Background: an optimization exercise with open tools, aiming at small area and a short achievable clock period. Do not read the settings as production practice. The RTL was checked by simulation tests, not by an equivalence proof against the original design. Not every run is shown, and edits may drop behaviour that the tests do not exercise.

Run 1, placement view:
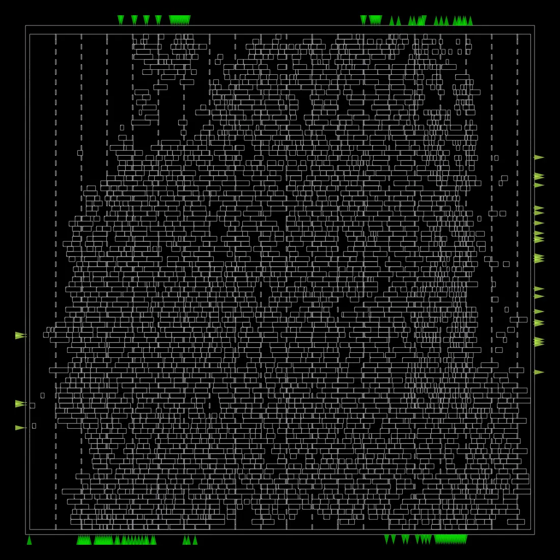
Run 1, M1 wires:
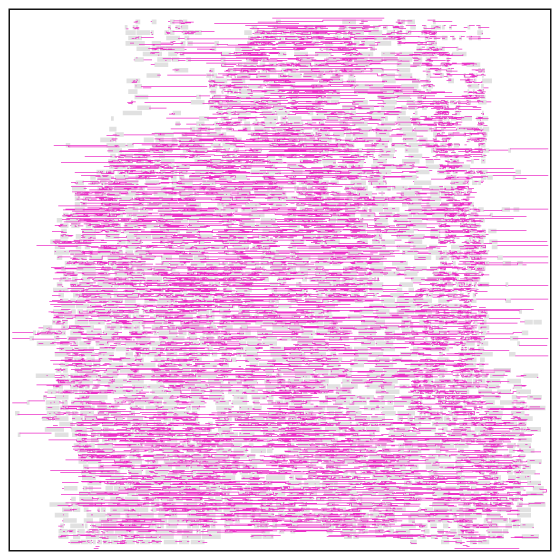
Run 1, congestion heat map:
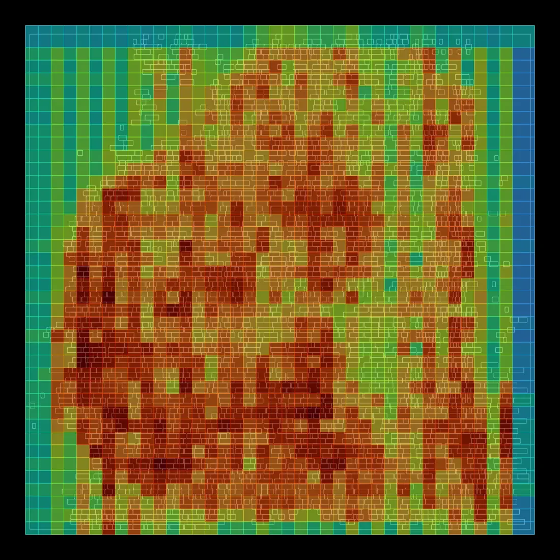
==> flow/design.v, too long to show whole: its modules and the start of the top module <==
// module full_add: 10 lines
// module half_add: 9 lines
// module half_add1: 9 lines
// module pg_cell: 4 lines
// module aoi_cell: 3 lines
// module oai_cell: 3 lines
// module nand_cell: 3 lines
// module nor_cell: 3 lines
// module xor_cell: 3 lines
// module xnor_cell: 3 lines
// module inv_cell: 3 lines
// module ao_cell: 3 lines
// module and_cell: 3 lines
// module booth_enc: 12 lines
// module booth_pp: 10 lines
// module booth_ppn: 10 lines
// module multiply: 2820 lines
module multiply(
    input wire clk,
    input wire resetn,
    input wire[31:0] A,
    input wire[31:0] B,
    input wire sign,
    output wire[63:0] result
);
  // ...
==> flow/run.sh <==
#!/bin/bash
# synth_recipe.tcl (not shown) runs the flow's synth.tcl, then flattens the netlist and writes it again
# the make line also repeats each setting of config.mk as NAME=value (left out here)
make -C /OpenROAD-flow-scripts/flow DESIGN_CONFIG=/design/flow/config.mk WORK_HOME=/design/flow/orfs CLKGATE_MAP_FILE= SYNTH_SCRIPT=/design/flow/synth_recipe.tcl finish
==> flow/config.mk <==
export PLATFORM = sky130hd
export DESIGN_NAME = multiply
export DESIGN_NICKNAME = multiply
export VERILOG_FILES = /design/flow/design.v
export SDC_FILE = /design/flow/constraint.sdc
export NUM_CORES = 4
export LEC_CHECK = 0
export CAP_MARGIN = 20
export CORE_MARGIN = 2
export CORE_UTILIZATION = 40
export PLACE_DENSITY = 0.6
export SETUP_SLACK_MARGIN = 2.0
export SLEW_MARGIN = 20
export SYNTH_HIERARCHICAL = 1
==> flow/constraint.sdc <==
create_clock -name core_clock -period 6.5 [get_ports {clk}]
set_input_delay 1.3000 -clock core_clock [delete_from_list [all_inputs] [get_ports {clk}]]
set_output_delay 1.3000 -clock core_clock [all_outputs]
set_load 0.01 [all_outputs]
==> out/results.md, run 1 <==
### Placement
* **Setup WS pre-CTS** 0.4041 ns
* **final weighted congestion of routability-driven global placement** 0.9449
* **Detailed Place HPWL** 80.67 mm
* **number of port buffers** 129

### Logic synthesis
* **Syn Std Cell Area** 29150 um2
* **multiplexer fraction of the synthesized cell area** 0.03434%
* **complex-gate fraction of the synthesized area** 29.36%
* **fraction of the mapped netlist area in adder cells** 37.14%
* **share of synthesized area occupied by flip-flops and latches** 8.721%
* **dominant combinational cell family by area after synthesis** adder cells
* **most used flip-flop cell after synthesis** sky130_fd_sc_hd__dfxtp_1
* **number of flops mapped to enable cells by yosys** 0
* **post-synthesis register bit count** 127
* **Post-Synthesis Cells** 2498
* **Yosys cell types** 69
* **xor/xnor share of the synthesized area** 18.54%
* **Synth Area per Inst** 11.67 um2
* **share of async-settable or async-resettable flops after synthesis** 0%
* **Synthesis Warnings** 7
* **simple-gate portion of the synthesized area** 4.434%

### Timing
* **fraction of the cycle the final worst path needs** 77.33%
* **worst max-slew margin expressed relative to the limit** 44.47%
* **final number of max-transition violations** 0
* **post-route worst setup slack** 1.473 ns
* **Worst Tran Pin Value** 0.8329 ns
* **Min Clock Period, post-route** 5.027 ns
* **FMAX** 198.9 MHz
* **final total negative setup slack** 0 ns
* **Final setup viols** 0
* **unrepaired setup endpoints after global routing** true
* **final hold viol count** 0

### Die
* **number of ports placed on the die boundary** 131
* **vertical die dimension** 274.0 um
* **area of the core region** 71850 um2
* **Initial Utilization** 40.57%
* **die area** 75050 um2
* **Horiz. Die Dim** 274.0 um

### Cells and area
* **Final nets** 3658
* **Non-Clock Buffer Count** 518
* **total area of sequential cells** 2555 um2
* **Top class by area** multi-input combinational cells
* **Largest register FFs** 64
* **share of final-layout standard cells stronger than drive strength 1** 50.88%
* **share of cell area taken by multi-input logic gates** 73.56%
* **number of fill cells in the layout** 6059
* **area overhead of the layout relative to synthesis** 34.18%
* **nonclk inv count** 70
* **multi-input combinational cell area** 28780 um2
* **leading cell types in the layout, fill and taps excluded** 545 x sky130_fd_sc_hd__a22oi_2, 480 x sky130_fd_sc_hd__xnor2_1, 261 x sky130_fd_sc_hd__fa_1
* **antenna diode instance count** 3
* **clock buffers** 20
* **register fraction of the total cell area** 6.532%
* **number of multi-input combinational cells** 2273
* **commonest non-fill, non-tap cell in the layout** sky130_fd_sc_hd__a22oi_2
* **Final non-clock buffer share** 14.77%
* **clock network area share** 1.407%

### Run status
* **outcome** complete, no violations

### Route
* **initial detailed-routing violation count** 2088
* **total via count after detailed routing** 24650
* **average vias per placed instance** 6.206
* **wire length after detailed routing** 116.2 mm
* **count of antenna-violating nets left after detailed routing** 0
* **# DRC** 0
* **First-pass DRT Iterations** 7

### Flow run
* **# Max-Cap Violations** 0

### Setup path
* **most frequent cell on the critical path** sky130_fd_sc_hd__fa_2
* **worst-path cell with the longest stage delay** sky130_fd_sc_hd__fa_2
* **Setup Crit Path Kind** primary input to register
* **delay contributed by the slowest stage of the critical path** 0.56 ns
* **worst path bufs/invs** 3
* **WP data arrival** 5.28 ns
* **Worst Path Max Fanout** 6
* **kind of end point of the critical path** register
* **type of element launching the critical path** primary input
* **endpoint required time on the critical path** 6.75 ns
* **CP top delay family** adder cells
* **crit path cell chain** buf_8 > nand2b_4 > o22ai_4 > buf_12 > buf_4 > a22oi_2 > xnor2_1 > fa_2 > fa_2 > fa_2 > fa_2 > fa_2 > fa_2
* **number of stages on the worst setup path** 13

### Clock network
* **count of clock tree sinks** 127
* **CTS tree** yes
* **total number of H-tree levels** 4
* **number of buffers created by CTS** 17
* **Root Buffer Master** sky130_fd_sc_hd__clkbuf_16
* **number of buffers added to fix hold violations after cts** 0
* **CTS clk-pin slew, worst paths** 0.05 ns
* **largest buffer count on any clock path** 2

### Global route
* **met3 global-route usage** 5.894%
* **met1 Use GR** 38.84%
* **first-pass GRT wire length** 173.9 mm
* **GRT overflow** 0
* **pin count of the biggest net entering global routing** 36
* **via count of the first global-routing pass** 26718
* **number of antenna violations at the first check in global routing** 15

### Min path
* **path class of the lowest-slack min-delay path** primary input to register
* **Worst Hold Depth** 3

## Picture notes: 'placement view'
well tap count: 950
Seq cells: 127
number of rows created at floorplan: 98

## Picture notes: 'M1 wires'
nets with wire on the layer	3280
main direction	horizontal

## Picture notes: 'congestion heat map'
Global Route Usage Sum: 31.07%
GRT met2 Usage: 50.49%
grt peak-use layer: met2
detail-routed net length per standard cell: 29.26 um

==> run 1: kinds of logic after synthesis <==
group	Yosys count
AO/OA/AOI/OAI	796
XOR/XNOR	617
adder cells (fa/ha/maj)	584
AND/OR/NAND/NOR	255
flip-flops	127
buffers and inverters	117
other	1
multiplexers	1
==> run 1: layer usage <==
layer  routed length (um)  part of all wire (%)  vias to the layer above
li1                     -                     -                    10104
met4                 7706                   6.6                       10
met1                44940                    39                    12707
met2                54350                    47                     1393
met3                 9165                   7.9                      436
met5                   64                 0.055                        -
==> run 1: cell usage after synthesis (all sizes together), types with 7 or more instances <==
cell | n | area, um2
xor2 | 56 | 490.5
o22ai | 16 | 200.2
o211ai | 9 | 67.56
inv | 70 | 262.8
nand4 | 17 | 106.4
a31oi | 8 | 65.06
nor3 | 17 | 90.09
nand3 | 13 | 70.07
a21o | 30 | 225.2
nor2 | 41 | 153.9
clkbuf | 26 | 105.1
and2 | 32 | 200.2
ha | 115 | 1439
a22oi | 547 | 6829
xnor2 | 561 | 4913
a211oi | 7 | 57.55
o21ai | 46 | 241.5
nand2b | 19 | 126.4
fa | 469 | 9389
buf | 21 | 145.1
dfxtp | 127 | 2542
o21bai | 12 | 90.09
nand2 | 85 | 319.1
a21oi | 82 | 410.4
==> run 1: what timing repair did <==
| action | 4_1_cts | 5_1_grt |
|---|---|---|
| cloned | 15 | 2 |
| pin swaps | 242 | 150 |
| endpoints found under the setup margin | 152 | 109 |
| setup buffers | 196 | 37 |
| endpoints found under the hold margin | 0 | 0 |
| resized for setup | 653 | 169 |
==> run 1: worst min-delay path: stages <==
cell                      delay, ns
sky130_fd_sc_hd__buf_12        0.13
sky130_fd_sc_hd__buf_6         0.23
sky130_fd_sc_hd__xnor2_1       0.22
==> run 1: stage by stage <==
stage / instance area [um2] / hold slack, ns / instances / util [%]
floorplan: 30030 / 1.476 / 2516 / -
global placement: 33190 / 2.089 / 3688 / 46.19
detailed placement: 33190 / 2.097 / 3688 / 46.19
CTS: 38140 / 1.524 / 3930 / 53.08
global route: 39110 / 1.539 / 3969 / 54.43
finish: 39120 / 1.573 / 3972 / 54.44
==> run 2: too many edits to list; what changed since run 1 <==
flow/design.v: 2911 -> 3777 lines; modules unchanged: 5
  half_add1: edited, 9 -> 9 lines
  x2: new, 3 lines
  xn2: new, 3 lines
  an2: new, 3 lines
  or2: new, 3 lines
  inv1: new, 3 lines
  maj: new, 3 lines
  aoi_cell: edited, 3 -> 3 lines
  oai_cell: edited, 3 -> 3 lines
  nand_cell: edited, 3 -> 3 lines
  nor_cell: edited, 3 -> 3 lines
  fa_fast: new, 6 lines
  ha_fast: new, 4 lines
  booth8_enc: new, 20 lines
  booth8_pp: new, 14 lines
  booth8_ppn: new, 14 lines
  multiply: edited, 2820 -> 3629 lines
  removed: pg_cell, xor_cell, xnor_cell, inv_cell, ao_cell, and_cell
==> module oai_cell as of run 2 <==
module oai_cell(input wire g, input wire p, input wire gi, output wire y);
    assign y = ~(g & (p | gi));
endmodule
==> module booth8_ppn as of run 2 <==
module booth8_ppn(
    input wire s1,
    input wire s2,
    input wire s3,
    input wire s4,
    input wire neg,
    input wire a,
    input wire a1,
    input wire t,
    input wire a2,
    output wire p
);
    assign p = ~(((s1 & a) | (s2 & a1) | (s3 & t) | (s4 & a2)) ^ neg);
endmodule
==> module aoi_cell as of run 2 <==
module aoi_cell(input wire g, input wire p, input wire gi, output wire y);
    assign y = ~(g | (p & gi));
endmodule
==> module half_add1 as of run 2 <==
module half_add1(
    input wire a,
    input wire b,
    output wire co,
    output wire s
);
    xn2 u0 (.a(a), .b(b), .y(s));
    or2 u1 (.a(a), .b(b), .y(co));
endmodule  
==> module maj as of run 2 <==
module maj(input wire a, input wire b, input wire c, output wire y);
    assign y = (a & b) | (a & c) | (b & c);
endmodule
==> module nor_cell as of run 2 <==
module nor_cell(input wire a, input wire b, output wire y);
    assign y = ~(a | b);
endmodule
==> module ha_fast as of run 2 <==
module ha_fast(input wire a, input wire b, output wire co, output wire s);
    x2 u0 (.a(a), .b(b), .y(s));
    an2 u1 (.a(a), .b(b), .y(co));
endmodule
==> module nand_cell as of run 2 <==
module nand_cell(input wire a, input wire b, output wire y);
    assign y = ~(a & b);
endmodule
==> module an2 as of run 2 <==
module an2(input wire a, input wire b, output wire y);
    assign y = a & b;
endmodule
==> module or2 as of run 2 <==
module or2(input wire a, input wire b, output wire y);
    assign y = a | b;
endmodule
==> module x2 as of run 2 <==
module x2(input wire a, input wire b, output wire y);
    assign y = a ^ b;
endmodule
==> module booth8_enc as of run 2 <==
module booth8_enc(
    input wire y3,
    input wire y2,
    input wire y1,
    input wire y0,
    output wire s1,
    output wire s2,
    output wire s3,
    output wire s4,
    output wire neg
);
    wire u2 = y2 ^ y3;
    wire u1 = y1 ^ y3;
    wire u0 = y0 ^ y3;
    assign s1 = ~u2 & (u1 ^ u0);
    assign s2 = (~u2 & u1 & u0) | (u2 & ~u1 & ~u0);
    assign s3 = u2 & (u1 ^ u0);
    assign s4 = u2 & u1 & u0;
    assign neg = y3;
endmodule
==> module booth8_pp as of run 2 <==
module booth8_pp(
    input wire s1,
    input wire s2,
    input wire s3,
    input wire s4,
    input wire neg,
    input wire a,
    input wire a1,
    input wire t,
    input wire a2,
    output wire p
);
    assign p = ((s1 & a) | (s2 & a1) | (s3 & t) | (s4 & a2)) ^ neg;
endmodule
==> module inv1 as of run 2 <==
module inv1(input wire a, output wire y);
    assign y = ~a;
endmodule
==> module xn2 as of run 2 <==
module xn2(input wire a, input wire b, output wire y);
    assign y = ~(a ^ b);
endmodule
==> module fa_fast as of run 2 <==
module fa_fast(input wire a, input wire b, input wire ci, output wire co, output wire s);
    wire t;
    x2 u0 (.a(a), .b(b), .y(t));
    x2 u1 (.a(t), .b(ci), .y(s));
    maj u2 (.a(a), .b(b), .c(ci), .y(co));
endmodule
--- a/flow/config.mk
+++ b/flow/config.mk
@@ -8,7 +8,7 @@
 export CAP_MARGIN = 20
 export CORE_MARGIN = 2
-export CORE_UTILIZATION = 40
-export PLACE_DENSITY = 0.6
-export SETUP_SLACK_MARGIN = 2.0
+export CORE_UTILIZATION = 50
+export PLACE_DENSITY = 0.65
+export SETUP_SLACK_MARGIN = 2.5
 export SLEW_MARGIN = 20
 export SYNTH_HIERARCHICAL = 1
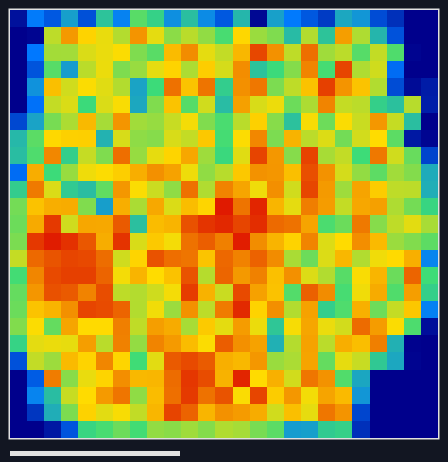
Run 2: cell area per tile
The bar under the picture is 100 um long. The die is cut into 25 by 25 equal tiles; dark blue is low, red is high, 0 to 100% covered.
mean over tiles	63%
fullest tile	97%
tiles over 75% full	40%
nearly empty tiles	6.7%

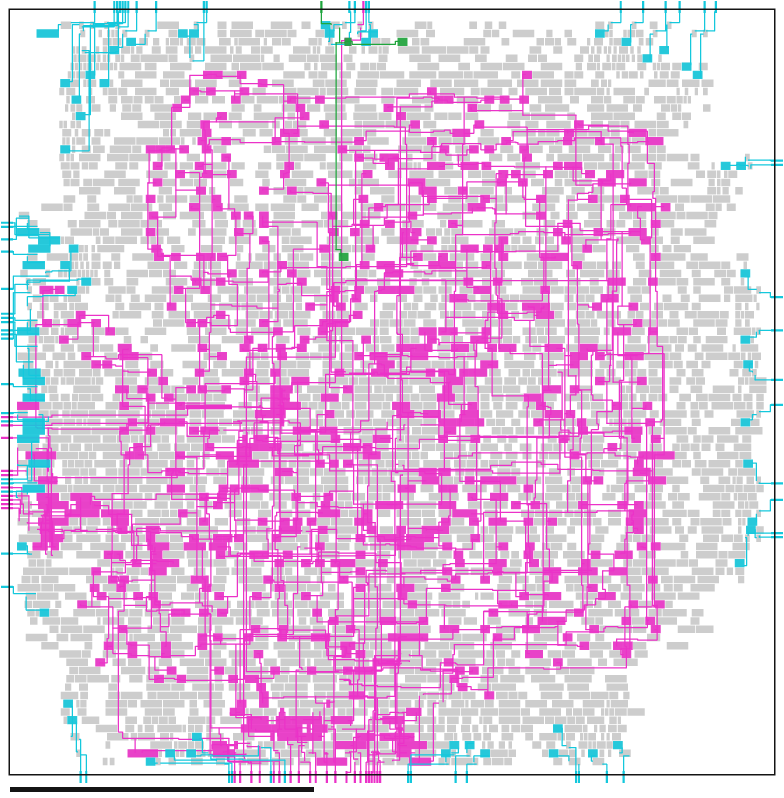
Run 2: wires at chosen ports, followed through buffers
The bar under the picture is 100 um long.
color	port	bits	direction	edge	end cells	wire
magenta	`B`	32	input	21 bottom, 10 left, 1 top	627	14200 um
cyan	`result`	64	output	21 top, 19 left, 14 bottom, 10 right	64	1360 um
green	`sign`	1	input	top	3	108 um

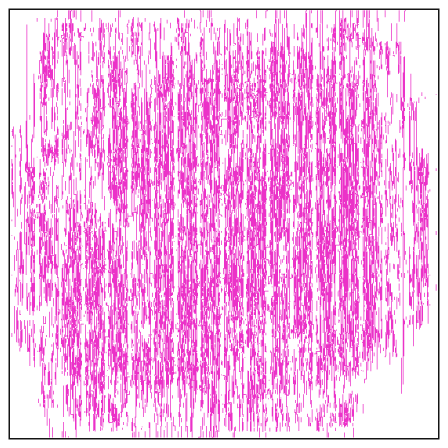
Run 2: metal 2
share of all routed wire	47%
main direction	vertical
nets with wire on the layer	3368

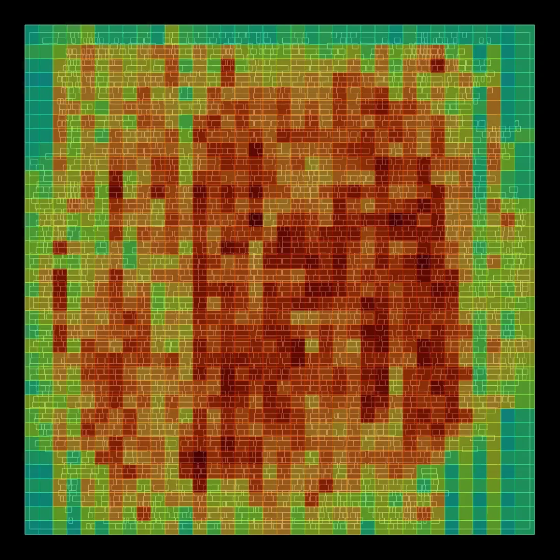
Run 2: congestion heat map
final core utilization: 67.38%
detail-routed net length per standard cell: 27.22 um
met3 global-route usage: 6.937%
met1 Use GR: 43.17%

==> out/results.md, run 2 <==
### Setup path
* **Setup Crit Path Kind** register to primary output
* **worst-path cell with the longest stage delay** sky130_fd_sc_hd__dfxtp_2
* **worst path bufs/invs** 6
* **crit path cell chain** xor2_2 > xor2_2 > xor2_2 > a21oi_2 > inv_2 > a21oi_4 > o21ai_4 > a21oi_4 > o21ai_4 > buf_12 > a21oi_4 > buf_6 > buf_12 > inv_1 > a21oi_2 > xnor2_1 > buf_2
* **kind of end point of the critical path** primary output
* **Worst Path Max Fanout** 9
* **WP data arrival** 3.37 ns
* **CP top delay family** compound AO/OA/AOI/OAI gates
* **delay contributed by the slowest stage of the critical path** 0.37 ns
* **number of stages on the worst setup path** 17
* **endpoint required time on the critical path** 5.20 ns

### Global route
* **pin count of the biggest net entering global routing** 37
* **first-pass GRT wire length** 164.9 mm
* **Global Route Usage Sum** 34.83%
* **number of antenna violations at the first check in global routing** 2
* **GRT overflow** 0
* **via count of the first global-routing pass** 26089

### Timing
* **final number of max-transition violations** 0
* **Worst Tran Pin Value** 0.8182 ns
* **worst max-slew margin expressed relative to the limit** 45.45%
* **unrepaired setup endpoints after global routing** true
* **final total negative setup slack** 0 ns
* **post-route worst setup slack** 1.827 ns
* **FMAX** 214.0 MHz
* **Final setup viols** 0

### Die
* **Initial Utilization** 50.61%
* **Horiz. Die Dim** 251.2 um
* **die area** 63080 um2
* **vertical die dimension** 251.2 um
* **number of ports placed on the die boundary** 131
* **number of rows created at floorplan** 90

### Placement
* **final weighted congestion of routability-driven global placement** 0.8369
* **Detailed Place HPWL** 66.85 mm
* **number of port buffers** 129
* **placed standard-cell area** 34370 um2
* **Setup WS pre-CTS** 0.7914 ns

### Cells and area
* **share of final-layout standard cells stronger than drive strength 1** 53.73%
* **Final nets** 3711
* **leading cell types in the layout, fill and taps excluded** 544 x sky130_fd_sc_hd__a22oi_2, 465 x sky130_fd_sc_hd__xnor2_1, 332 x sky130_fd_sc_hd__xor2_1
* **final design area excluding fillers** 40670 um2
* **Largest register FFs** 151
* **area overhead of the layout relative to synthesis** 33.14%
* **commonest non-fill, non-tap cell in the layout** sky130_fd_sc_hd__a22oi_2

### Route
* **average vias per placed instance** 6.216
* **wire length after detailed routing** 110.7 mm
* **initial detailed-routing violation count** 2011
* **count of antenna-violating nets left after detailed routing** 0

### Clock network
* **Root Buffer Master** sky130_fd_sc_hd__clkbuf_16
* **total number of H-tree levels** 4
* **count of clock tree sinks** 166
* **CTS clk-pin slew, worst paths** 0.08 ns
* **CTS tree** yes
* **number of buffers added to fix hold violations after cts** 0
* **number of buffers created by CTS** 17

### Logic synthesis
* **Synth Area per Inst** 11.16 um2
* **Syn Std Cell Area** 30550 um2
* **Synthesis Warnings** 7

### Run status
* **outcome** complete, no violations

### Flow run
* **# Max-Cap Violations** 0

## run 2: layout make-up
| cell class | count | area [um2] |
|---|---|---|
| Clock inverter | 15 | 175.2 |
| Sequential cell | 166 | 3328 |
| Tap cell | 782 | 978.4 |
| Timing Repair Buffer | 527 | 5992 |
| Antenna cell | 1 | 2.502 |
| Multi-Input combinational cell | 2469 | 29430 |
| Clock buffer | 17 | 425.4 |
| Inverter | 89 | 341.6 |
| Fill cell | 4409 | 19690 |
## run 2: through the flow
| step | std cells |
|---|---|
| floorplan | 2756 |
| global placement | 3729 |
| detailed placement | 3729 |
| CTS | 3945 |
| global route | 4066 |
| finish | 4066 |
## run 2: per-layer routing
| metal | vias to the layer above | GRT usage (%) | wire length (um) |
|---|---|---|---|
| met3 | 380 | 6.937 | 9447 |
| met2 | 1258 | 56.88 | 52180 |
| li1 | 10702 | - | - |
| met5 | - | 0 | 13 |
| met1 | 12934 | 43.17 | 42020 |
| met4 | 2 | 19.42 | 7009 |
## run 2: repair_timing
action,4_1_cts,5_1_grt
gates resized for setup,492,298
setup endpoints to repair,189,114
setup buffers,156,117
gates cloned,28,3
hold endpoints to repair,0,0
pin swaps,161,224
## Run 3: what changed since run 2
==> flow/flow/run.sh (new file) <==
#!/bin/bash
# Own layout flow: the standard synthesis, then every combinational cell set to
# its smallest drive strength (registers untouched), then the standard layout,
# whose repair steps size cells up again where timing needs it.
set -euo pipefail
here=$(pwd)
res=$here/orfs/results/$FLOW_PLATFORM/multiply/base
bash standard.sh synth > $here/log_synth.txt 2>&1
cp $res/1_2_yosys.v $here/1_2_yosys.orig.v
python3 $here/flow/downsize.py $FLOW_HOME/platforms/$FLOW_PLATFORM/lib/sky130_fd_sc_hd__tt_025C_1v80.lib \
    $here/1_2_yosys.orig.v $res/1_2_yosys.v > $here/log_downsize.txt 2>&1
# make the netlist newer than its sources so only the later steps rerun
touch $res/1_2_yosys.v $res/1_2_yosys.sdc
bash standard.sh "BUFFER_PORTS_ARGS=-buffer_cell sky130_fd_sc_hd__buf_1" finish > $here/log_layout.txt 2>&1
==> flow/flow/downsize.py (new file) <==
#!/usr/bin/env python3
"""Set each combinational cell of a mapped netlist to the smallest drive strength
of its kind that the library has (registers and special cells untouched)."""
import re, sys
lib, src, dst = sys.argv[1:4]
cells = set(re.findall(r'cell\s*\(\s*"?(sky130_fd_sc_hd__\w+)"?\s*\)', open(lib).read()))
keep = re.compile(r'sky130_fd_sc_hd__(df|edf|sdf|sedf|dl|conb|clk|tap|fill|decap|diode|probe|lpflow)')
text = open(src).read()
count = {}
def repl(m):
    name = m.group(0)
    if keep.match(name):
        return name
    mm = re.match(r'(sky130_fd_sc_hd__\w+?)_(\d+)$', name)
    if not mm:
        return name
    base, size = mm.group(1), int(mm.group(2))
    for s in (1,):
        cand = f"{base}_{s}"
        if s < size and cand in cells:
            count[name] = count.get(name, 0) + 1
            return cand
    return name
out = re.sub(r'sky130_fd_sc_hd__\w+', repl, text)
open(dst, 'w').write(out)
for k, v in sorted(count.items(), key=lambda x: -x[1]):
    print(k, v)
==> flow/standard.sh (new file) <==
#!/bin/bash
# synth_recipe.tcl (not shown) runs the flow's synth.tcl, then flattens the netlist and writes it again
# the make line also repeats each setting of config.mk as NAME=value (left out here)
make -C /OpenROAD-flow-scripts/flow DESIGN_CONFIG=/design/flow/config.mk WORK_HOME=/design/flow/orfs CLKGATE_MAP_FILE= SYNTH_SCRIPT=/design/flow/synth_recipe.tcl "${@:-finish}"
--- a/flow/config.mk
+++ b/flow/config.mk
@@ -7,8 +7,8 @@
 export LEC_CHECK = 0
 export CAP_MARGIN = 20
 export CORE_MARGIN = 2
-export CORE_UTILIZATION = 50
-export PLACE_DENSITY = 0.65
-export SETUP_SLACK_MARGIN = 2.5
+export CORE_UTILIZATION = 45
+export PLACE_DENSITY = 0.6
+export SETUP_SLACK_MARGIN = 1.0
 export SLEW_MARGIN = 20
 export SYNTH_HIERARCHICAL = 1
removed: flow/run.sh
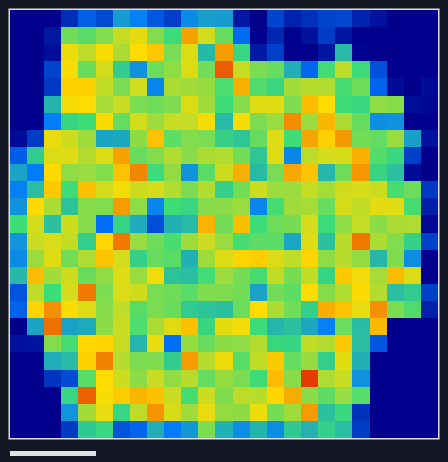
Run 3: cell area per tile
The bar under the picture is 50 um long. The die is cut into 25 by 25 equal tiles; dark blue is low, red is high, 0 to 100% covered.
fullest tile	93%
nearly empty tiles	14%
mean over tiles	47%
tiles over 75% full	11%

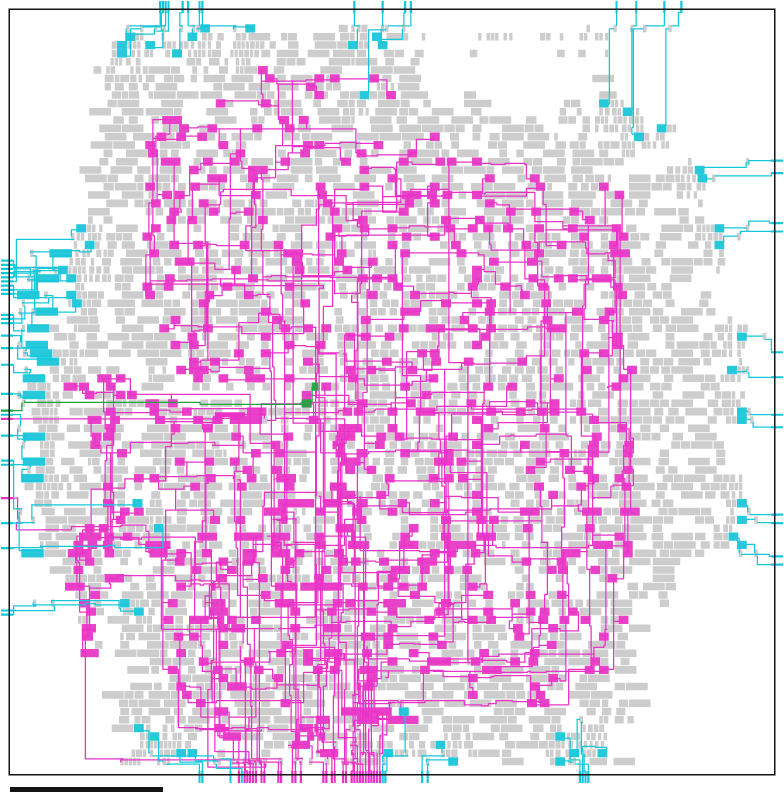
Run 3: wires at chosen ports, followed through buffers
The bar under the picture is 50 um long.
color	port	bits	direction	edge	end cells	wire
cyan	`result`	64	output	24 left, 16 top, 12 bottom, 12 right	64	1490 um
magenta	`B`	32	input	30 bottom, 2 left	627	12700 um
green	`sign`	1	input	left	2	107 um

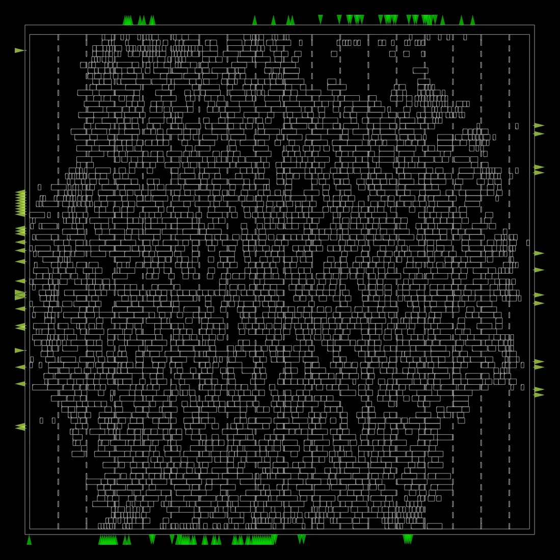
Run 3: placement view
well tap count: 773
number of rows created at floorplan: 89

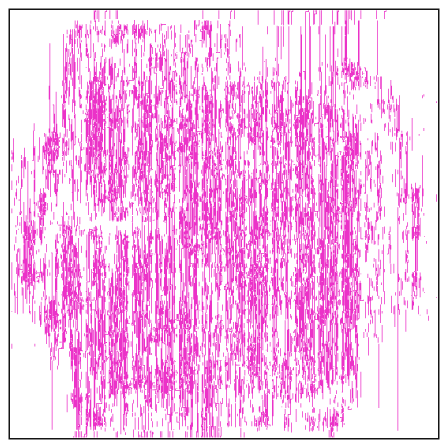
Run 3: metal 2
nets with wire on the layer	2944
main direction	vertical
longest straight run	130 um
wire length on this layer	43.6 mm

==> out/results.md, run 3 <==
### Run status
* **outcome** complete, no violations

### Route
* **average vias per placed instance** 6.200
* **# DRC** 0
* **First-pass DRT Iterations** 9
* **wire length after detailed routing** 94.01 mm
* **count of antenna-violating nets left after detailed routing** 0

### Setup path
* **kind of end point of the critical path** primary output
* **type of element launching the critical path** register
* **endpoint required time on the critical path** 5.20 ns
* **delay contributed by the slowest stage of the critical path** 0.36 ns
* **most frequent cell on the critical path** sky130_fd_sc_hd__a21oi_1
* **WP data arrival** 3.80 ns
* **crit path cell chain** xor2_1 > xor2_1 > xor2_1 > a21oi_1 > inv_1 > a21oi_1 > o21ai_1 > a21oi_1 > buf_4 > o21ai_4 > buf_12 > a21oi_4 > buf_12 > inv_1 > a21oi_1 > xnor2_1 > buf_1
* **Setup Crit Path Kind** register to primary output
* **worst path bufs/invs** 6
* **worst-path cell with the longest stage delay** sky130_fd_sc_hd__dfxtp_1
* **CP top delay family** compound AO/OA/AOI/OAI gates

### Clock network
* **CTS clk-pin slew, worst paths** 0.08 ns
* **count of clock tree sinks** 166
* **largest buffer count on any clock path** 2
* **number of buffers created by CTS** 17
* **CTS tree** yes
* **total number of H-tree levels** 4

### Placement
* **number of placed instances, taps included** 3745
* **number of port buffers** 129
* **final weighted congestion of routability-driven global placement** 0.9051
* **Detailed Place HPWL** 65.82 mm

### Timing
* **final total negative setup slack** 0 ns
* **Final setup viols** 0
* **Min Clock Period, post-route** 5.103 ns
* **final number of max-transition violations** 0
* **unrepaired setup endpoints after global routing** false
* **final hold viol count** 0
* **FMAX** 196.0 MHz

### Die
* **number of ports placed on the die boundary** 131
* **area of the core region** 59240 um2
* **Initial Utilization** 45.77%
* **vertical die dimension** 249.5 um
* **die area** 62230 um2

### Global route
* **Global Route Usage Sum** 30.30%
* **pin count of the biggest net entering global routing** 37
* **GRT overflow** 0
* **via count of the first global-routing pass** 24078

### Cells and area
* **share of final-layout standard cells stronger than drive strength 1** 6.917%
* **multi-input combinational cell area** 23660 um2
* **total area of sequential cells** 3323 um2
* **area overhead of the layout relative to synthesis** 12.03%
* **commonest non-fill, non-tap cell in the layout** sky130_fd_sc_hd__xnor2_1
* **Final nets** 3435
* **number of fill cells in the layout** 5448
* **Largest register FFs** 151

### Flow run
* **# Max-Cap Violations** 0

### Logic synthesis
* **Post-Synthesis Cells** 2738
* **Synthesis Warnings** 7
* **Synth Area per Inst** 9.902 um2

### Min path
* **Worst Hold Depth** 3
* **path class of the lowest-slack min-delay path** primary input to register

## run 3: cell count changes in the layout (fill, tap and decap cells not counted), moves of 110 or more
cell and delta:
sky130_fd_sc_hd__fa_2 -145, sky130_fd_sc_hd__buf_4 -136, sky130_fd_sc_hd__a22oi_2 -544, sky130_fd_sc_hd__fa_1 +145, sky130_fd_sc_hd__maj3_2 -148, sky130_fd_sc_hd__a22oi_1 +544, sky130_fd_sc_hd__buf_1 +110, sky130_fd_sc_hd__maj3_1 +148
## run 3: repair_timing
item	CTS	global route
buffers inserted	0	3
gates cloned	0	0
pin swaps	0	2
hold buffers	0	0
gates resized for setup	2	0
setup endpoints to repair	18	18
## run 3: final cells by class
class,instances,area share (%)
Inverter,89,1.100
Clock buffer,18,1.413
Timing Repair Buffer,252,4.918
Multi-Input combinational cell,2468,77.90
Sequential cell,166,10.94
Tap cell,773,3.184
Antenna cell,1,0.008239
Clock inverter,14,0.5314
## run 3: stage by stage
step / cell area [um2] / setup WS, ns / hold slack (ns)
after CTS: 30320 / 1.035 / 1.284
after global routing: 30370 / 1.123 / 1.323
after floorplan: 27240 / 1.001 / 1.382
after detailed placement: 29710 / 0.9947 / 1.684
final: 30370 / 1.397 / 1.308
after global placement: 29710 / 1.017 / 1.693
## run 3: metal layers
metal  up-vias  routed length, um  global-route usage (%)
met5         -                 40                       0
met4         6               4583                   14.96
li1      10141                  -                       -
met1     11699              37180                   38.38
met3       305               8592                   6.133
met2      1293              43610                   49.27
## Run 4: what changed since run 3
--- a/flow/config.mk
+++ b/flow/config.mk
@@ -9,6 +9,6 @@
 export CORE_MARGIN = 2
 export CORE_UTILIZATION = 45
 export PLACE_DENSITY = 0.6
-export SETUP_SLACK_MARGIN = 1.0
+export SETUP_SLACK_MARGIN = 1.5
 export SLEW_MARGIN = 20
 export SYNTH_HIERARCHICAL = 1
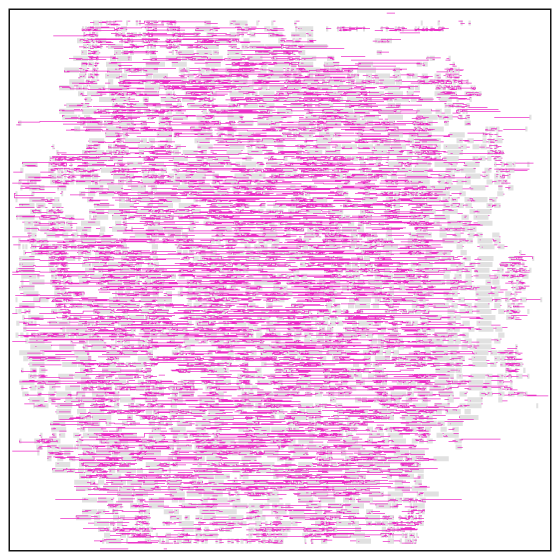
Run 4: M1 wires
longest straight run	79.1 um
share of all routed wire	39%
nets with wire on the layer	3100

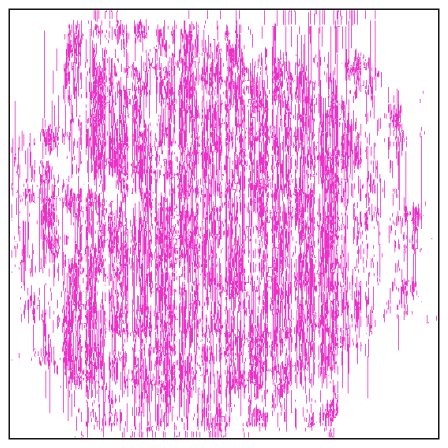
Run 4: metal 2
GRT met2 Usage: 47.95%
total via count after detailed routing: 23605
wire length after detailed routing: 94.84 mm

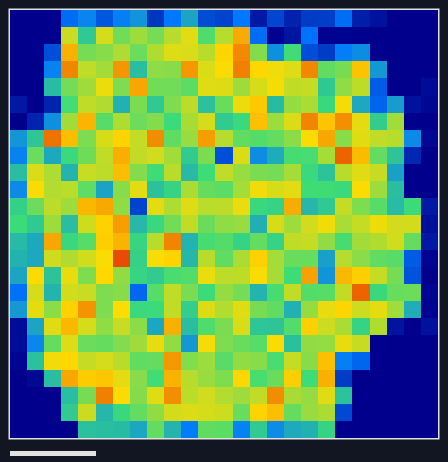
Run 4: cell area per tile
The bar under the picture is 50 um long. The die is cut into 25 by 25 equal tiles; dark blue is low, red is high, 0 to 100% covered.
fullest tile	91%
tiles over 75% full	11%
mean over tiles	48%
nearly empty tiles	14%

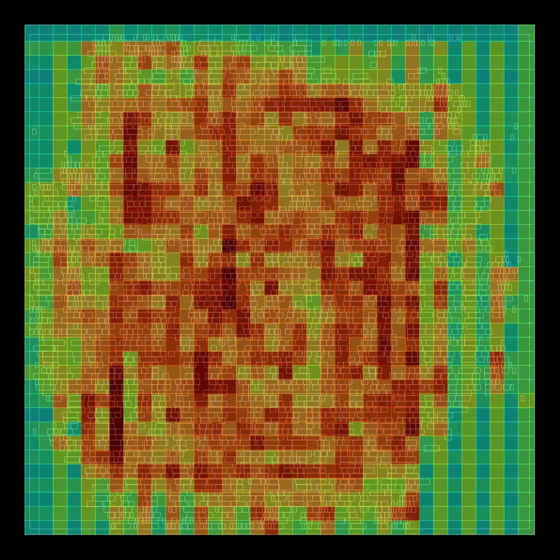
Run 4: congestion heat map
detail-routed net length per standard cell: 24.98 um
met1 Use GR: 37.86%
met3 global-route usage: 7.530%
Global Route Usage Sum: 30.06%
final core utilization: 52.05%

==> out/results.md, run 4 <==
### Run status
* **outcome** complete, no violations

### Cells and area
* **filler-free cell count of the finished design** 3797
* **share of final-layout standard cells stronger than drive strength 1** 8.140%
* **Largest register FFs** 151
* **commonest non-fill, non-tap cell in the layout** sky130_fd_sc_hd__xnor2_1
* **area overhead of the layout relative to synthesis** 13.72%
* **leading cell types in the layout, fill and taps excluded** 571 x sky130_fd_sc_hd__xnor2_1, 545 x sky130_fd_sc_hd__a22oi_1, 393 x sky130_fd_sc_hd__xor2_1
* **Final nets** 3451

### Setup path
* **kind of end point of the critical path** register
* **worst-path cell with the longest stage delay** sky130_fd_sc_hd__fa_1
* **delay contributed by the slowest stage of the critical path** 0.54 ns
* **crit path cell chain** clkbuf_2 > nand2b_1 > o22ai_4 > buf_12 > a22oi_1 > xnor2_1 > fa_1 > fa_1 > fa_1 > ha_1 > nor2b_1 > a2111oi_1 > o21bai_1 > xor2_1
* **endpoint required time on the critical path** 6.89 ns
* **type of element launching the critical path** primary input
* **Setup Crit Path Kind** primary input to register
* **WP data arrival** 5.36 ns
* **most frequent cell on the critical path** sky130_fd_sc_hd__fa_1
* **Worst Path Max Fanout** 11

### Clock network
* **number of buffers created by CTS** 17
* **Root Buffer Master** sky130_fd_sc_hd__clkbuf_16
* **CTS tree** yes
* **total number of H-tree levels** 4
* **CTS clk-pin slew, worst paths** 0.07 ns
* **largest buffer count on any clock path** 2
* **count of clock tree sinks** 166
* **number of buffers added to fix hold violations after cts** 0

### Global route
* **number of antenna violations at the first check in global routing** 4
* **via count of the first global-routing pass** 24480
* **GRT overflow** 0
* **first-pass GRT wire length** 143.9 mm
* **pin count of the biggest net entering global routing** 37

### Route
* **count of antenna-violating nets left after detailed routing** 0
* **average vias per placed instance** 6.217
* **# DRC** 0
* **initial detailed-routing violation count** 2399
* **First-pass DRT Iterations** 7

### Timing
* **worst max-slew margin expressed relative to the limit** 26.82%
* **fraction of the cycle the final worst path needs** 76.40%
* **unrepaired setup endpoints after global routing** true
* **Worst Tran Pin Value** 1.098 ns
* **final total negative setup slack** 0 ns
* **FMAX** 201.4 MHz
* **Final setup viols** 0
* **worst hold slack** 1.299 ns
* **final hold viol count** 0
* **final number of max-transition violations** 0
* **Min Clock Period, post-route** 4.966 ns

### Die
* **number of rows created at floorplan** 89
* **die area** 62230 um2
* **Initial Utilization** 45.77%
* **area of the core region** 59240 um2
* **Horiz. Die Dim** 249.5 um
* **vertical die dimension** 249.5 um
* **number of ports placed on the die boundary** 131

### Flow run
* **# Max-Cap Violations** 0

### Logic synthesis
* **Syn Std Cell Area** 27110 um2
* **Synthesis Warnings** 7
* **Synth Area per Inst** 9.902 um2
* **Post-Synthesis Cells** 2738

### Placement
* **Detailed Place HPWL** 65.23 mm
* **number of port buffers** 129
* **final weighted congestion of routability-driven global placement** 0.9143
* **number of placed instances, taps included** 3743

### Min path
* **path class of the lowest-slack min-delay path** primary input to register
* **Worst Hold Depth** 2

-- run 4: cell count changes in the layout (fill, tap and decap cells not counted), moves of 5 or more --
cell                      previous run  this run
sky130_fd_sc_hd__o22ai_4             1         7
sky130_fd_sc_hd__buf_1             110       105
sky130_fd_sc_hd__buf_4             118       123
sky130_fd_sc_hd__o21ai_1            52        47
sky130_fd_sc_hd__xor2_4              1         6
-- run 4: timing repair --
action,in CTS,in global routing
endpoints found under the setup margin,35,37
resized for setup,11,29
cloned,0,7
buffers inserted,3,11
pin swaps,4,11
-- run 4: routing by layer --
layer	wire, um	vias to the layer above	global-route usage, %
met3	10090	249	7.530
met5	94	-	0
met2	43490	1378	47.95
li1	-	10186	-
met4	4166	6	15.09
met1	37010	11786	37.86
-- run 4: through the flow --
| step | worst slack [ns] | instance area, um2 |
|---|---|---|
| after detailed placement | 0.9390 | 29760 |
| after global placement | 1.005 | 29740 |
| after CTS | 1.486 | 30480 |
| final | 1.534 | 30830 |
| after global routing | 1.444 | 30830 |
| after floorplan | 1.480 | 27530 |
-- run 4: cell type report --
type / count / area [um2]
Sequential cell: 166 / 3323
Inverter: 89 / 334.1
Clock buffer: 17 / 425.4
Fill cell: 5397 / 28410
Tap cell: 773 / 967.2
Timing Repair Buffer: 262 / 1639
Multi-Input combinational cell: 2474 / 23930
Clock inverter: 14 / 212.7
Antenna cell: 2 / 5.005
-- run 4: worst max-delay path: cells and delay by family --
kind | cells | cell delay (ns)
AND/OR/NAND/NOR | 2 | 0.46
XOR/XNOR | 2 | 0.36
adder cells (fa/ha/maj) | 4 | 1.81
buffers and inverters | 2 | 0.49
AO/OA/AOI/OAI | 4 | 0.91
## Run 5: what changed since run 4
--- a/flow/config.mk
+++ b/flow/config.mk
@@ -9,6 +9,6 @@
 export CORE_MARGIN = 2
 export CORE_UTILIZATION = 45
 export PLACE_DENSITY = 0.6
-export SETUP_SLACK_MARGIN = 1.5
+export SETUP_SLACK_MARGIN = 1.75
 export SLEW_MARGIN = 20
 export SYNTH_HIERARCHICAL = 1
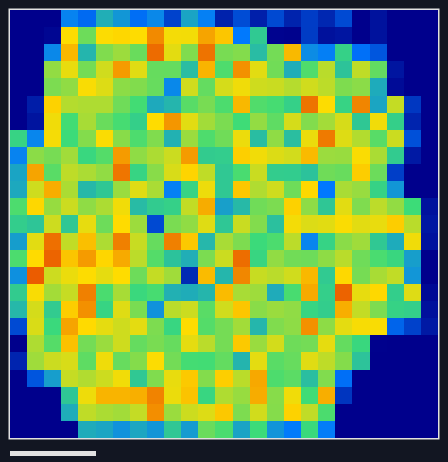
Run 5: cell area per tile
The bar under the picture is 50 um long. The die is cut into 25 by 25 equal tiles; dark blue is low, red is high, 0 to 100% covered.
final core utilization: 53.16%
Initial Utilization: 45.77%
area of the core region: 59240 um2

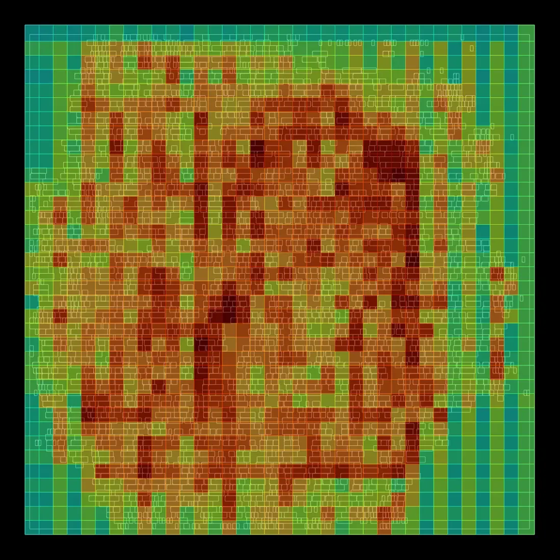
Run 5: congestion heat map
met1 Use GR: 39.12%
detail-routed net length per standard cell: 24.38 um
GRT met2 Usage: 47.65%
met3 global-route usage: 6.925%
Global Route Usage Sum: 30.05%

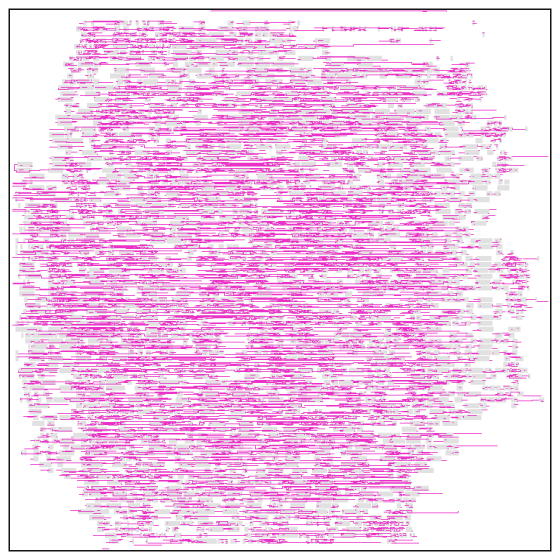
Run 5: M1 wires
wire length on this layer	37.1 mm
nets with wire on the layer	3098
longest straight run	109 um
main direction	horizontal

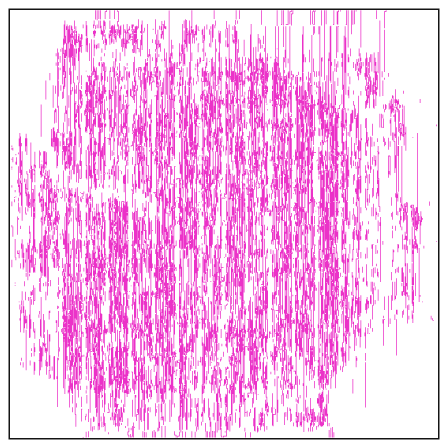
Run 5: metal 2
wire length after detailed routing: 93.40 mm
total via count after detailed routing: 23366

==> out/results.md, run 5 <==
### Run status
* **outcome** complete, no violations

### Logic synthesis
* **Syn Std Cell Area** 27110 um2
* **Synth Area per Inst** 9.902 um2
* **Post-Synthesis Cells** 2738
* **Synthesis Warnings** 7

### Global route
* **pin count of the biggest net entering global routing** 49
* **GRT overflow** 0
* **via count of the first global-routing pass** 24263
* **number of antenna violations at the first check in global routing** 4
* **first-pass GRT wire length** 143.8 mm

### Cells and area
* **share of final-layout standard cells stronger than drive strength 1** 10.89%
* **antenna diode instance count** 0
* **commonest non-fill, non-tap cell in the layout** sky130_fd_sc_hd__xnor2_1
* **leading cell types in the layout, fill and taps excluded** 571 x sky130_fd_sc_hd__xnor2_1, 541 x sky130_fd_sc_hd__a22oi_1, 383 x sky130_fd_sc_hd__xor2_1
* **Largest register FFs** 151
* **final design area excluding fillers** 31490 um2
* **area overhead of the layout relative to synthesis** 16.15%
* **filler-free cell count of the finished design** 3831
* **Final nets** 3486

### Route
* **# DRC** 0
* **First-pass DRT Iterations** 7
* **average vias per placed instance** 6.099
* **initial detailed-routing violation count** 2259
* **count of antenna-violating nets left after detailed routing** 0

### Placement
* **final weighted congestion of routability-driven global placement** 0.8775
* **Detailed Place HPWL** 65.30 mm
* **placed standard-cell area** 29850 um2
* **number of port buffers** 129
* **Setup WS pre-CTS** 0.9969 ns
* **number of placed instances, taps included** 3743

### Timing
* **FMAX** 211.6 MHz
* **Worst Tran Pin Value** 1.235 ns
* **worst hold slack** 1.491 ns
* **post-route worst setup slack** 1.774 ns
* **worst max-slew margin expressed relative to the limit** 17.64%
* **final number of max-transition violations** 0
* **Final setup viols** 0
* **final hold viol count** 0
* **Min Clock Period, post-route** 4.726 ns
* **final total negative setup slack** 0 ns
* **fraction of the cycle the final worst path needs** 72.71%
* **unrepaired setup endpoints after global routing** true

### Setup path
* **kind of end point of the critical path** primary output
* **Setup Crit Path Kind** register to primary output
* **delay contributed by the slowest stage of the critical path** 0.36 ns
* **crit path cell chain** xor2_2 > xor2_1 > xor2_1 > a21oi_1 > inv_1 > a21oi_4 > o21ai_4 > a21oi_2 > buf_6 > o21ai_4 > buf_12 > a21oi_4 > buf_12 > o21ai_2 > xor2_2 > buf_1
* **type of element launching the critical path** register
* **worst-path cell with the longest stage delay** sky130_fd_sc_hd__dfxtp_2
* **endpoint required time on the critical path** 5.20 ns
* **WP data arrival** 3.43 ns
* **Worst Path Max Fanout** 9

### Clock network
* **Root Buffer Master** sky130_fd_sc_hd__clkbuf_16
* **largest buffer count on any clock path** 2
* **CTS clk-pin slew, worst paths** 0.08 ns
* **number of buffers created by CTS** 17
* **CTS tree** yes
* **number of buffers added to fix hold violations after cts** 0
* **count of clock tree sinks** 166
* **total number of H-tree levels** 4

### Min path
* **path class of the lowest-slack min-delay path** primary input to register
* **Worst Hold Depth** 4

### Die
* **number of rows created at floorplan** 89
* **vertical die dimension** 249.5 um
* **die area** 62230 um2
* **number of ports placed on the die boundary** 131
* **Horiz. Die Dim** 249.5 um

### Flow run
* **# Max-Cap Violations** 0

-- run 5: stage by stage --
stage / utilization (%)
after global routing: 53.16
after floorplan: -
after detailed placement: 50.38
after global placement: 50.38
after CTS: 52.28
final: 53.16
-- run 5: cell type report --
cell class	count	area, um2
fill	5431	27750
multi-input combinational	2473	24200
sequential	166	3326
timing repair buffer	298	2052
tap	773	967.2
clock buffer	17	425.4
inverter	89	339.1
clock inverter	15	177.7
-- run 5: critical path, delay by kind of cell, from the launching register on --
kind | cells | cell delay (ns)
AO/OA/AOI/OAI | 7 | 0.86
XOR/XNOR | 4 | 0.94
buffers and inverters | 5 | 0.76
flip-flops | 1 | 0.36
-- run 5: per-layer routing --
layer | GRT usage (%) | wire, um
met1 | 39.12 | 37140
met2 | 47.65 | 42910
met3 | 6.925 | 9236
met4 | 13.30 | 4082
met5 | 0 | 27
-- run 5: what timing repair did --
action                                  CTS  global route
endpoints found under the setup margin   58            61
setup buffers                            31            19
gates resized for setup                  31            92
cloned                                    5             1
pin swaps                                15            22
hold endpoints to repair                  0             0
## Run 6: what changed since run 5
--- a/flow/config.mk
+++ b/flow/config.mk
@@ -9,6 +9,6 @@
 export CORE_MARGIN = 2
 export CORE_UTILIZATION = 45
 export PLACE_DENSITY = 0.6
-export SETUP_SLACK_MARGIN = 1.75
+export SETUP_SLACK_MARGIN = 2.25
 export SLEW_MARGIN = 20
 export SYNTH_HIERARCHICAL = 1
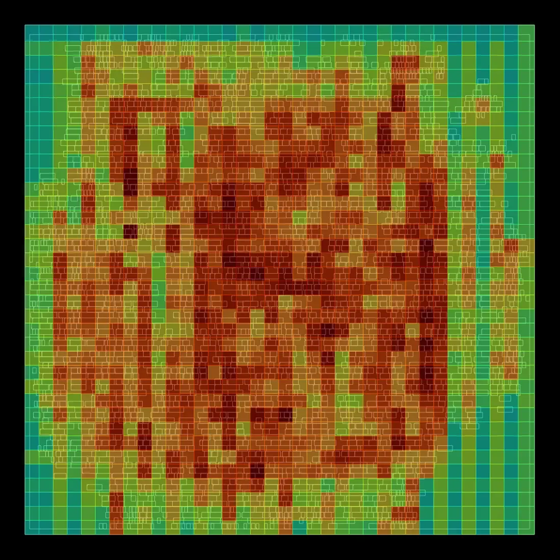
Run 6: congestion heat map
met1 Use GR: 40.18%
met3 global-route usage: 7.384%
Global Route Usage Sum: 31.86%
GRT met2 Usage: 50.87%
final core utilization: 58.06%

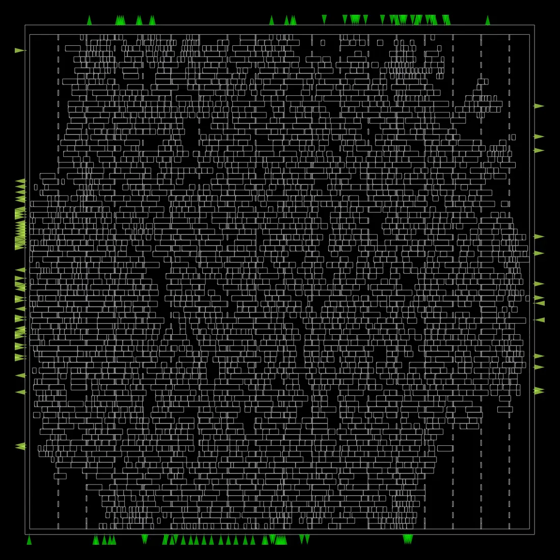
Run 6: placement view
Seq cells: 166
number of fill cells in the layout: 5105
filler-free cell count of the finished design: 3874
register fraction of the total cell area: 9.669%

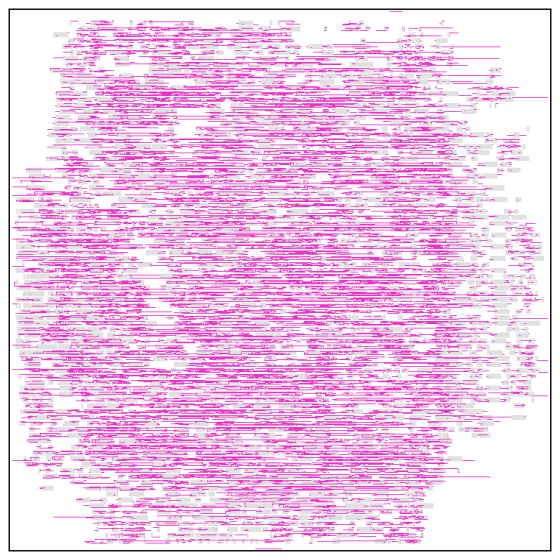
Run 6: M1 wires
main direction	horizontal
wire length on this layer	39.2 mm
nets with wire on the layer	3165
share of all routed wire	39%
longest straight run	62.1 um

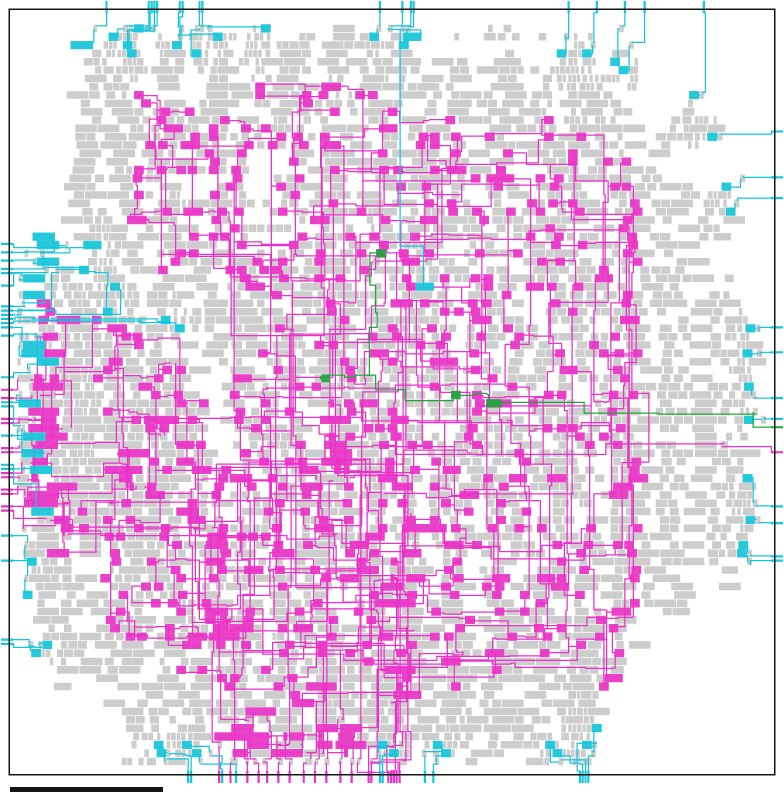
Run 6: wires at chosen ports, followed through buffers
The bar under the picture is 50 um long.
number of ports placed on the die boundary: 131
number of port buffers: 129

==> out/results.md, run 6 <==
### Run status
* **outcome** complete, no violations

### Die
* **die area** 62230 um2
* **area of the core region** 59240 um2
* **Horiz. Die Dim** 249.5 um
* **Initial Utilization** 45.77%
* **vertical die dimension** 249.5 um
* **number of rows created at floorplan** 89

### Min path
* **Worst Hold Depth** 3
* **path class of the lowest-slack min-delay path** primary input to register

### Clock network
* **Root Buffer Master** sky130_fd_sc_hd__clkbuf_16
* **CTS tree** yes
* **largest buffer count on any clock path** 2
* **CTS clk-pin slew, worst paths** 0.07 ns
* **count of clock tree sinks** 166
* **number of buffers created by CTS** 17
* **total number of H-tree levels** 4

### Placement
* **final weighted congestion of routability-driven global placement** 0.8683
* **Detailed Place HPWL** 64.57 mm
* **Setup WS pre-CTS** 0.9902 ns

### Global route
* **number of antenna violations at the first check in global routing** 4
* **grt peak-use layer** met2
* **GRT overflow** 0
* **first-pass GRT wire length** 151.5 mm
* **pin count of the biggest net entering global routing** 37
* **via count of the first global-routing pass** 24825

### Logic synthesis
* **Synth Area per Inst** 9.902 um2
* **Post-Synthesis Cells** 2738
* **Synthesis Warnings** 7
* **Syn Std Cell Area** 27110 um2

### Cells and area
* **share of final-layout standard cells stronger than drive strength 1** 24.73%
* **total area of sequential cells** 3326 um2
* **leading cell types in the layout, fill and taps excluded** 549 x sky130_fd_sc_hd__xnor2_1, 424 x sky130_fd_sc_hd__a22oi_1, 369 x sky130_fd_sc_hd__xor2_1
* **area overhead of the layout relative to synthesis** 26.86%
* **Largest register FFs** 151
* **commonest non-fill, non-tap cell in the layout** sky130_fd_sc_hd__xnor2_1
* **Final nets** 3527
* **multi-input combinational cell area** 25880 um2

### Timing
* **fraction of the cycle the final worst path needs** 72.30%
* **final hold viol count** 0
* **unrepaired setup endpoints after global routing** true
* **post-route worst setup slack** 1.801 ns
* **Worst Tran Pin Value** 1.136 ns
* **worst max-slew margin expressed relative to the limit** 24.24%
* **FMAX** 212.8 MHz
* **Min Clock Period, post-route** 4.699 ns
* **final total negative setup slack** 0 ns
* **Final setup viols** 0
* **final number of max-transition violations** 0

### Route
* **initial detailed-routing violation count** 2470
* **First-pass DRT Iterations** 6
* **total via count after detailed routing** 24301
* **count of antenna-violating nets left after detailed routing** 0
* **detail-routed net length per standard cell** 26.20 um
* **average vias per placed instance** 6.273
* **wire length after detailed routing** 101.5 mm
* **# DRC** 0

### Setup path
* **Worst Path Max Fanout** 8
* **Setup Crit Path Kind** register to primary output
* **endpoint required time on the critical path** 5.20 ns
* **type of element launching the critical path** register
* **kind of end point of the critical path** primary output
* **WP data arrival** 3.40 ns

### Flow run
* **# Max-Cap Violations** 0

run 6: layout make-up:
class / instances / share of cell area [%]
diodes: 3 / 0.02183
clock buffers: 18 / 1.248
clock inverters: 13 / 0.4984
inverters: 89 / 1.037
multi-input cells: 2472 / 75.24
flip-flops and latches: 166 / 9.669
well taps: 773 / 2.812
repair buffers: 340 / 9.477
run 6: metrics by stage:
stage | hold slack, ns | cells | cell area [um2] | utilization (%)
final | 1.485 | 3874 | 34390 | 58.06
after global routing | 1.436 | 3872 | 34390 | 58.05
after CTS | 1.366 | 3835 | 33310 | 56.23
after detailed placement | 1.685 | 3708 | 30740 | 51.89
after global placement | 1.693 | 3708 | 30740 | 51.89
after floorplan | 1.382 | 2756 | 28780 | -
run 6: worst max-delay path, stage by stage (launching register included):
cell and delay (ns):
sky130_fd_sc_hd__dfxtp_2 0.36, sky130_fd_sc_hd__xor2_2 0.18, sky130_fd_sc_hd__xor2_2 0.24, sky130_fd_sc_hd__xor2_2 0.11, sky130_fd_sc_hd__a21oi_1 0.13, sky130_fd_sc_hd__inv_1 0.09
sky130_fd_sc_hd__a21oi_4 0.17, sky130_fd_sc_hd__o21ai_4 0.09, sky130_fd_sc_hd__a21oi_4 0.27, sky130_fd_sc_hd__o21ai_4 0.09, sky130_fd_sc_hd__buf_12 0.15, sky130_fd_sc_hd__a21oi_4 0.20
sky130_fd_sc_hd__buf_12 0.20, sky130_fd_sc_hd__o21ai_1 0.10, sky130_fd_sc_hd__xor2_1 0.29, sky130_fd_sc_hd__buf_2 0.19
run 6: routing by layer:
metal	share of wire, %	up-vias	routed length (um)
met5	0.012	-	12
met4	6.1	2	6196
met3	9.6	371	9766
met2	46	1430	46350
met1	39	12160	39170
li1	-	10338	-
run 6: what timing repair did:
action | CTS | global route
pin swaps | 73 | 118
cloned | 10 | 4
endpoints found under the setup margin | 149 | 89
hold buffers | 0 | 0
resized for setup | 216 | 180
buffers inserted | 86 | 32
## Run 7: what changed since run 6
--- a/flow/config.mk
+++ b/flow/config.mk
@@ -8,7 +8,8 @@
 export CAP_MARGIN = 20
 export CORE_MARGIN = 2
 export CORE_UTILIZATION = 45
+export CTS_BUF_LIST = sky130_fd_sc_hd__clkbuf_8
 export PLACE_DENSITY = 0.6
-export SETUP_SLACK_MARGIN = 2.25
+export SETUP_SLACK_MARGIN = 1.25
 export SLEW_MARGIN = 20
 export SYNTH_HIERARCHICAL = 1
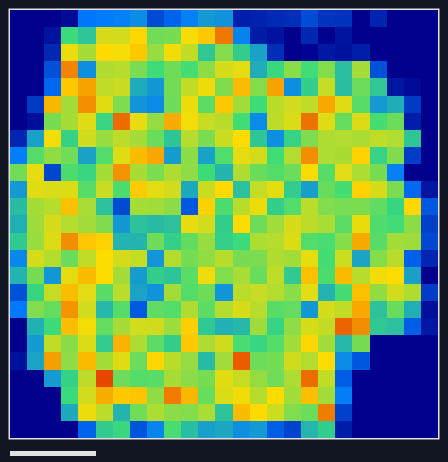
Run 7: cell area per tile
The bar under the picture is 50 um long. The die is cut into 25 by 25 equal tiles; dark blue is low, red is high, 0 to 100% covered.
nearly empty tiles	13%
tiles over 75% full	10%
fullest tile	92%
final core utilization: 51.05%

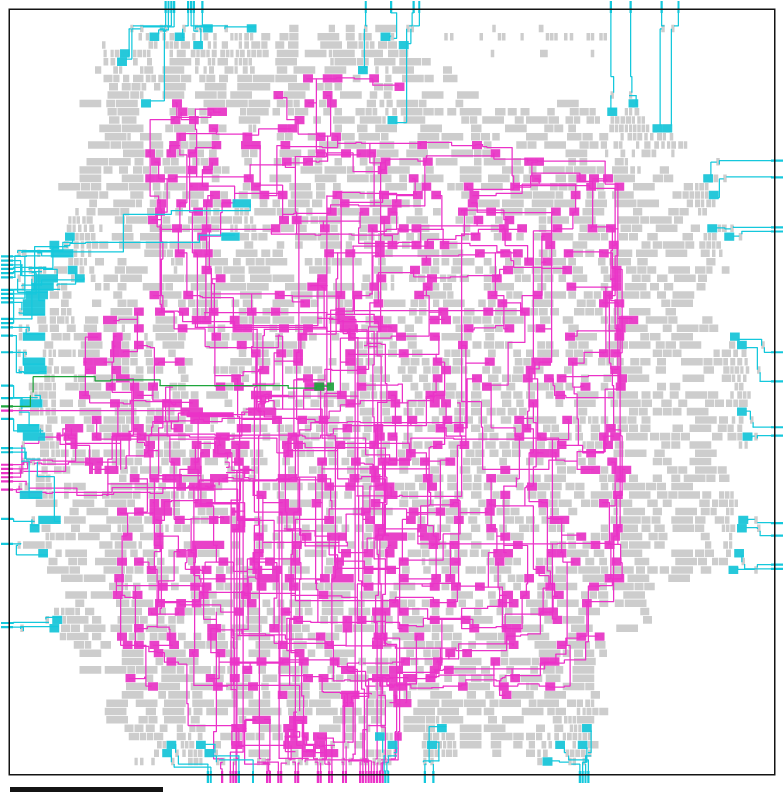
Run 7: wires at chosen ports, followed through buffers
The bar under the picture is 50 um long.

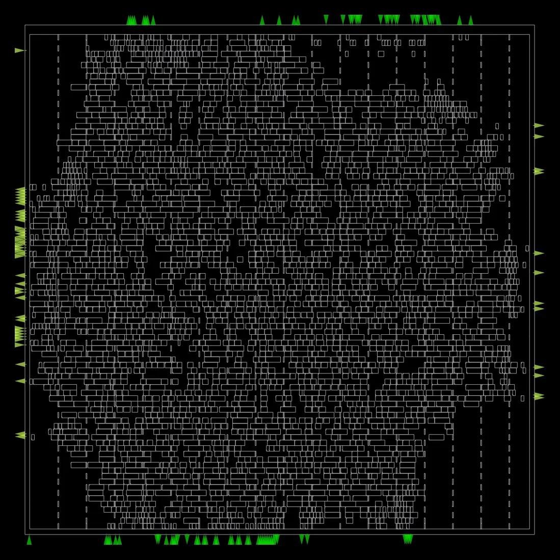
Run 7: placement view
filler-free cell count of the finished design: 3790
number of fill cells in the layout: 5462

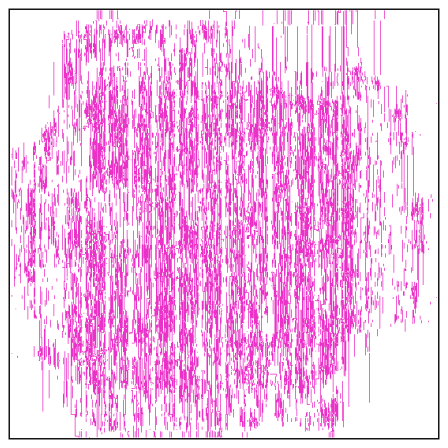
Run 7: metal 2
longest straight run	97.6 um
wire length on this layer	42.7 mm

==> out/results.md, run 7 <==
### Run status
* **outcome** complete, no violations

### Setup path
* **WP data arrival** 3.64 ns
* **kind of end point of the critical path** primary output
* **worst path bufs/invs** 4
* **endpoint required time on the critical path** 5.20 ns
* **CP top delay family** compound AO/OA/AOI/OAI gates
* **most frequent cell on the critical path** sky130_fd_sc_hd__xor2_1
* **Setup Crit Path Kind** register to primary output
* **type of element launching the critical path** register
* **delay contributed by the slowest stage of the critical path** 0.36 ns
* **Worst Path Max Fanout** 18
* **worst-path cell with the longest stage delay** sky130_fd_sc_hd__dfxtp_1
* **number of stages on the worst setup path** 15
* **crit path cell chain** xor2_1 > xor2_1 > xor2_1 > a21oi_1 > inv_1 > a21oi_2 > o21ai_2 > a21oi_1 > buf_4 > o21ai_4 > a21oi_2 > buf_8 > o21ai_2 > xor2_2 > buf_2

### Placement
* **placed standard-cell area** 29750 um2
* **Detailed Place HPWL** 66.14 mm
* **number of port buffers** 129
* **final weighted congestion of routability-driven global placement** 0.9047

### Die
* **area of the core region** 59240 um2
* **Horiz. Die Dim** 249.5 um
* **die area** 62230 um2
* **number of rows created at floorplan** 89
* **number of ports placed on the die boundary** 131
* **vertical die dimension** 249.5 um
* **Initial Utilization** 45.77%

### Logic synthesis
* **Syn Std Cell Area** 27110 um2
* **Synth Area per Inst** 9.902 um2
* **Synthesis Warnings** 7
* **Post-Synthesis Cells** 2738

### Clock network
* **Root Buffer Master** sky130_fd_sc_hd__clkbuf_8
* **count of clock tree sinks** 166
* **CTS clk-pin slew, worst paths** 0.10 ns
* **total number of H-tree levels** 4
* **CTS tree** yes
* **number of buffers created by CTS** 17
* **largest buffer count on any clock path** 2

### Timing
* **Min Clock Period, post-route** 4.939 ns
* **final total negative setup slack** 0 ns
* **final hold viol count** 0
* **worst max-slew margin expressed relative to the limit** 23.18%
* **final number of max-transition violations** 0
* **unrepaired setup endpoints after global routing** true
* **Final setup viols** 0
* **FMAX** 202.5 MHz
* **fraction of the cycle the final worst path needs** 75.98%
* **Worst Tran Pin Value** 1.151 ns

### Global route
* **GRT overflow** 0
* **via count of the first global-routing pass** 24104
* **number of antenna violations at the first check in global routing** 6
* **first-pass GRT wire length** 141.7 mm
* **Global Route Usage Sum** 29.59%
* **pin count of the biggest net entering global routing** 36

### Cells and area
* **commonest non-fill, non-tap cell in the layout** sky130_fd_sc_hd__xnor2_1
* **area overhead of the layout relative to synthesis** 11.55%
* **Final nets** 3440
* **final design area excluding fillers** 30240 um2
* **Largest register FFs** 151
* **share of final-layout standard cells stronger than drive strength 1** 7.304%
* **leading cell types in the layout, fill and taps excluded** 571 x sky130_fd_sc_hd__xnor2_1, 545 x sky130_fd_sc_hd__a22oi_1, 393 x sky130_fd_sc_hd__xor2_1

### Route
* **# DRC** 0
* **total via count after detailed routing** 23346
* **sum of routed wire segments on met1** 36.31 mm
* **top layer reached by signal wires** met5
* **detailed route wirelength on metal3** 8.843 mm
* **average vias per placed instance** 6.160
* **First-pass DRT Iterations** 6
* **initial detailed-routing violation count** 2297
* **count of antenna-violating nets left after detailed routing** 0
* **wire length after detailed routing** 91.85 mm
* **Met2 Wirelength** 42.72 mm
* **detail-routed net length per standard cell** 24.23 um

### Min path
* **Worst Hold Depth** 3
* **path class of the lowest-slack min-delay path** primary input to register

### Flow run
* **# Max-Cap Violations** 0

==> run 7: repair_timing <==
item / 4_1_cts / 5_1_grt
pin swaps: 2 / 6
gates resized for setup: 3 / 11
buffers inserted: 1 / 0
setup endpoints to repair: 34 / 6
endpoints found under the hold margin: 0 / 0
hold buffers: 0 / 0
==> run 7: metrics by stage <==
step	std cells	setup slack, ns	hold WS [ns]
final	3790	1.561	1.373
after global routing	3790	1.195	1.384
after CTS	3785	1.296	1.289
after detailed placement	3752	1.053	1.686
after global placement	3752	1.130	1.694
after floorplan	2756	1.259	1.382
==> run 7: layout make-up <==
cell class | count | area, um2 | area share [%]
flip-flops and latches | 166 | 3323 | 10.99
clock buffers | 18 | 247.7 | 0.8191
multi-input cells | 2468 | 23670 | 78.26
well taps | 773 | 967.2 | 3.198
diodes | 5 | 12.51 | 0.04137
inverters | 89 | 334.1 | 1.105
clock inverters | 14 | 176.4 | 0.5833
repair buffers | 257 | 1514 | 5.006
==> run 7: layer usage <==
| metal | global-route usage (%) | vias to the layer above |
|---|---|---|
| li1 | - | 10139 |
| met1 | 37.92 | 11632 |
| met2 | 47.23 | 1314 |
| met3 | 6.654 | 259 |
| met4 | 14.34 | 2 |
| met5 | 0 | - |
## Run 8: what changed since run 7
--- a/flow/config.mk
+++ b/flow/config.mk
@@ -10,6 +10,6 @@
 export CORE_UTILIZATION = 45
 export CTS_BUF_LIST = sky130_fd_sc_hd__clkbuf_8
 export PLACE_DENSITY = 0.6
-export SETUP_SLACK_MARGIN = 1.25
+export SETUP_SLACK_MARGIN = 1.0
 export SLEW_MARGIN = 20
 export SYNTH_HIERARCHICAL = 1
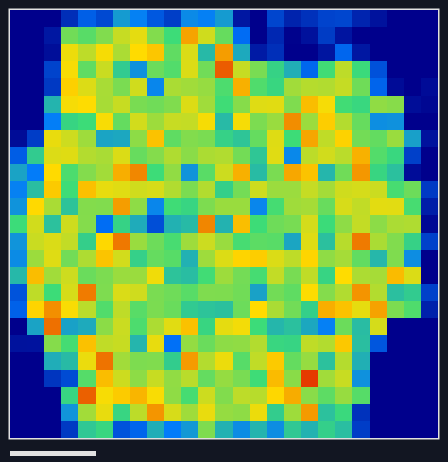
Run 8: cell area per tile
The bar under the picture is 50 um long. The die is cut into 25 by 25 equal tiles; dark blue is low, red is high, 0 to 100% covered.
nearly empty tiles	13%
fullest tile	93%
tiles over 75% full	9.8%
emptiest ninth of the die	top right
mean over tiles	47%
final core utilization: 50.95%

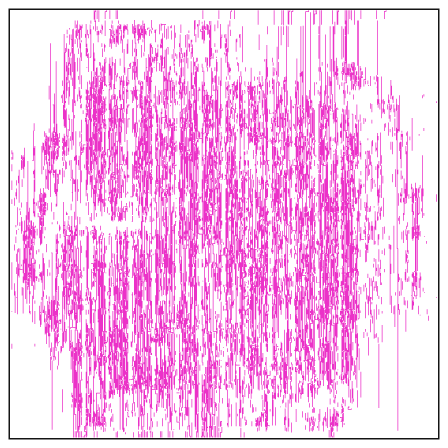
Run 8: metal 2
wire length on this layer	43.4 mm
longest straight run	106 um
main direction	vertical
nets with wire on the layer	2935
share of all routed wire	46%
wire length after detailed routing: 93.77 mm
GRT met2 Usage: 49.31%
total via count after detailed routing: 23443

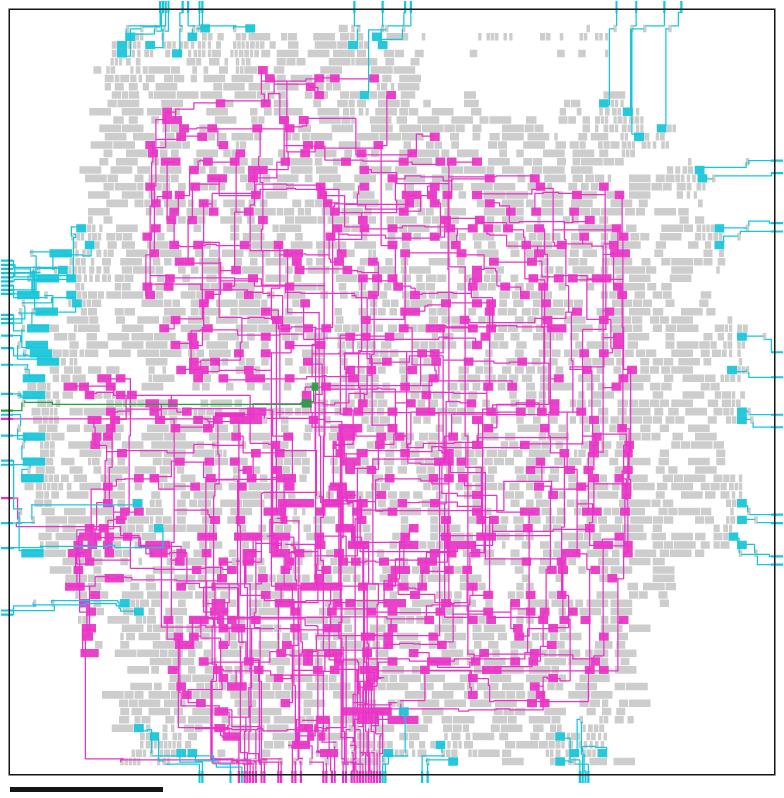
Run 8: wires at chosen ports, followed through buffers
The bar under the picture is 50 um long.

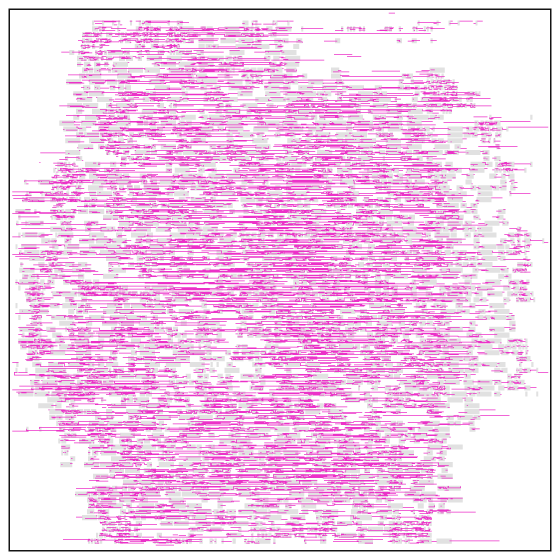
Run 8: M1 wires
share of all routed wire	39%
nets with wire on the layer	3054
wire length on this layer	36.2 mm

==> out/results.md, run 8 <==
### Route
* **detailed route wirelength on metal3** 9.117 mm
* **top layer reached by signal wires** met5
* **Met2 Wirelength** 43.41 mm
* **initial detailed-routing violation count** 2576
* **sum of routed wire segments on met1** 36.23 mm
* **detail-routed net length per standard cell** 24.80 um
* **# DRC** 0
* **First-pass DRT Iterations** 6
* **average vias per placed instance** 6.200
* **count of antenna-violating nets left after detailed routing** 0

### Setup path
* **Worst Path Max Fanout** 18
* **type of element launching the critical path** register
* **worst-path cell with the longest stage delay** sky130_fd_sc_hd__dfxtp_1
* **delay contributed by the slowest stage of the critical path** 0.37 ns
* **most frequent cell on the critical path** sky130_fd_sc_hd__a21oi_1
* **Setup Crit Path Kind** register to primary output
* **WP data arrival** 3.87 ns
* **crit path cell chain** xor2_1 > xor2_1 > xor2_1 > a21oi_1 > inv_1 > a21oi_1 > o21ai_2 > a21oi_1 > buf_4 > o21ai_4 > buf_12 > a21oi_4 > buf_12 > inv_1 > a21oi_1 > xnor2_1 > buf_1
* **kind of end point of the critical path** primary output
* **endpoint required time on the critical path** 5.20 ns

### Min path
* **path class of the lowest-slack min-delay path** primary input to register
* **Worst Hold Depth** 3

### Clock network
* **Root Buffer Master** sky130_fd_sc_hd__clkbuf_8
* **count of clock tree sinks** 166
* **number of buffers created by CTS** 17
* **CTS tree** yes
* **CTS clk-pin slew, worst paths** 0.11 ns
* **total number of H-tree levels** 4
* **largest buffer count on any clock path** 2

### Global route
* **Global Route Usage Sum** 30.21%
* **via count of the first global-routing pass** 24062
* **number of antenna violations at the first check in global routing** 2
* **pin count of the biggest net entering global routing** 37
* **GRT overflow** 0
* **first-pass GRT wire length** 144.2 mm

### Logic synthesis
* **Synthesis Warnings** 7
* **Synth Area per Inst** 9.902 um2
* **Syn Std Cell Area** 27110 um2
* **Post-Synthesis Cells** 2738

### Flow run
* **# Max-Cap Violations** 0

### Die
* **vertical die dimension** 249.5 um
* **number of rows created at floorplan** 89
* **die area** 62230 um2
* **Horiz. Die Dim** 249.5 um
* **number of ports placed on the die boundary** 131
* **Initial Utilization** 45.77%
* **area of the core region** 59240 um2

### Timing
* **final hold viol count** 0
* **final number of max-transition violations** 0
* **FMAX** 193.3 MHz
* **post-route worst setup slack** 1.328 ns
* **worst hold slack** 1.220 ns
* **Worst Tran Pin Value** 1.167 ns
* **Final setup viols** 0
* **Min Clock Period, post-route** 5.172 ns
* **final total negative setup slack** 0 ns
* **unrepaired setup endpoints after global routing** false
* **worst max-slew margin expressed relative to the limit** 22.20%
* **fraction of the cycle the final worst path needs** 79.57%

### Cells and area
* **Final nets** 3434
* **leading cell types in the layout, fill and taps excluded** 571 x sky130_fd_sc_hd__xnor2_1, 545 x sky130_fd_sc_hd__a22oi_1, 395 x sky130_fd_sc_hd__xor2_1
* **final design area excluding fillers** 30180 um2
* **Largest register FFs** 151
* **commonest non-fill, non-tap cell in the layout** sky130_fd_sc_hd__xnor2_1
* **number of fill cells in the layout** 5467
* **share of final-layout standard cells stronger than drive strength 1** 6.919%
* **area overhead of the layout relative to synthesis** 11.32%

### Placement
* **placed standard-cell area** 29710 um2
* **Setup WS pre-CTS** 0.9947 ns
* **final weighted congestion of routability-driven global placement** 0.9051
* **number of port buffers** 129
* **Detailed Place HPWL** 65.82 mm

### Run status
* **outcome** complete, no violations

## run 8: cell count changes in the layout (fill, tap and decap cells not counted), moves of 2 or more
cell | before | now
sky130_fd_sc_hd__clkinv_4 | 3 | 1
sky130_fd_sc_hd__clkinv_8 | 0 | 2
sky130_fd_sc_hd__buf_12 | 3 | 5
sky130_fd_sc_hd__xor2_1 | 393 | 395
sky130_fd_sc_hd__bufinv_16 | 3 | 1
sky130_fd_sc_hd__a21oi_2 | 2 | 0
sky130_fd_sc_hd__buf_4 | 124 | 117
sky130_fd_sc_hd__o21ai_2 | 3 | 1
sky130_fd_sc_hd__xor2_2 | 18 | 15
sky130_fd_sc_hd__clkinv_2 | 2 | 0
sky130_fd_sc_hd__inv_6 | 1 | 6
sky130_fd_sc_hd__o21ai_1 | 49 | 51
sky130_fd_sc_hd__diode_2 | 5 | 2
## run 8: final cells by class
class / instances / area [um2] / share of cell area (%)
diodes: 2 / 5.005 / 0.01658
clock buffers: 17 / 234.0 / 0.7752
clock inverters: 15 / 165.2 / 0.5472
inverters: 89 / 334.1 / 1.107
multi-input cells: 2468 / 23670 / 78.41
flip-flops and latches: 166 / 3323 / 11.01
well taps: 773 / 967.2 / 3.205
repair buffers: 251 / 1486 / 4.925
## run 8: worst max-delay path, delay by kind of cell, from the launching register on
| kind | cells | cell delay [ns] |
|---|---|---|
| XOR/XNOR | 4 | 0.70 |
| AO/OA/AOI/OAI | 7 | 1.26 |
| buffers and inverters | 6 | 0.87 |
| flip-flops | 1 | 0.37 |
## run 8: routing by layer
| metal | GRT usage, % | up-vias |
|---|---|---|
| li1 | - | 10130 |
| met1 | 38.25 | 11633 |
| met2 | 49.31 | 1360 |
| met3 | 6.049 | 318 |
| met4 | 14.73 | 2 |
| met5 | 0 | - |
## run 8: what timing repair did
| item | 4_1_cts | 5_1_grt |
|---|---|---|
| setup buffers | 1 | 1 |
| endpoints found under the setup margin | 22 | 21 |
| resized for setup | 2 | 1 |
| hold buffers | 0 | 0 |
| pin swaps | 1 | 1 |
## run 8: stage by stage
stage	cells	utilization [%]
4_1_cts	3778	50.88
5_1_grt	3780	50.94
2_1_floorplan	2756	-
3_3_place_gp	3745	50.15
3_5_place_dp	3745	50.15
6_report	3781	50.95
## Run 9: what changed since run 8
--- a/flow/config.mk
+++ b/flow/config.mk
@@ -10,6 +10,6 @@
 export CORE_UTILIZATION = 45
 export CTS_BUF_LIST = sky130_fd_sc_hd__clkbuf_8
 export PLACE_DENSITY = 0.6
-export SETUP_SLACK_MARGIN = 1.0
+export SETUP_SLACK_MARGIN = 2.0
 export SLEW_MARGIN = 20
 export SYNTH_HIERARCHICAL = 1
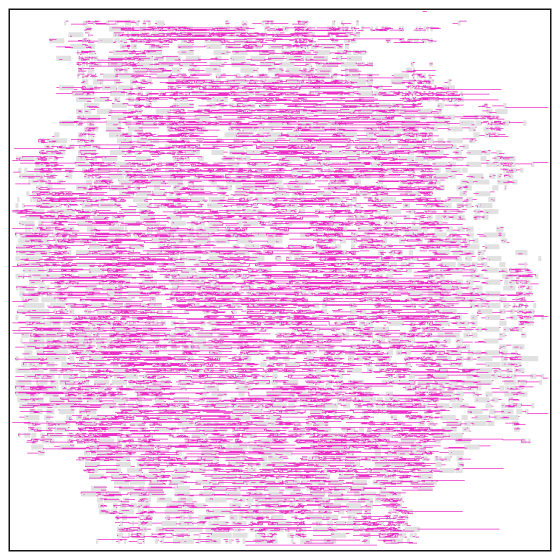
Run 9: M1 wires
total via count after detailed routing: 24106
met1 Use GR: 38.91%
wire length after detailed routing: 97.84 mm

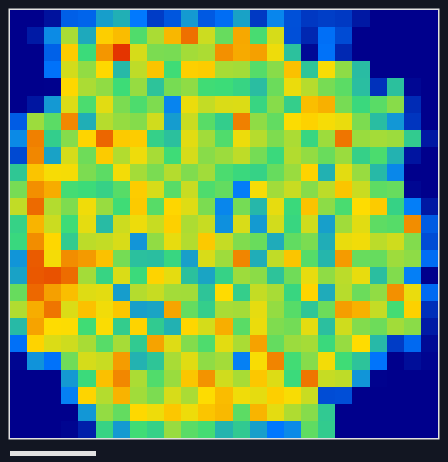
Run 9: cell area per tile
The bar under the picture is 50 um long. The die is cut into 25 by 25 equal tiles; dark blue is low, red is high, 0 to 100% covered.
final core utilization: 54.08%

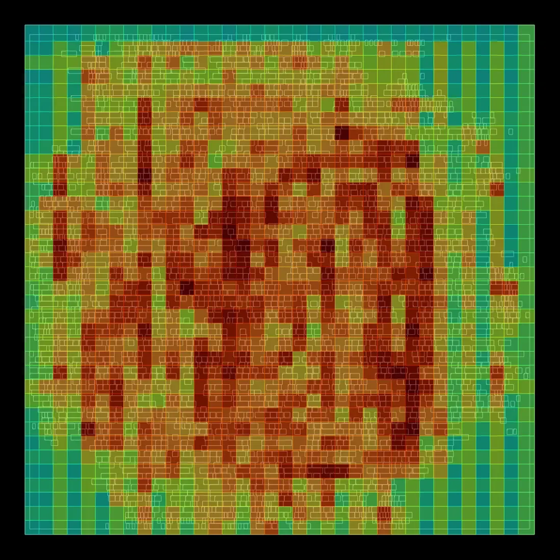
Run 9: congestion heat map
GRT met2 Usage: 49.17%
met3 global-route usage: 8.114%
detail-routed net length per standard cell: 25.36 um
Global Route Usage Sum: 30.87%

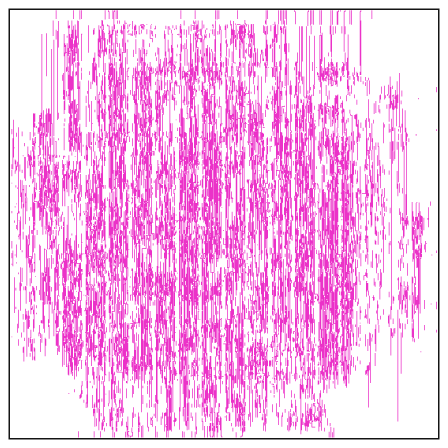
Run 9: metal 2
share of all routed wire	46%
longest straight run	111 um
nets with wire on the layer	3093
main direction	vertical
wire length on this layer	45.0 mm

==> out/results.md, run 9 <==
### Global route
* **grt peak-use layer** met2
* **GRT overflow** 0
* **pin count of the biggest net entering global routing** 38
* **number of antenna violations at the first check in global routing** 2
* **first-pass GRT wire length** 147.4 mm
* **via count of the first global-routing pass** 24756

### Clock network
* **CTS tree** yes
* **number of buffers created by CTS** 17
* **CTS clk-pin slew, worst paths** 0.10 ns
* **count of clock tree sinks** 166
* **total number of H-tree levels** 4
* **largest buffer count on any clock path** 2
* **number of buffers added to fix hold violations after cts** 0
* **Root Buffer Master** sky130_fd_sc_hd__clkbuf_8

### Timing
* **FMAX** 209.2 MHz
* **worst hold slack** 1.441 ns
* **Min Clock Period, post-route** 4.780 ns
* **unrepaired setup endpoints after global routing** true
* **final hold viol count** 0
* **Final setup viols** 0
* **final number of max-transition violations** 0
* **post-route worst setup slack** 1.720 ns
* **worst max-slew margin expressed relative to the limit** 19.73%
* **Worst Tran Pin Value** 1.204 ns
* **fraction of the cycle the final worst path needs** 73.54%

### Min path
* **path class of the lowest-slack min-delay path** primary input to register
* **Worst Hold Depth** 3

### Die
* **vertical die dimension** 249.5 um
* **number of rows created at floorplan** 89
* **die area** 62230 um2
* **Initial Utilization** 45.77%
* **number of ports placed on the die boundary** 131
* **area of the core region** 59240 um2
* **Horiz. Die Dim** 249.5 um

### Route
* **Met2 Wirelength** 44.96 mm
* **First-pass DRT Iterations** 8
* **average vias per placed instance** 6.248
* **sum of routed wire segments on met1** 37.22 mm
* **# DRC** 0
* **count of antenna-violating nets left after detailed routing** 0
* **initial detailed-routing violation count** 2508
* **detailed route wirelength on metal3** 10.72 mm
* **top layer reached by signal wires** met5

### Cells and area
* **filler-free cell count of the finished design** 3858
* **final design area excluding fillers** 32040 um2
* **commonest non-fill, non-tap cell in the layout** sky130_fd_sc_hd__xnor2_1
* **Final nets** 3512
* **leading cell types in the layout, fill and taps excluded** 568 x sky130_fd_sc_hd__xnor2_1, 540 x sky130_fd_sc_hd__a22oi_1, 379 x sky130_fd_sc_hd__xor2_1
* **area overhead of the layout relative to synthesis** 18.17%
* **share of final-layout standard cells stronger than drive strength 1** 14.11%
* **Largest register FFs** 151
* **number of fill cells in the layout** 5342

### Logic synthesis
* **Synthesis Warnings** 7
* **Synth Area per Inst** 9.902 um2
* **Post-Synthesis Cells** 2738
* **Syn Std Cell Area** 27110 um2

### Placement
* **final weighted congestion of routability-driven global placement** 0.8890
* **number of port buffers** 129
* **placed standard-cell area** 29970 um2
* **number of placed instances, taps included** 3738
* **Detailed Place HPWL** 65.06 mm
* **Setup WS pre-CTS** 1.134 ns

### Setup path
* **kind of end point of the critical path** primary output
* **endpoint required time on the critical path** 5.20 ns
* **WP data arrival** 3.48 ns
* **type of element launching the critical path** register
* **Worst Path Max Fanout** 8
* **Setup Crit Path Kind** register to primary output

### Flow run
* **# Max-Cap Violations** 0

### Run status
* **outcome** complete, no violations

run 9: changes by cell type in the layout (fill, tap and decap cells not counted), moves of 11 or more:
cell,delta
sky130_fd_sc_hd__a21oi_1,-28
sky130_fd_sc_hd__a21oi_2,+19
sky130_fd_sc_hd__buf_1,-48
sky130_fd_sc_hd__buf_12,+13
sky130_fd_sc_hd__buf_2,+39
sky130_fd_sc_hd__buf_4,+25
sky130_fd_sc_hd__buf_6,+28
sky130_fd_sc_hd__o21ai_1,-16
sky130_fd_sc_hd__o21ai_2,+14
sky130_fd_sc_hd__o22ai_2,-12
sky130_fd_sc_hd__o22ai_4,+15
sky130_fd_sc_hd__xor2_1,-16
sky130_fd_sc_hd__xor2_4,+11
run 9: worst max-delay path, stage by stage (launching register included):
cell	delay, ns
sky130_fd_sc_hd__dfxtp_2	0.35
sky130_fd_sc_hd__xor2_2	0.18
sky130_fd_sc_hd__xor2_2	0.15
sky130_fd_sc_hd__xor2_1	0.17
sky130_fd_sc_hd__a21oi_1	0.14
sky130_fd_sc_hd__inv_1	0.10
sky130_fd_sc_hd__a21oi_4	0.18
sky130_fd_sc_hd__o21ai_4	0.11
sky130_fd_sc_hd__a21oi_2	0.16
sky130_fd_sc_hd__buf_6	0.14
sky130_fd_sc_hd__o21ai_4	0.06
sky130_fd_sc_hd__buf_12	0.15
sky130_fd_sc_hd__a21oi_4	0.25
sky130_fd_sc_hd__buf_12	0.20
sky130_fd_sc_hd__inv_4	0.05
sky130_fd_sc_hd__a21oi_4	0.16
sky130_fd_sc_hd__xnor2_2	0.15
sky130_fd_sc_hd__buf_2	0.17
run 9: cell type report:
class                      count  area [um2]  share of cell area [%]
multi-input combinational   2476       24590                   76.75
sequential                   166        3326                   10.38
timing repair buffer         321        2410                   7.521
tap                          773       967.2                   3.019
inverter                      89       349.1                   1.090
clock buffer                  18       247.7                  0.7732
clock inverter                14       147.6                  0.4608
antenna                        1       2.502                0.007810
run 9: repair_timing:
item | 4_1_cts | 5_1_grt
pin swaps | 29 | 59
hold endpoints to repair | 0 | 0
gates cloned | 7 | 3
setup endpoints to repair | 83 | 82
resized for setup | 89 | 123
setup buffers | 56 | 20
## Run 10: what changed since run 9
--- a/flow/config.mk
+++ b/flow/config.mk
@@ -7,9 +7,9 @@
 export LEC_CHECK = 0
 export CAP_MARGIN = 20
 export CORE_MARGIN = 2
-export CORE_UTILIZATION = 45
+export CORE_UTILIZATION = 50
 export CTS_BUF_LIST = sky130_fd_sc_hd__clkbuf_8
-export PLACE_DENSITY = 0.6
-export SETUP_SLACK_MARGIN = 2.0
+export PLACE_DENSITY = 0.65
+export SETUP_SLACK_MARGIN = 1.5
 export SLEW_MARGIN = 20
 export SYNTH_HIERARCHICAL = 1
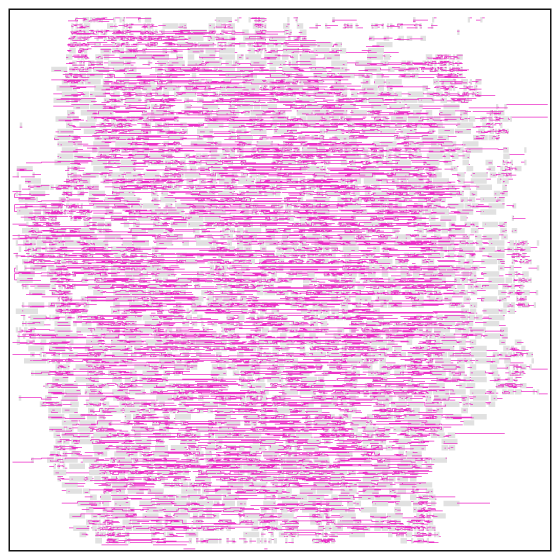
Run 10: M1 wires
met1 Use GR: 40.56%
total via count after detailed routing: 23559

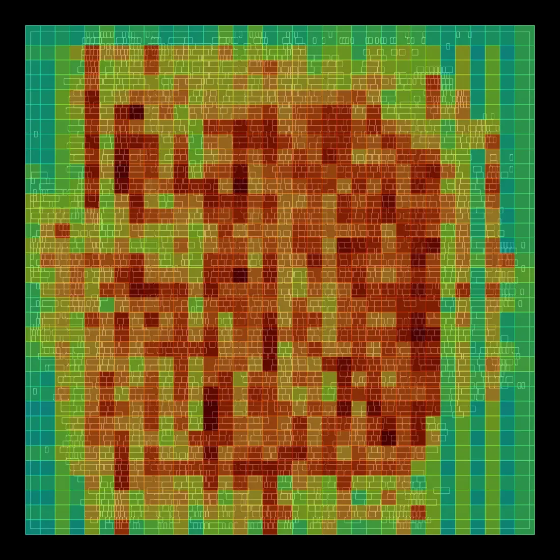
Run 10: congestion heat map
Global Route Usage Sum: 31.87%
final core utilization: 56.53%

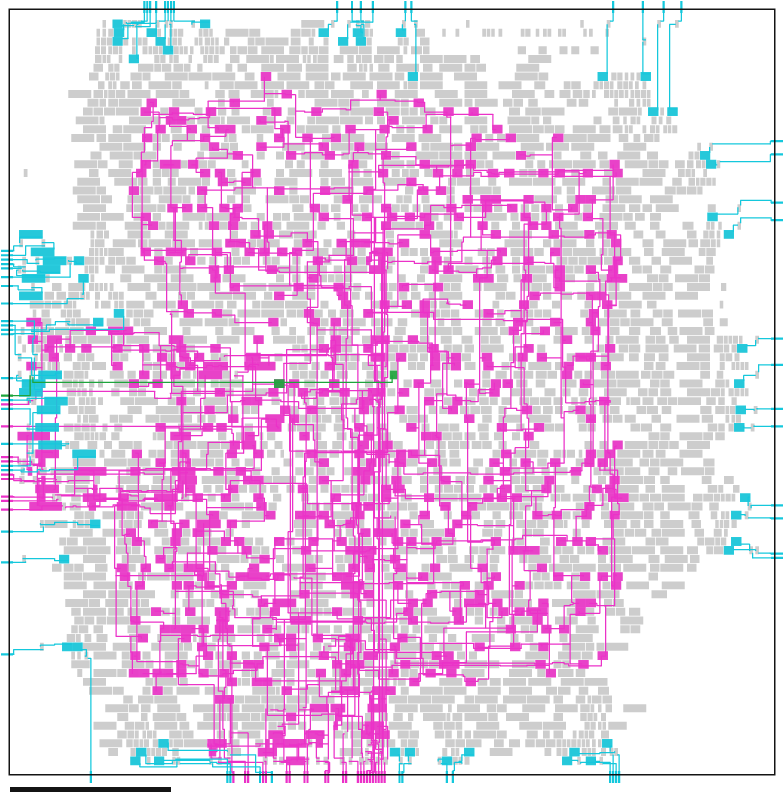
Run 10: wires at chosen ports, followed through buffers
The bar under the picture is 50 um long.
color	port	bits	direction	edge	end cells	wire
cyan	`result`	64	output	21 left, 18 top, 13 bottom, 12 right	64	1210 um
green	`sign`	1	input	left	2	128 um
magenta	`B`	32	input	23 bottom, 9 left	630	11900 um

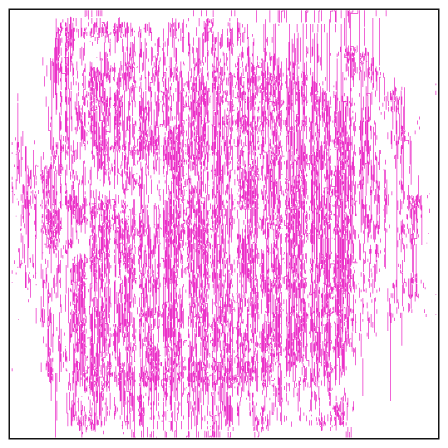
Run 10: metal 2
main direction	vertical
wire length on this layer	40.9 mm
longest straight run	118 um
share of all routed wire	46%

==> out/results.md, run 10 <==
### Run status
* **outcome** complete, no violations

### Setup path
* **kind of end point of the critical path** register
* **Setup Crit Path Kind** primary input to register
* **WP data arrival** 5.35 ns
* **endpoint required time on the critical path** 6.98 ns
* **type of element launching the critical path** primary input
* **Worst Path Max Fanout** 23

### Min path
* **path class of the lowest-slack min-delay path** primary input to register
* **Worst Hold Depth** 2

### Timing
* **post-route worst setup slack** 1.623 ns
* **Worst Tran Pin Value** 1.163 ns
* **Min Clock Period, post-route** 4.877 ns
* **final number of max-transition violations** 0
* **FMAX** 205.1 MHz
* **fraction of the cycle the final worst path needs** 75.03%
* **final hold viol count** 0
* **Final setup viols** 0
* **worst max-slew margin expressed relative to the limit** 22.46%
* **final total negative setup slack** 0 ns
* **worst hold slack** 1.364 ns
* **unrepaired setup endpoints after global routing** true

### Placement
* **number of port buffers** 129
* **Detailed Place HPWL** 64.12 mm
* **final weighted congestion of routability-driven global placement** 0.9307
* **Setup WS pre-CTS** 1.028 ns

### Clock network
* **Root Buffer Master** sky130_fd_sc_hd__clkbuf_8
* **number of buffers added to fix hold violations after cts** 0
* **number of buffers created by CTS** 17
* **CTS clk-pin slew, worst paths** 0.11 ns
* **count of clock tree sinks** 166
* **total number of H-tree levels** 4
* **CTS tree** yes
* **largest buffer count on any clock path** 2

### Cells and area
* **Final nets** 3447
* **commonest non-fill, non-tap cell in the layout** sky130_fd_sc_hd__xnor2_1
* **area overhead of the layout relative to synthesis** 11.98%
* **share of final-layout standard cells stronger than drive strength 1** 8.016%
* **Largest register FFs** 151
* **leading cell types in the layout, fill and taps excluded** 571 x sky130_fd_sc_hd__xnor2_1, 545 x sky130_fd_sc_hd__a22oi_1, 393 x sky130_fd_sc_hd__xor2_1

### Route
* **wire length after detailed routing** 89.69 mm
* **# DRC** 0
* **count of antenna-violating nets left after detailed routing** 0
* **average vias per placed instance** 6.335
* **detail-routed net length per standard cell** 24.12 um
* **initial detailed-routing violation count** 2582
* **First-pass DRT Iterations** 8

### Global route
* **number of antenna violations at the first check in global routing** 5
* **pin count of the biggest net entering global routing** 37
* **first-pass GRT wire length** 137.3 mm
* **via count of the first global-routing pass** 23974
* **GRT overflow** 0

### Logic synthesis
* **Syn Std Cell Area** 27110 um2
* **Synthesis Warnings** 7
* **Synth Area per Inst** 9.902 um2
* **Post-Synthesis Cells** 2738

### Die
* **number of rows created at floorplan** 85
* **die area** 56100 um2
* **Initial Utilization** 50.48%
* **vertical die dimension** 236.9 um
* **Horiz. Die Dim** 236.9 um
* **area of the core region** 53710 um2
* **number of ports placed on the die boundary** 131

### Flow run
* **# Max-Cap Violations** 0

## run 10: metal layers
| metal | vias up | GRT usage (%) | share of wire, % |
|---|---|---|---|
| met5 | - | 0 | 0 |
| met4 | 0 | 15.11 | 4.3 |
| met3 | 272 | 8.160 | 11 |
| met2 | 1467 | 50.70 | 46 |
| met1 | 11665 | 40.56 | 39 |
| li1 | 10155 | - | - |
## run 10: worst max-delay path, stage by stage
cell and delay (ns):
sky130_fd_sc_hd__clkbuf_2 0.46, sky130_fd_sc_hd__xor2_2 0.55, sky130_fd_sc_hd__buf_4 0.44, sky130_fd_sc_hd__a22oi_1 0.17, sky130_fd_sc_hd__xnor2_1 0.21, sky130_fd_sc_hd__fa_1 0.46, sky130_fd_sc_hd__maj3_1 0.41, sky130_fd_sc_hd__fa_1 0.46
sky130_fd_sc_hd__fa_1 0.50, sky130_fd_sc_hd__maj3_1 0.36
## run 10: what timing repair did
action	CTS	global route
resized for setup	7	24
buffers inserted	3	11
setup endpoints to repair	34	29
gates cloned	0	3
pin swaps	2	9
## run 10: area by class of cell
cell class,instances,area [um2]
Antenna cell,4,10.01
Clock buffer,17,234.0
Clock inverter,15,133.9
Fill cell,4662,23350
Inverter,89,334.1
Multi-Input combinational cell,2471,23860
Sequential cell,166,3323
Tap cell,696,870.8
Timing Repair Buffer,261,1594
## run 10: stage by stage
stage | area, um2 | std cells
CTS | 30100 | 3701
finish | 30360 | 3719
detailed placement | 29650 | 3666
global placement | 29650 | 3666
floorplan | 27530 | 2756
global route | 30360 | 3718
## Run 11: what changed since run 10
--- a/flow/config.mk
+++ b/flow/config.mk
@@ -7,9 +7,8 @@
 export LEC_CHECK = 0
 export CAP_MARGIN = 20
 export CORE_MARGIN = 2
-export CORE_UTILIZATION = 50
-export CTS_BUF_LIST = sky130_fd_sc_hd__clkbuf_8
-export PLACE_DENSITY = 0.65
+export CORE_UTILIZATION = 55
+export PLACE_DENSITY = 0.68
 export SETUP_SLACK_MARGIN = 1.5
 export SLEW_MARGIN = 20
 export SYNTH_HIERARCHICAL = 1
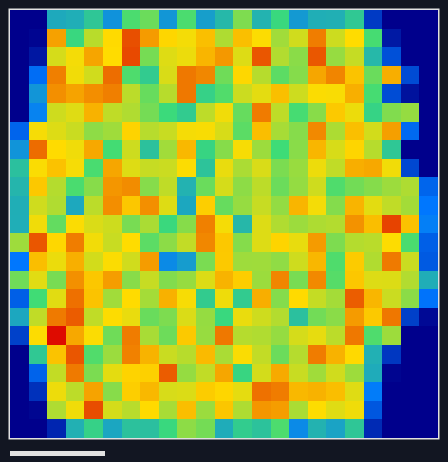
Run 11: cell area per tile
The bar under the picture is 50 um long. The die is cut into 23 by 23 equal tiles; dark blue is low, red is high, 0 to 100% covered.
nearly empty tiles	8.7%
fullest tile	99%
mean over tiles	58%
area of the core region: 48850 um2
Initial Utilization: 55.50%

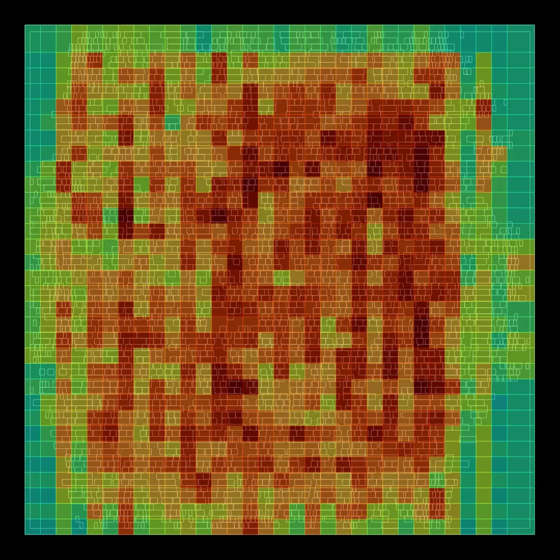
Run 11: congestion heat map
met1 Use GR: 44.62%
Global Route Usage Sum: 35.55%
final core utilization: 62.51%

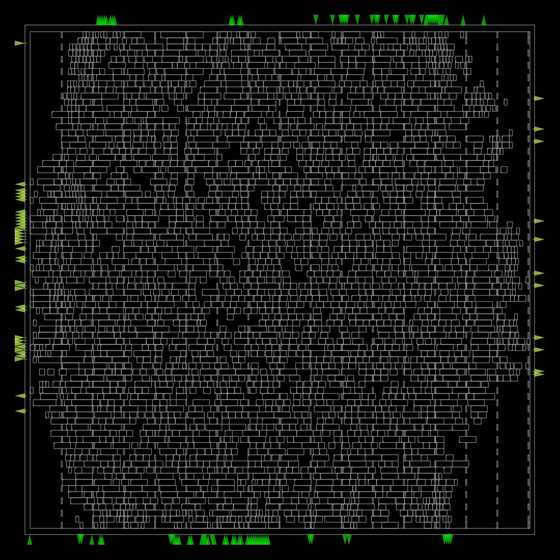
Run 11: placement view
well tap count: 664
number of rows created at floorplan: 81
register fraction of the total cell area: 10.89%
number of fill cells in the layout: 4116
filler-free cell count of the finished design: 3688

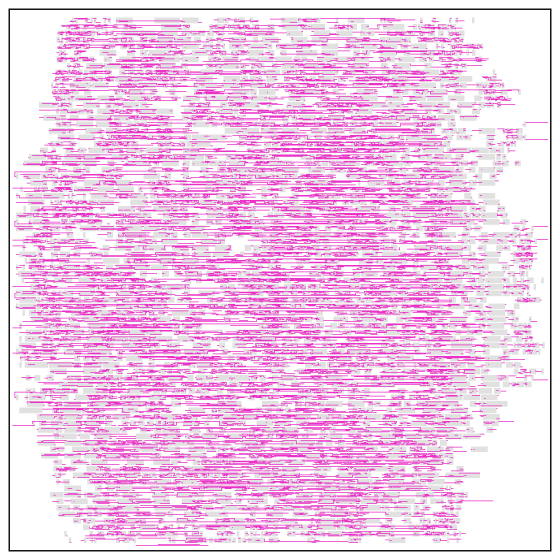
Run 11: M1 wires
wire length on this layer	34.0 mm
longest straight run	69.5 um
nets with wire on the layer	3083
share of all routed wire	38%
main direction	horizontal
total via count after detailed routing: 23561
wire length after detailed routing: 89.08 mm

==> out/results.md, run 11 <==
### Run status
* **outcome** complete, no violations

### Setup path
* **most frequent cell on the critical path** sky130_fd_sc_hd__fa_1
* **endpoint required time on the critical path** 6.91 ns
* **delay contributed by the slowest stage of the critical path** 0.69 ns
* **number of stages on the worst setup path** 10
* **worst-path cell with the longest stage delay** sky130_fd_sc_hd__xor2_2
* **kind of end point of the critical path** register
* **worst path bufs/invs** 3
* **Worst Path Max Fanout** 15
* **crit path cell chain** clkbuf_2 > xor2_2 > buf_4 > buf_4 > a22oi_1 > xnor2_1 > fa_1 > fa_1 > fa_1 > maj3_1
* **type of element launching the critical path** primary input

### Timing
* **Worst Tran Pin Value** 1.194 ns
* **unrepaired setup endpoints after global routing** true
* **final hold viol count** 0
* **FMAX** 204.3 MHz
* **post-route worst setup slack** 1.604 ns
* **fraction of the cycle the final worst path needs** 75.32%
* **Min Clock Period, post-route** 4.896 ns
* **Final setup viols** 0
* **worst max-slew margin expressed relative to the limit** 20.38%
* **final number of max-transition violations** 0
* **final total negative setup slack** 0 ns

### Route
* **detail-routed net length per standard cell** 24.15 um
* **# DRC** 0
* **First-pass DRT Iterations** 7
* **count of antenna-violating nets left after detailed routing** 0
* **average vias per placed instance** 6.389
* **initial detailed-routing violation count** 2567

### Placement
* **Setup WS pre-CTS** 0.8369 ns
* **final weighted congestion of routability-driven global placement** 0.9242
* **placed standard-cell area** 29600 um2
* **number of port buffers** 129
* **Detailed Place HPWL** 63.24 mm

### Cells and area
* **commonest non-fill, non-tap cell in the layout** sky130_fd_sc_hd__xnor2_1
* **Largest register FFs** 151
* **final design area excluding fillers** 30540 um2
* **share of final-layout standard cells stronger than drive strength 1** 7.809%
* **area overhead of the layout relative to synthesis** 12.63%
* **leading cell types in the layout, fill and taps excluded** 571 x sky130_fd_sc_hd__xnor2_1, 545 x sky130_fd_sc_hd__a22oi_1, 394 x sky130_fd_sc_hd__xor2_1
* **Final nets** 3450

### Clock network
* **count of clock tree sinks** 166
* **number of buffers added to fix hold violations after cts** 0
* **Root Buffer Master** sky130_fd_sc_hd__clkbuf_16
* **CTS clk-pin slew, worst paths** 0.08 ns
* **largest buffer count on any clock path** 2
* **number of buffers created by CTS** 17
* **total number of H-tree levels** 4
* **CTS tree** yes

### Global route
* **first-pass GRT wire length** 138.1 mm
* **via count of the first global-routing pass** 24314
* **number of antenna violations at the first check in global routing** 3
* **pin count of the biggest net entering global routing** 39

### Die
* **number of ports placed on the die boundary** 131
* **vertical die dimension** 226.0 um
* **Horiz. Die Dim** 226.0 um
* **die area** 51090 um2

### Logic synthesis
* **Syn Std Cell Area** 27110 um2
* **Synthesis Warnings** 7
* **Synth Area per Inst** 9.902 um2

### Min path
* **path class of the lowest-slack min-delay path** primary input to register
* **Worst Hold Depth** 3

==> run 11: repair_timing <==
action | 4_1_cts | 5_1_grt
buffers inserted | 4 | 16
gates resized for setup | 6 | 20
endpoints found under the setup margin | 36 | 64
pin swaps | 3 | 12
cloned | 0 | 1
==> run 11: cell type report <==
class	instances	area [um2]	share of cell area [%]
Clock buffer	17	425.4	1.393
Inverter	89	334.1	1.094
Multi-Input combinational cell	2469	23800	77.95
Clock inverter	15	205.2	0.6720
Sequential cell	166	3324	10.89
Antenna cell	2	5.005	0.01639
Tap cell	664	830.8	2.721
Timing Repair Buffer	266	1609	5.269
==> run 11: per-stage QoR <==
stage | hold slack, ns | util (%) | instances
6_report | 1.506 | 62.51 | 3688
5_1_grt | 1.492 | 62.51 | 3688
4_1_cts | 1.461 | 62.03 | 3669
3_5_place_dp | 1.684 | 60.59 | 3633
3_3_place_gp | 1.695 | 60.59 | 3633
2_1_floorplan | 1.382 | - | 2756
==> run 11: layer usage <==
| layer | vias up | routed length, um | GRT usage, % |
|---|---|---|---|
| met3 | 309 | 9556 | 9.068 |
| li1 | 10164 | - | - |
| met5 | - | 18 | 0 |
| met1 | 11622 | 34000 | 44.62 |
| met2 | 1464 | 40610 | 55.92 |
| met4 | 2 | 4895 | 19.86 |
## Run 12: large edit since run 11, in outline
flow/design.v: 3777 -> 3827 lines; modules unchanged: 21
  multiply: edited, 3629 -> 3679 lines
==> flow/run.sh (new file) <==
#!/bin/bash
# synth_recipe.tcl (not shown) runs the flow's synth.tcl, then flattens the netlist and writes it again
# the make line also repeats each setting of config.mk as NAME=value (left out here)
make -C /OpenROAD-flow-scripts/flow DESIGN_CONFIG=/design/flow/config.mk WORK_HOME=/design/flow/orfs CLKGATE_MAP_FILE= SYNTH_SCRIPT=/design/flow/synth_recipe.tcl finish
--- a/flow/config.mk
+++ b/flow/config.mk
@@ -8,7 +8,7 @@
 export CAP_MARGIN = 20
 export CORE_MARGIN = 2
-export CORE_UTILIZATION = 55
-export PLACE_DENSITY = 0.68
-export SETUP_SLACK_MARGIN = 1.5
+export CORE_UTILIZATION = 50
+export PLACE_DENSITY = 0.65
+export SETUP_SLACK_MARGIN = 2.3
 export SLEW_MARGIN = 20
 export SYNTH_HIERARCHICAL = 1
removed: flow/flow/run.sh
removed: flow/flow/downsize.py
removed: flow/standard.sh
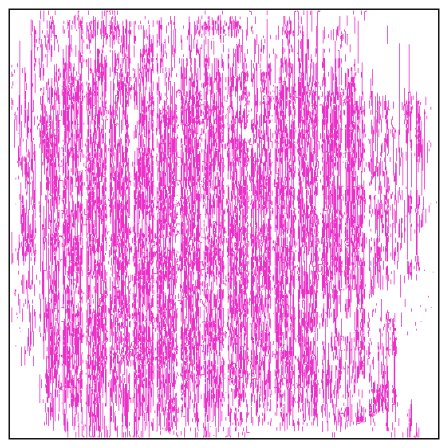
Run 12: metal 2
wire length after detailed routing: 120.2 mm
GRT met2 Usage: 60.39%
total via count after detailed routing: 26235

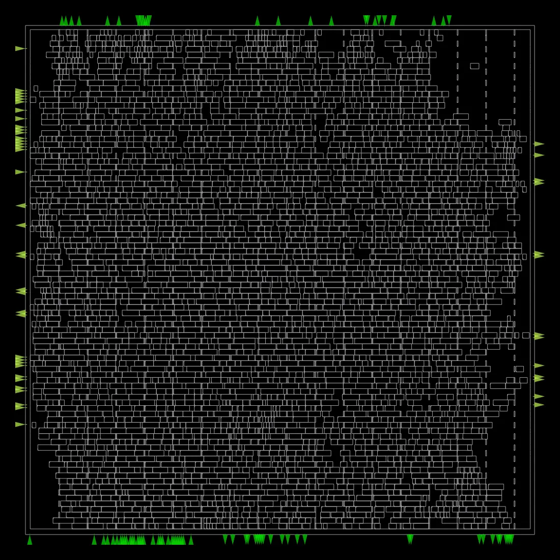
Run 12: placement view
area of the core region: 58690 um2
number of rows created at floorplan: 89

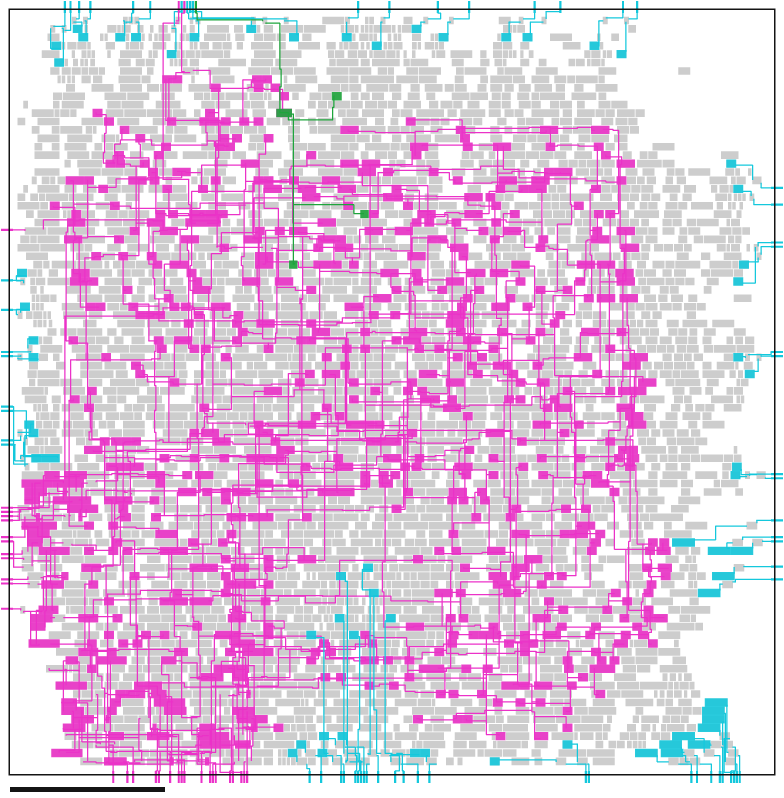
Run 12: wires at chosen ports, followed through buffers
The bar under the picture is 50 um long.
color	port	bits	direction	edge	end cells	wire
green	`sign`	1	input	top	4	163 um
magenta	`B`	32	input	18 bottom, 12 left, 2 top	627	13100 um
cyan	`result`	64	output	25 bottom, 18 top, 13 right, 8 left	64	1260 um

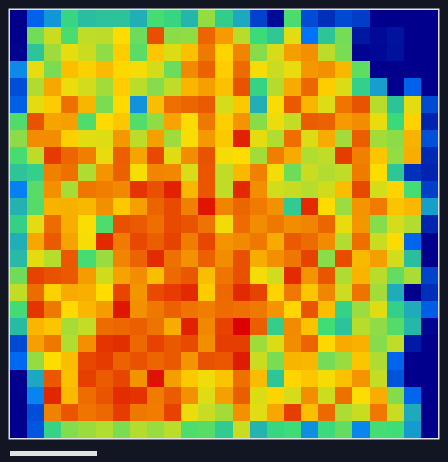
Run 12: cell area per tile
The bar under the picture is 50 um long. The die is cut into 25 by 25 equal tiles; dark blue is low, red is high, 0 to 100% covered.
Initial Utilization: 50.24%
final core utilization: 71.03%

==> out/results.md, run 12 <==
### Setup path
* **endpoint required time on the critical path** 6.88 ns
* **Worst Path Max Fanout** 6
* **type of element launching the critical path** primary input
* **kind of end point of the critical path** register
* **WP data arrival** 4.84 ns

### Logic synthesis
* **most used flip-flop cell after synthesis** sky130_fd_sc_hd__dfxtp_1
* **Yosys cell types** 36
* **Synth Area per Inst** 11.02 um2
* **most area-hungry cell type in the Yosys netlist** sky130_fd_sc_hd__a22oi_2
* **share of synthesized area occupied by flip-flops and latches** 7.809%
* **Post-Synthesis Cells** 2675
* **Syn Std Cell Area** 29480 um2
* **Synthesis Warnings** 7
* **largest cells by area after synthesis** sky130_fd_sc_hd__a22oi_2 23%, sky130_fd_sc_hd__fa_1 22%, sky130_fd_sc_hd__xnor2_1 17%
* **number of flops mapped to enable cells by yosys** 0
* **post-synthesis register bit count** 115
* **share of async-settable or async-resettable flops after synthesis** 0%
* **proportion of netlist area held by the largest area contributor** 23.09%
* **top cells by count, synth** 571 x sky130_fd_sc_hd__xnor2_1, 544 x sky130_fd_sc_hd__a22oi_2, 398 x sky130_fd_sc_hd__xor2_1, 326 x sky130_fd_sc_hd__fa_1, 143 x sky130_fd_sc_hd__maj3_2
* **most numerous cell in the Yosys netlist** sky130_fd_sc_hd__xnor2_1

### Timing
* **final number of max-transition violations** 0
* **worst max-slew margin expressed relative to the limit** 52.24%
* **FMAX** 224.0 MHz
* **fraction of the cycle the final worst path needs** 68.69%
* **Min Clock Period, post-route** 4.465 ns
* **Final setup viols** 0
* **Worst Tran Pin Value** 0.7164 ns

### Min path
* **path class of the lowest-slack min-delay path** primary input to register
* **Worst Hold Depth** 3

### Placement
* **final weighted congestion of routability-driven global placement** 0.8884
* **number of port buffers** 129

### Cells and area
* **commonest non-fill, non-tap cell in the layout** sky130_fd_sc_hd__a22oi_2
* **final design area excluding fillers** 41680 um2
* **Final nets** 3770
* **Largest register FFs** 100
* **area overhead of the layout relative to synthesis** 41.39%
* **total area of sequential cells** 2305 um2
* **antenna diode instance count** 0
* **share of final-layout standard cells stronger than drive strength 1** 58.17%
* **leading cell types in the layout, fill and taps excluded** 544 x sky130_fd_sc_hd__a22oi_2, 436 x sky130_fd_sc_hd__xnor2_1, 310 x sky130_fd_sc_hd__buf_4

### Global route
* **GRT overflow** 0
* **number of antenna violations at the first check in global routing** 1
* **via count of the first global-routing pass** 27619

### Flow run
* **# Max-Cap Violations** 0

### Route
* **First-pass DRT Iterations** 7
* **# DRC** 0

### Clock network
* **largest buffer count on any clock path** 2
* **total number of H-tree levels** 4
* **CTS tree** yes
* **number of buffers created by CTS** 17
* **Root Buffer Master** sky130_fd_sc_hd__clkbuf_16

### Run status
* **outcome** complete, no violations

### Die
* **number of ports placed on the die boundary** 131
* **Horiz. Die Dim** 246.8 um
* **vertical die dimension** 246.8 um

-- run 12: per-stage QoR --
| stage | utilization [%] | instances | setup WS [ns] |
|---|---|---|---|
| 3_3_place_gp | 57.45 | 3700 | 0.8100 |
| 3_5_place_dp | 57.45 | 3700 | 0.7665 |
| 2_1_floorplan | - | 2693 | 1.401 |
| 4_1_cts | 68.15 | 4029 | 2.163 |
| 6_report | 71.03 | 4108 | 2.035 |
| 5_1_grt | 71.03 | 4108 | 1.951 |
-- run 12: cell type report --
type | instances | share of cell area (%)
multi-input combinational | 2460 | 71.89
timing repair buffer | 639 | 17.75
sequential | 115 | 5.529
tap | 773 | 2.320
clock buffer | 20 | 1.120
inverter | 89 | 0.8495
clock inverter | 12 | 0.5403
-- run 12: cell families (layout without fill, tap and decap cells) --
group                    after synthesis  in the layout  synth area share (%)
other                                  1             19               0.01272
buffers and inverters                122            760                 1.935
flip-flops                           115            115                 7.809
adder cells (fa/ha/maj)              524            524                 29.93
XOR/XNOR                             969            969                 28.79
AO/OA/AOI/OAI                        723            725                 27.76
AND/OR/NAND/NOR                      221            223                 3.765
-- run 12: routing by layer --
metal | global-route usage [%] | routed length, um | vias to the layer above
met5 | 0 | 62 | -
met4 | 24.49 | 8447 | 2
met3 | 12.42 | 14000 | 541
met2 | 60.39 | 53420 | 1704
met1 | 47.95 | 44310 | 13296
li1 | - | - | 10692
-- run 12: worst max-delay path: stages --
cell	delay [ns]
sky130_fd_sc_hd__buf_8	0.11
sky130_fd_sc_hd__nand2b_4	0.15
sky130_fd_sc_hd__o22ai_4	0.20
sky130_fd_sc_hd__buf_12	0.14
sky130_fd_sc_hd__buf_12	0.11
sky130_fd_sc_hd__buf_16	0.13
sky130_fd_sc_hd__buf_4	0.22
sky130_fd_sc_hd__a22oi_2	0.10
sky130_fd_sc_hd__xnor2_1	0.35
sky130_fd_sc_hd__fa_2	0.52
sky130_fd_sc_hd__fa_1	0.46
sky130_fd_sc_hd__fa_1	0.62
sky130_fd_sc_hd__fa_2	0.44
-- run 12: repair_timing --
item / in CTS / in global routing
setup buffers: 264 / 77
gates cloned: 33 / 2
pin swaps: 381 / 291
gates resized for setup: 567 / 249
endpoints found under the setup margin: 143 / 117

==> notes/layouts.md <==
Pictures saved along the way, in no particular order.

Metal 2.
picture 1
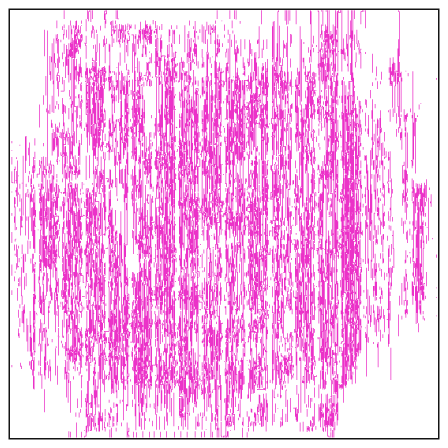
picture 2
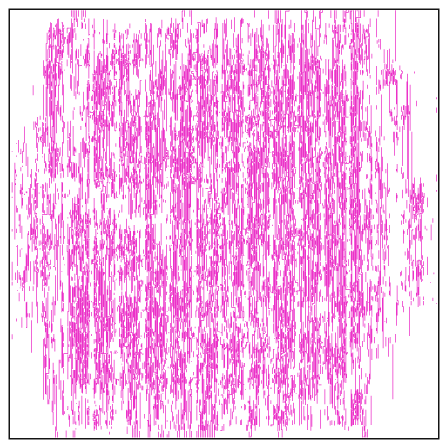
picture 3
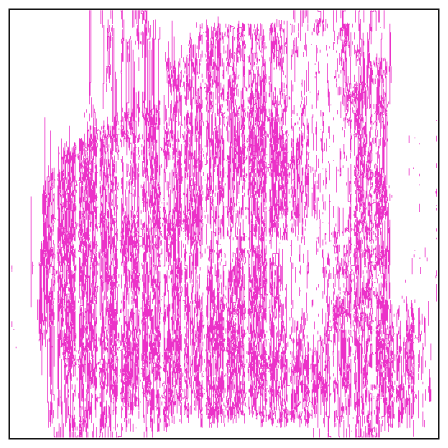
picture 2: run 11
picture 3: run 1
picture 1: run 6

Key to picture 1:
longest straight run	78.9 um
main direction	vertical
wire length on this layer	46.3 mm


==> gallery <==
Cell area per tile.
Plate I
The bar under the picture is 100 um long. The die is cut into 27 by 27 equal tiles; dark blue is low, red is high, 0 to 100% covered.
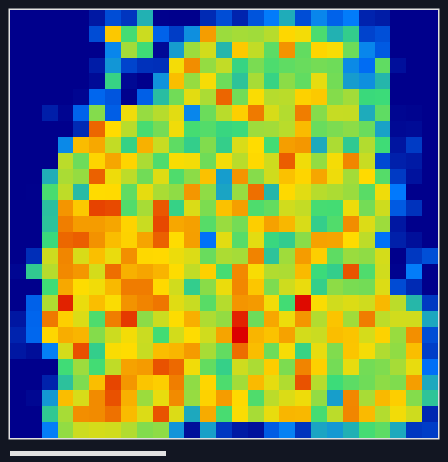
Plate II
The bar under the picture is 50 um long. The die is cut into 24 by 24 equal tiles; dark blue is low, red is high, 0 to 100% covered.
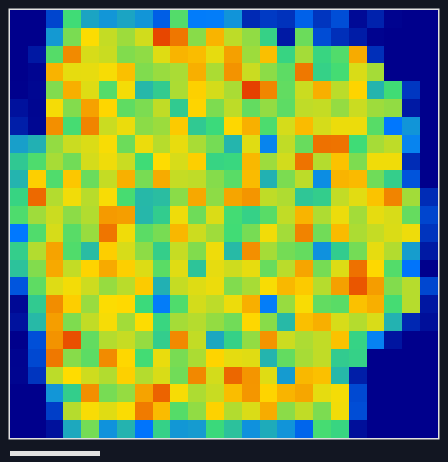
run 10 -> Plate II
run 1 -> Plate I
Of these, largest die: Plate I

Key to Plate I:
emptiest ninth of the die	top left
fullest tile	100%
tiles over 75% full	24%
mean over tiles	51%

==> re-timing with driven ports <==
No port has a modelled driver above. Below, the same layouts with a new extraction and two added sets of constraints. Step 1 (the two cells are an assumption about what drives the block):
set clk [get_ports {clk}]
set_driving_cell -lib_cell sky130_fd_sc_hd__clkbuf_16 $clk
set_driving_cell -lib_cell sky130_fd_sc_hd__buf_2 [delete_from_list [all_inputs] $clk]
Step 2 adds t to the input delays and takes it off the output delays; t is the mean of the earliest and latest rising clock arrival at the registers after step 1. Input paths then give back, and output paths get back, about the clock's delay inside the block. Slacks: ideal / step 1 / step 2; pairs: ideal / step 1.
run	t, ns	setup slack, ns	worst setup path after step 2	worst data-port slew with drivers (ns)	cell pins on the clock port's net
run 1	0.464	1.473 / 1.483 / 1.019	input to register	0.10	1
run 2	0.580	1.827 / 1.764 / 1.625	input to register	0.11	1
run 3	0.576	1.397 / 1.331 / 0.883	input to register	0.09	1
run 4	0.575	1.534 / 1.573 / 0.999	input to register	0.11	1
run 5	0.571	1.774 / 1.711 / 1.302	input to register	0.16	1
run 6	0.575	1.801 / 1.736 / 1.575	input to register	0.19	1
run 7	0.640	1.561 / 1.500 / 0.984	input to register	0.13	1
run 8	0.663	1.328 / 1.269 / 0.915	input to register	0.09	1
run 9	0.631	1.720 / 1.665 / 1.453	input to register	0.04	1
run 10	0.651	1.623 / 1.635 / 0.983	input to register	0.21	1
run 11	0.586	1.604 / 1.624 / 1.055	input to register	0.15	1
run 12	0.559	2.035 / 2.063 / 1.504	input to register	0.08	1
After both steps every run listed still meets setup and hold. For run 10, which loses most, drivers alone change the setup slack by +0.012 ns; drivers and shift together by -0.640 ns.
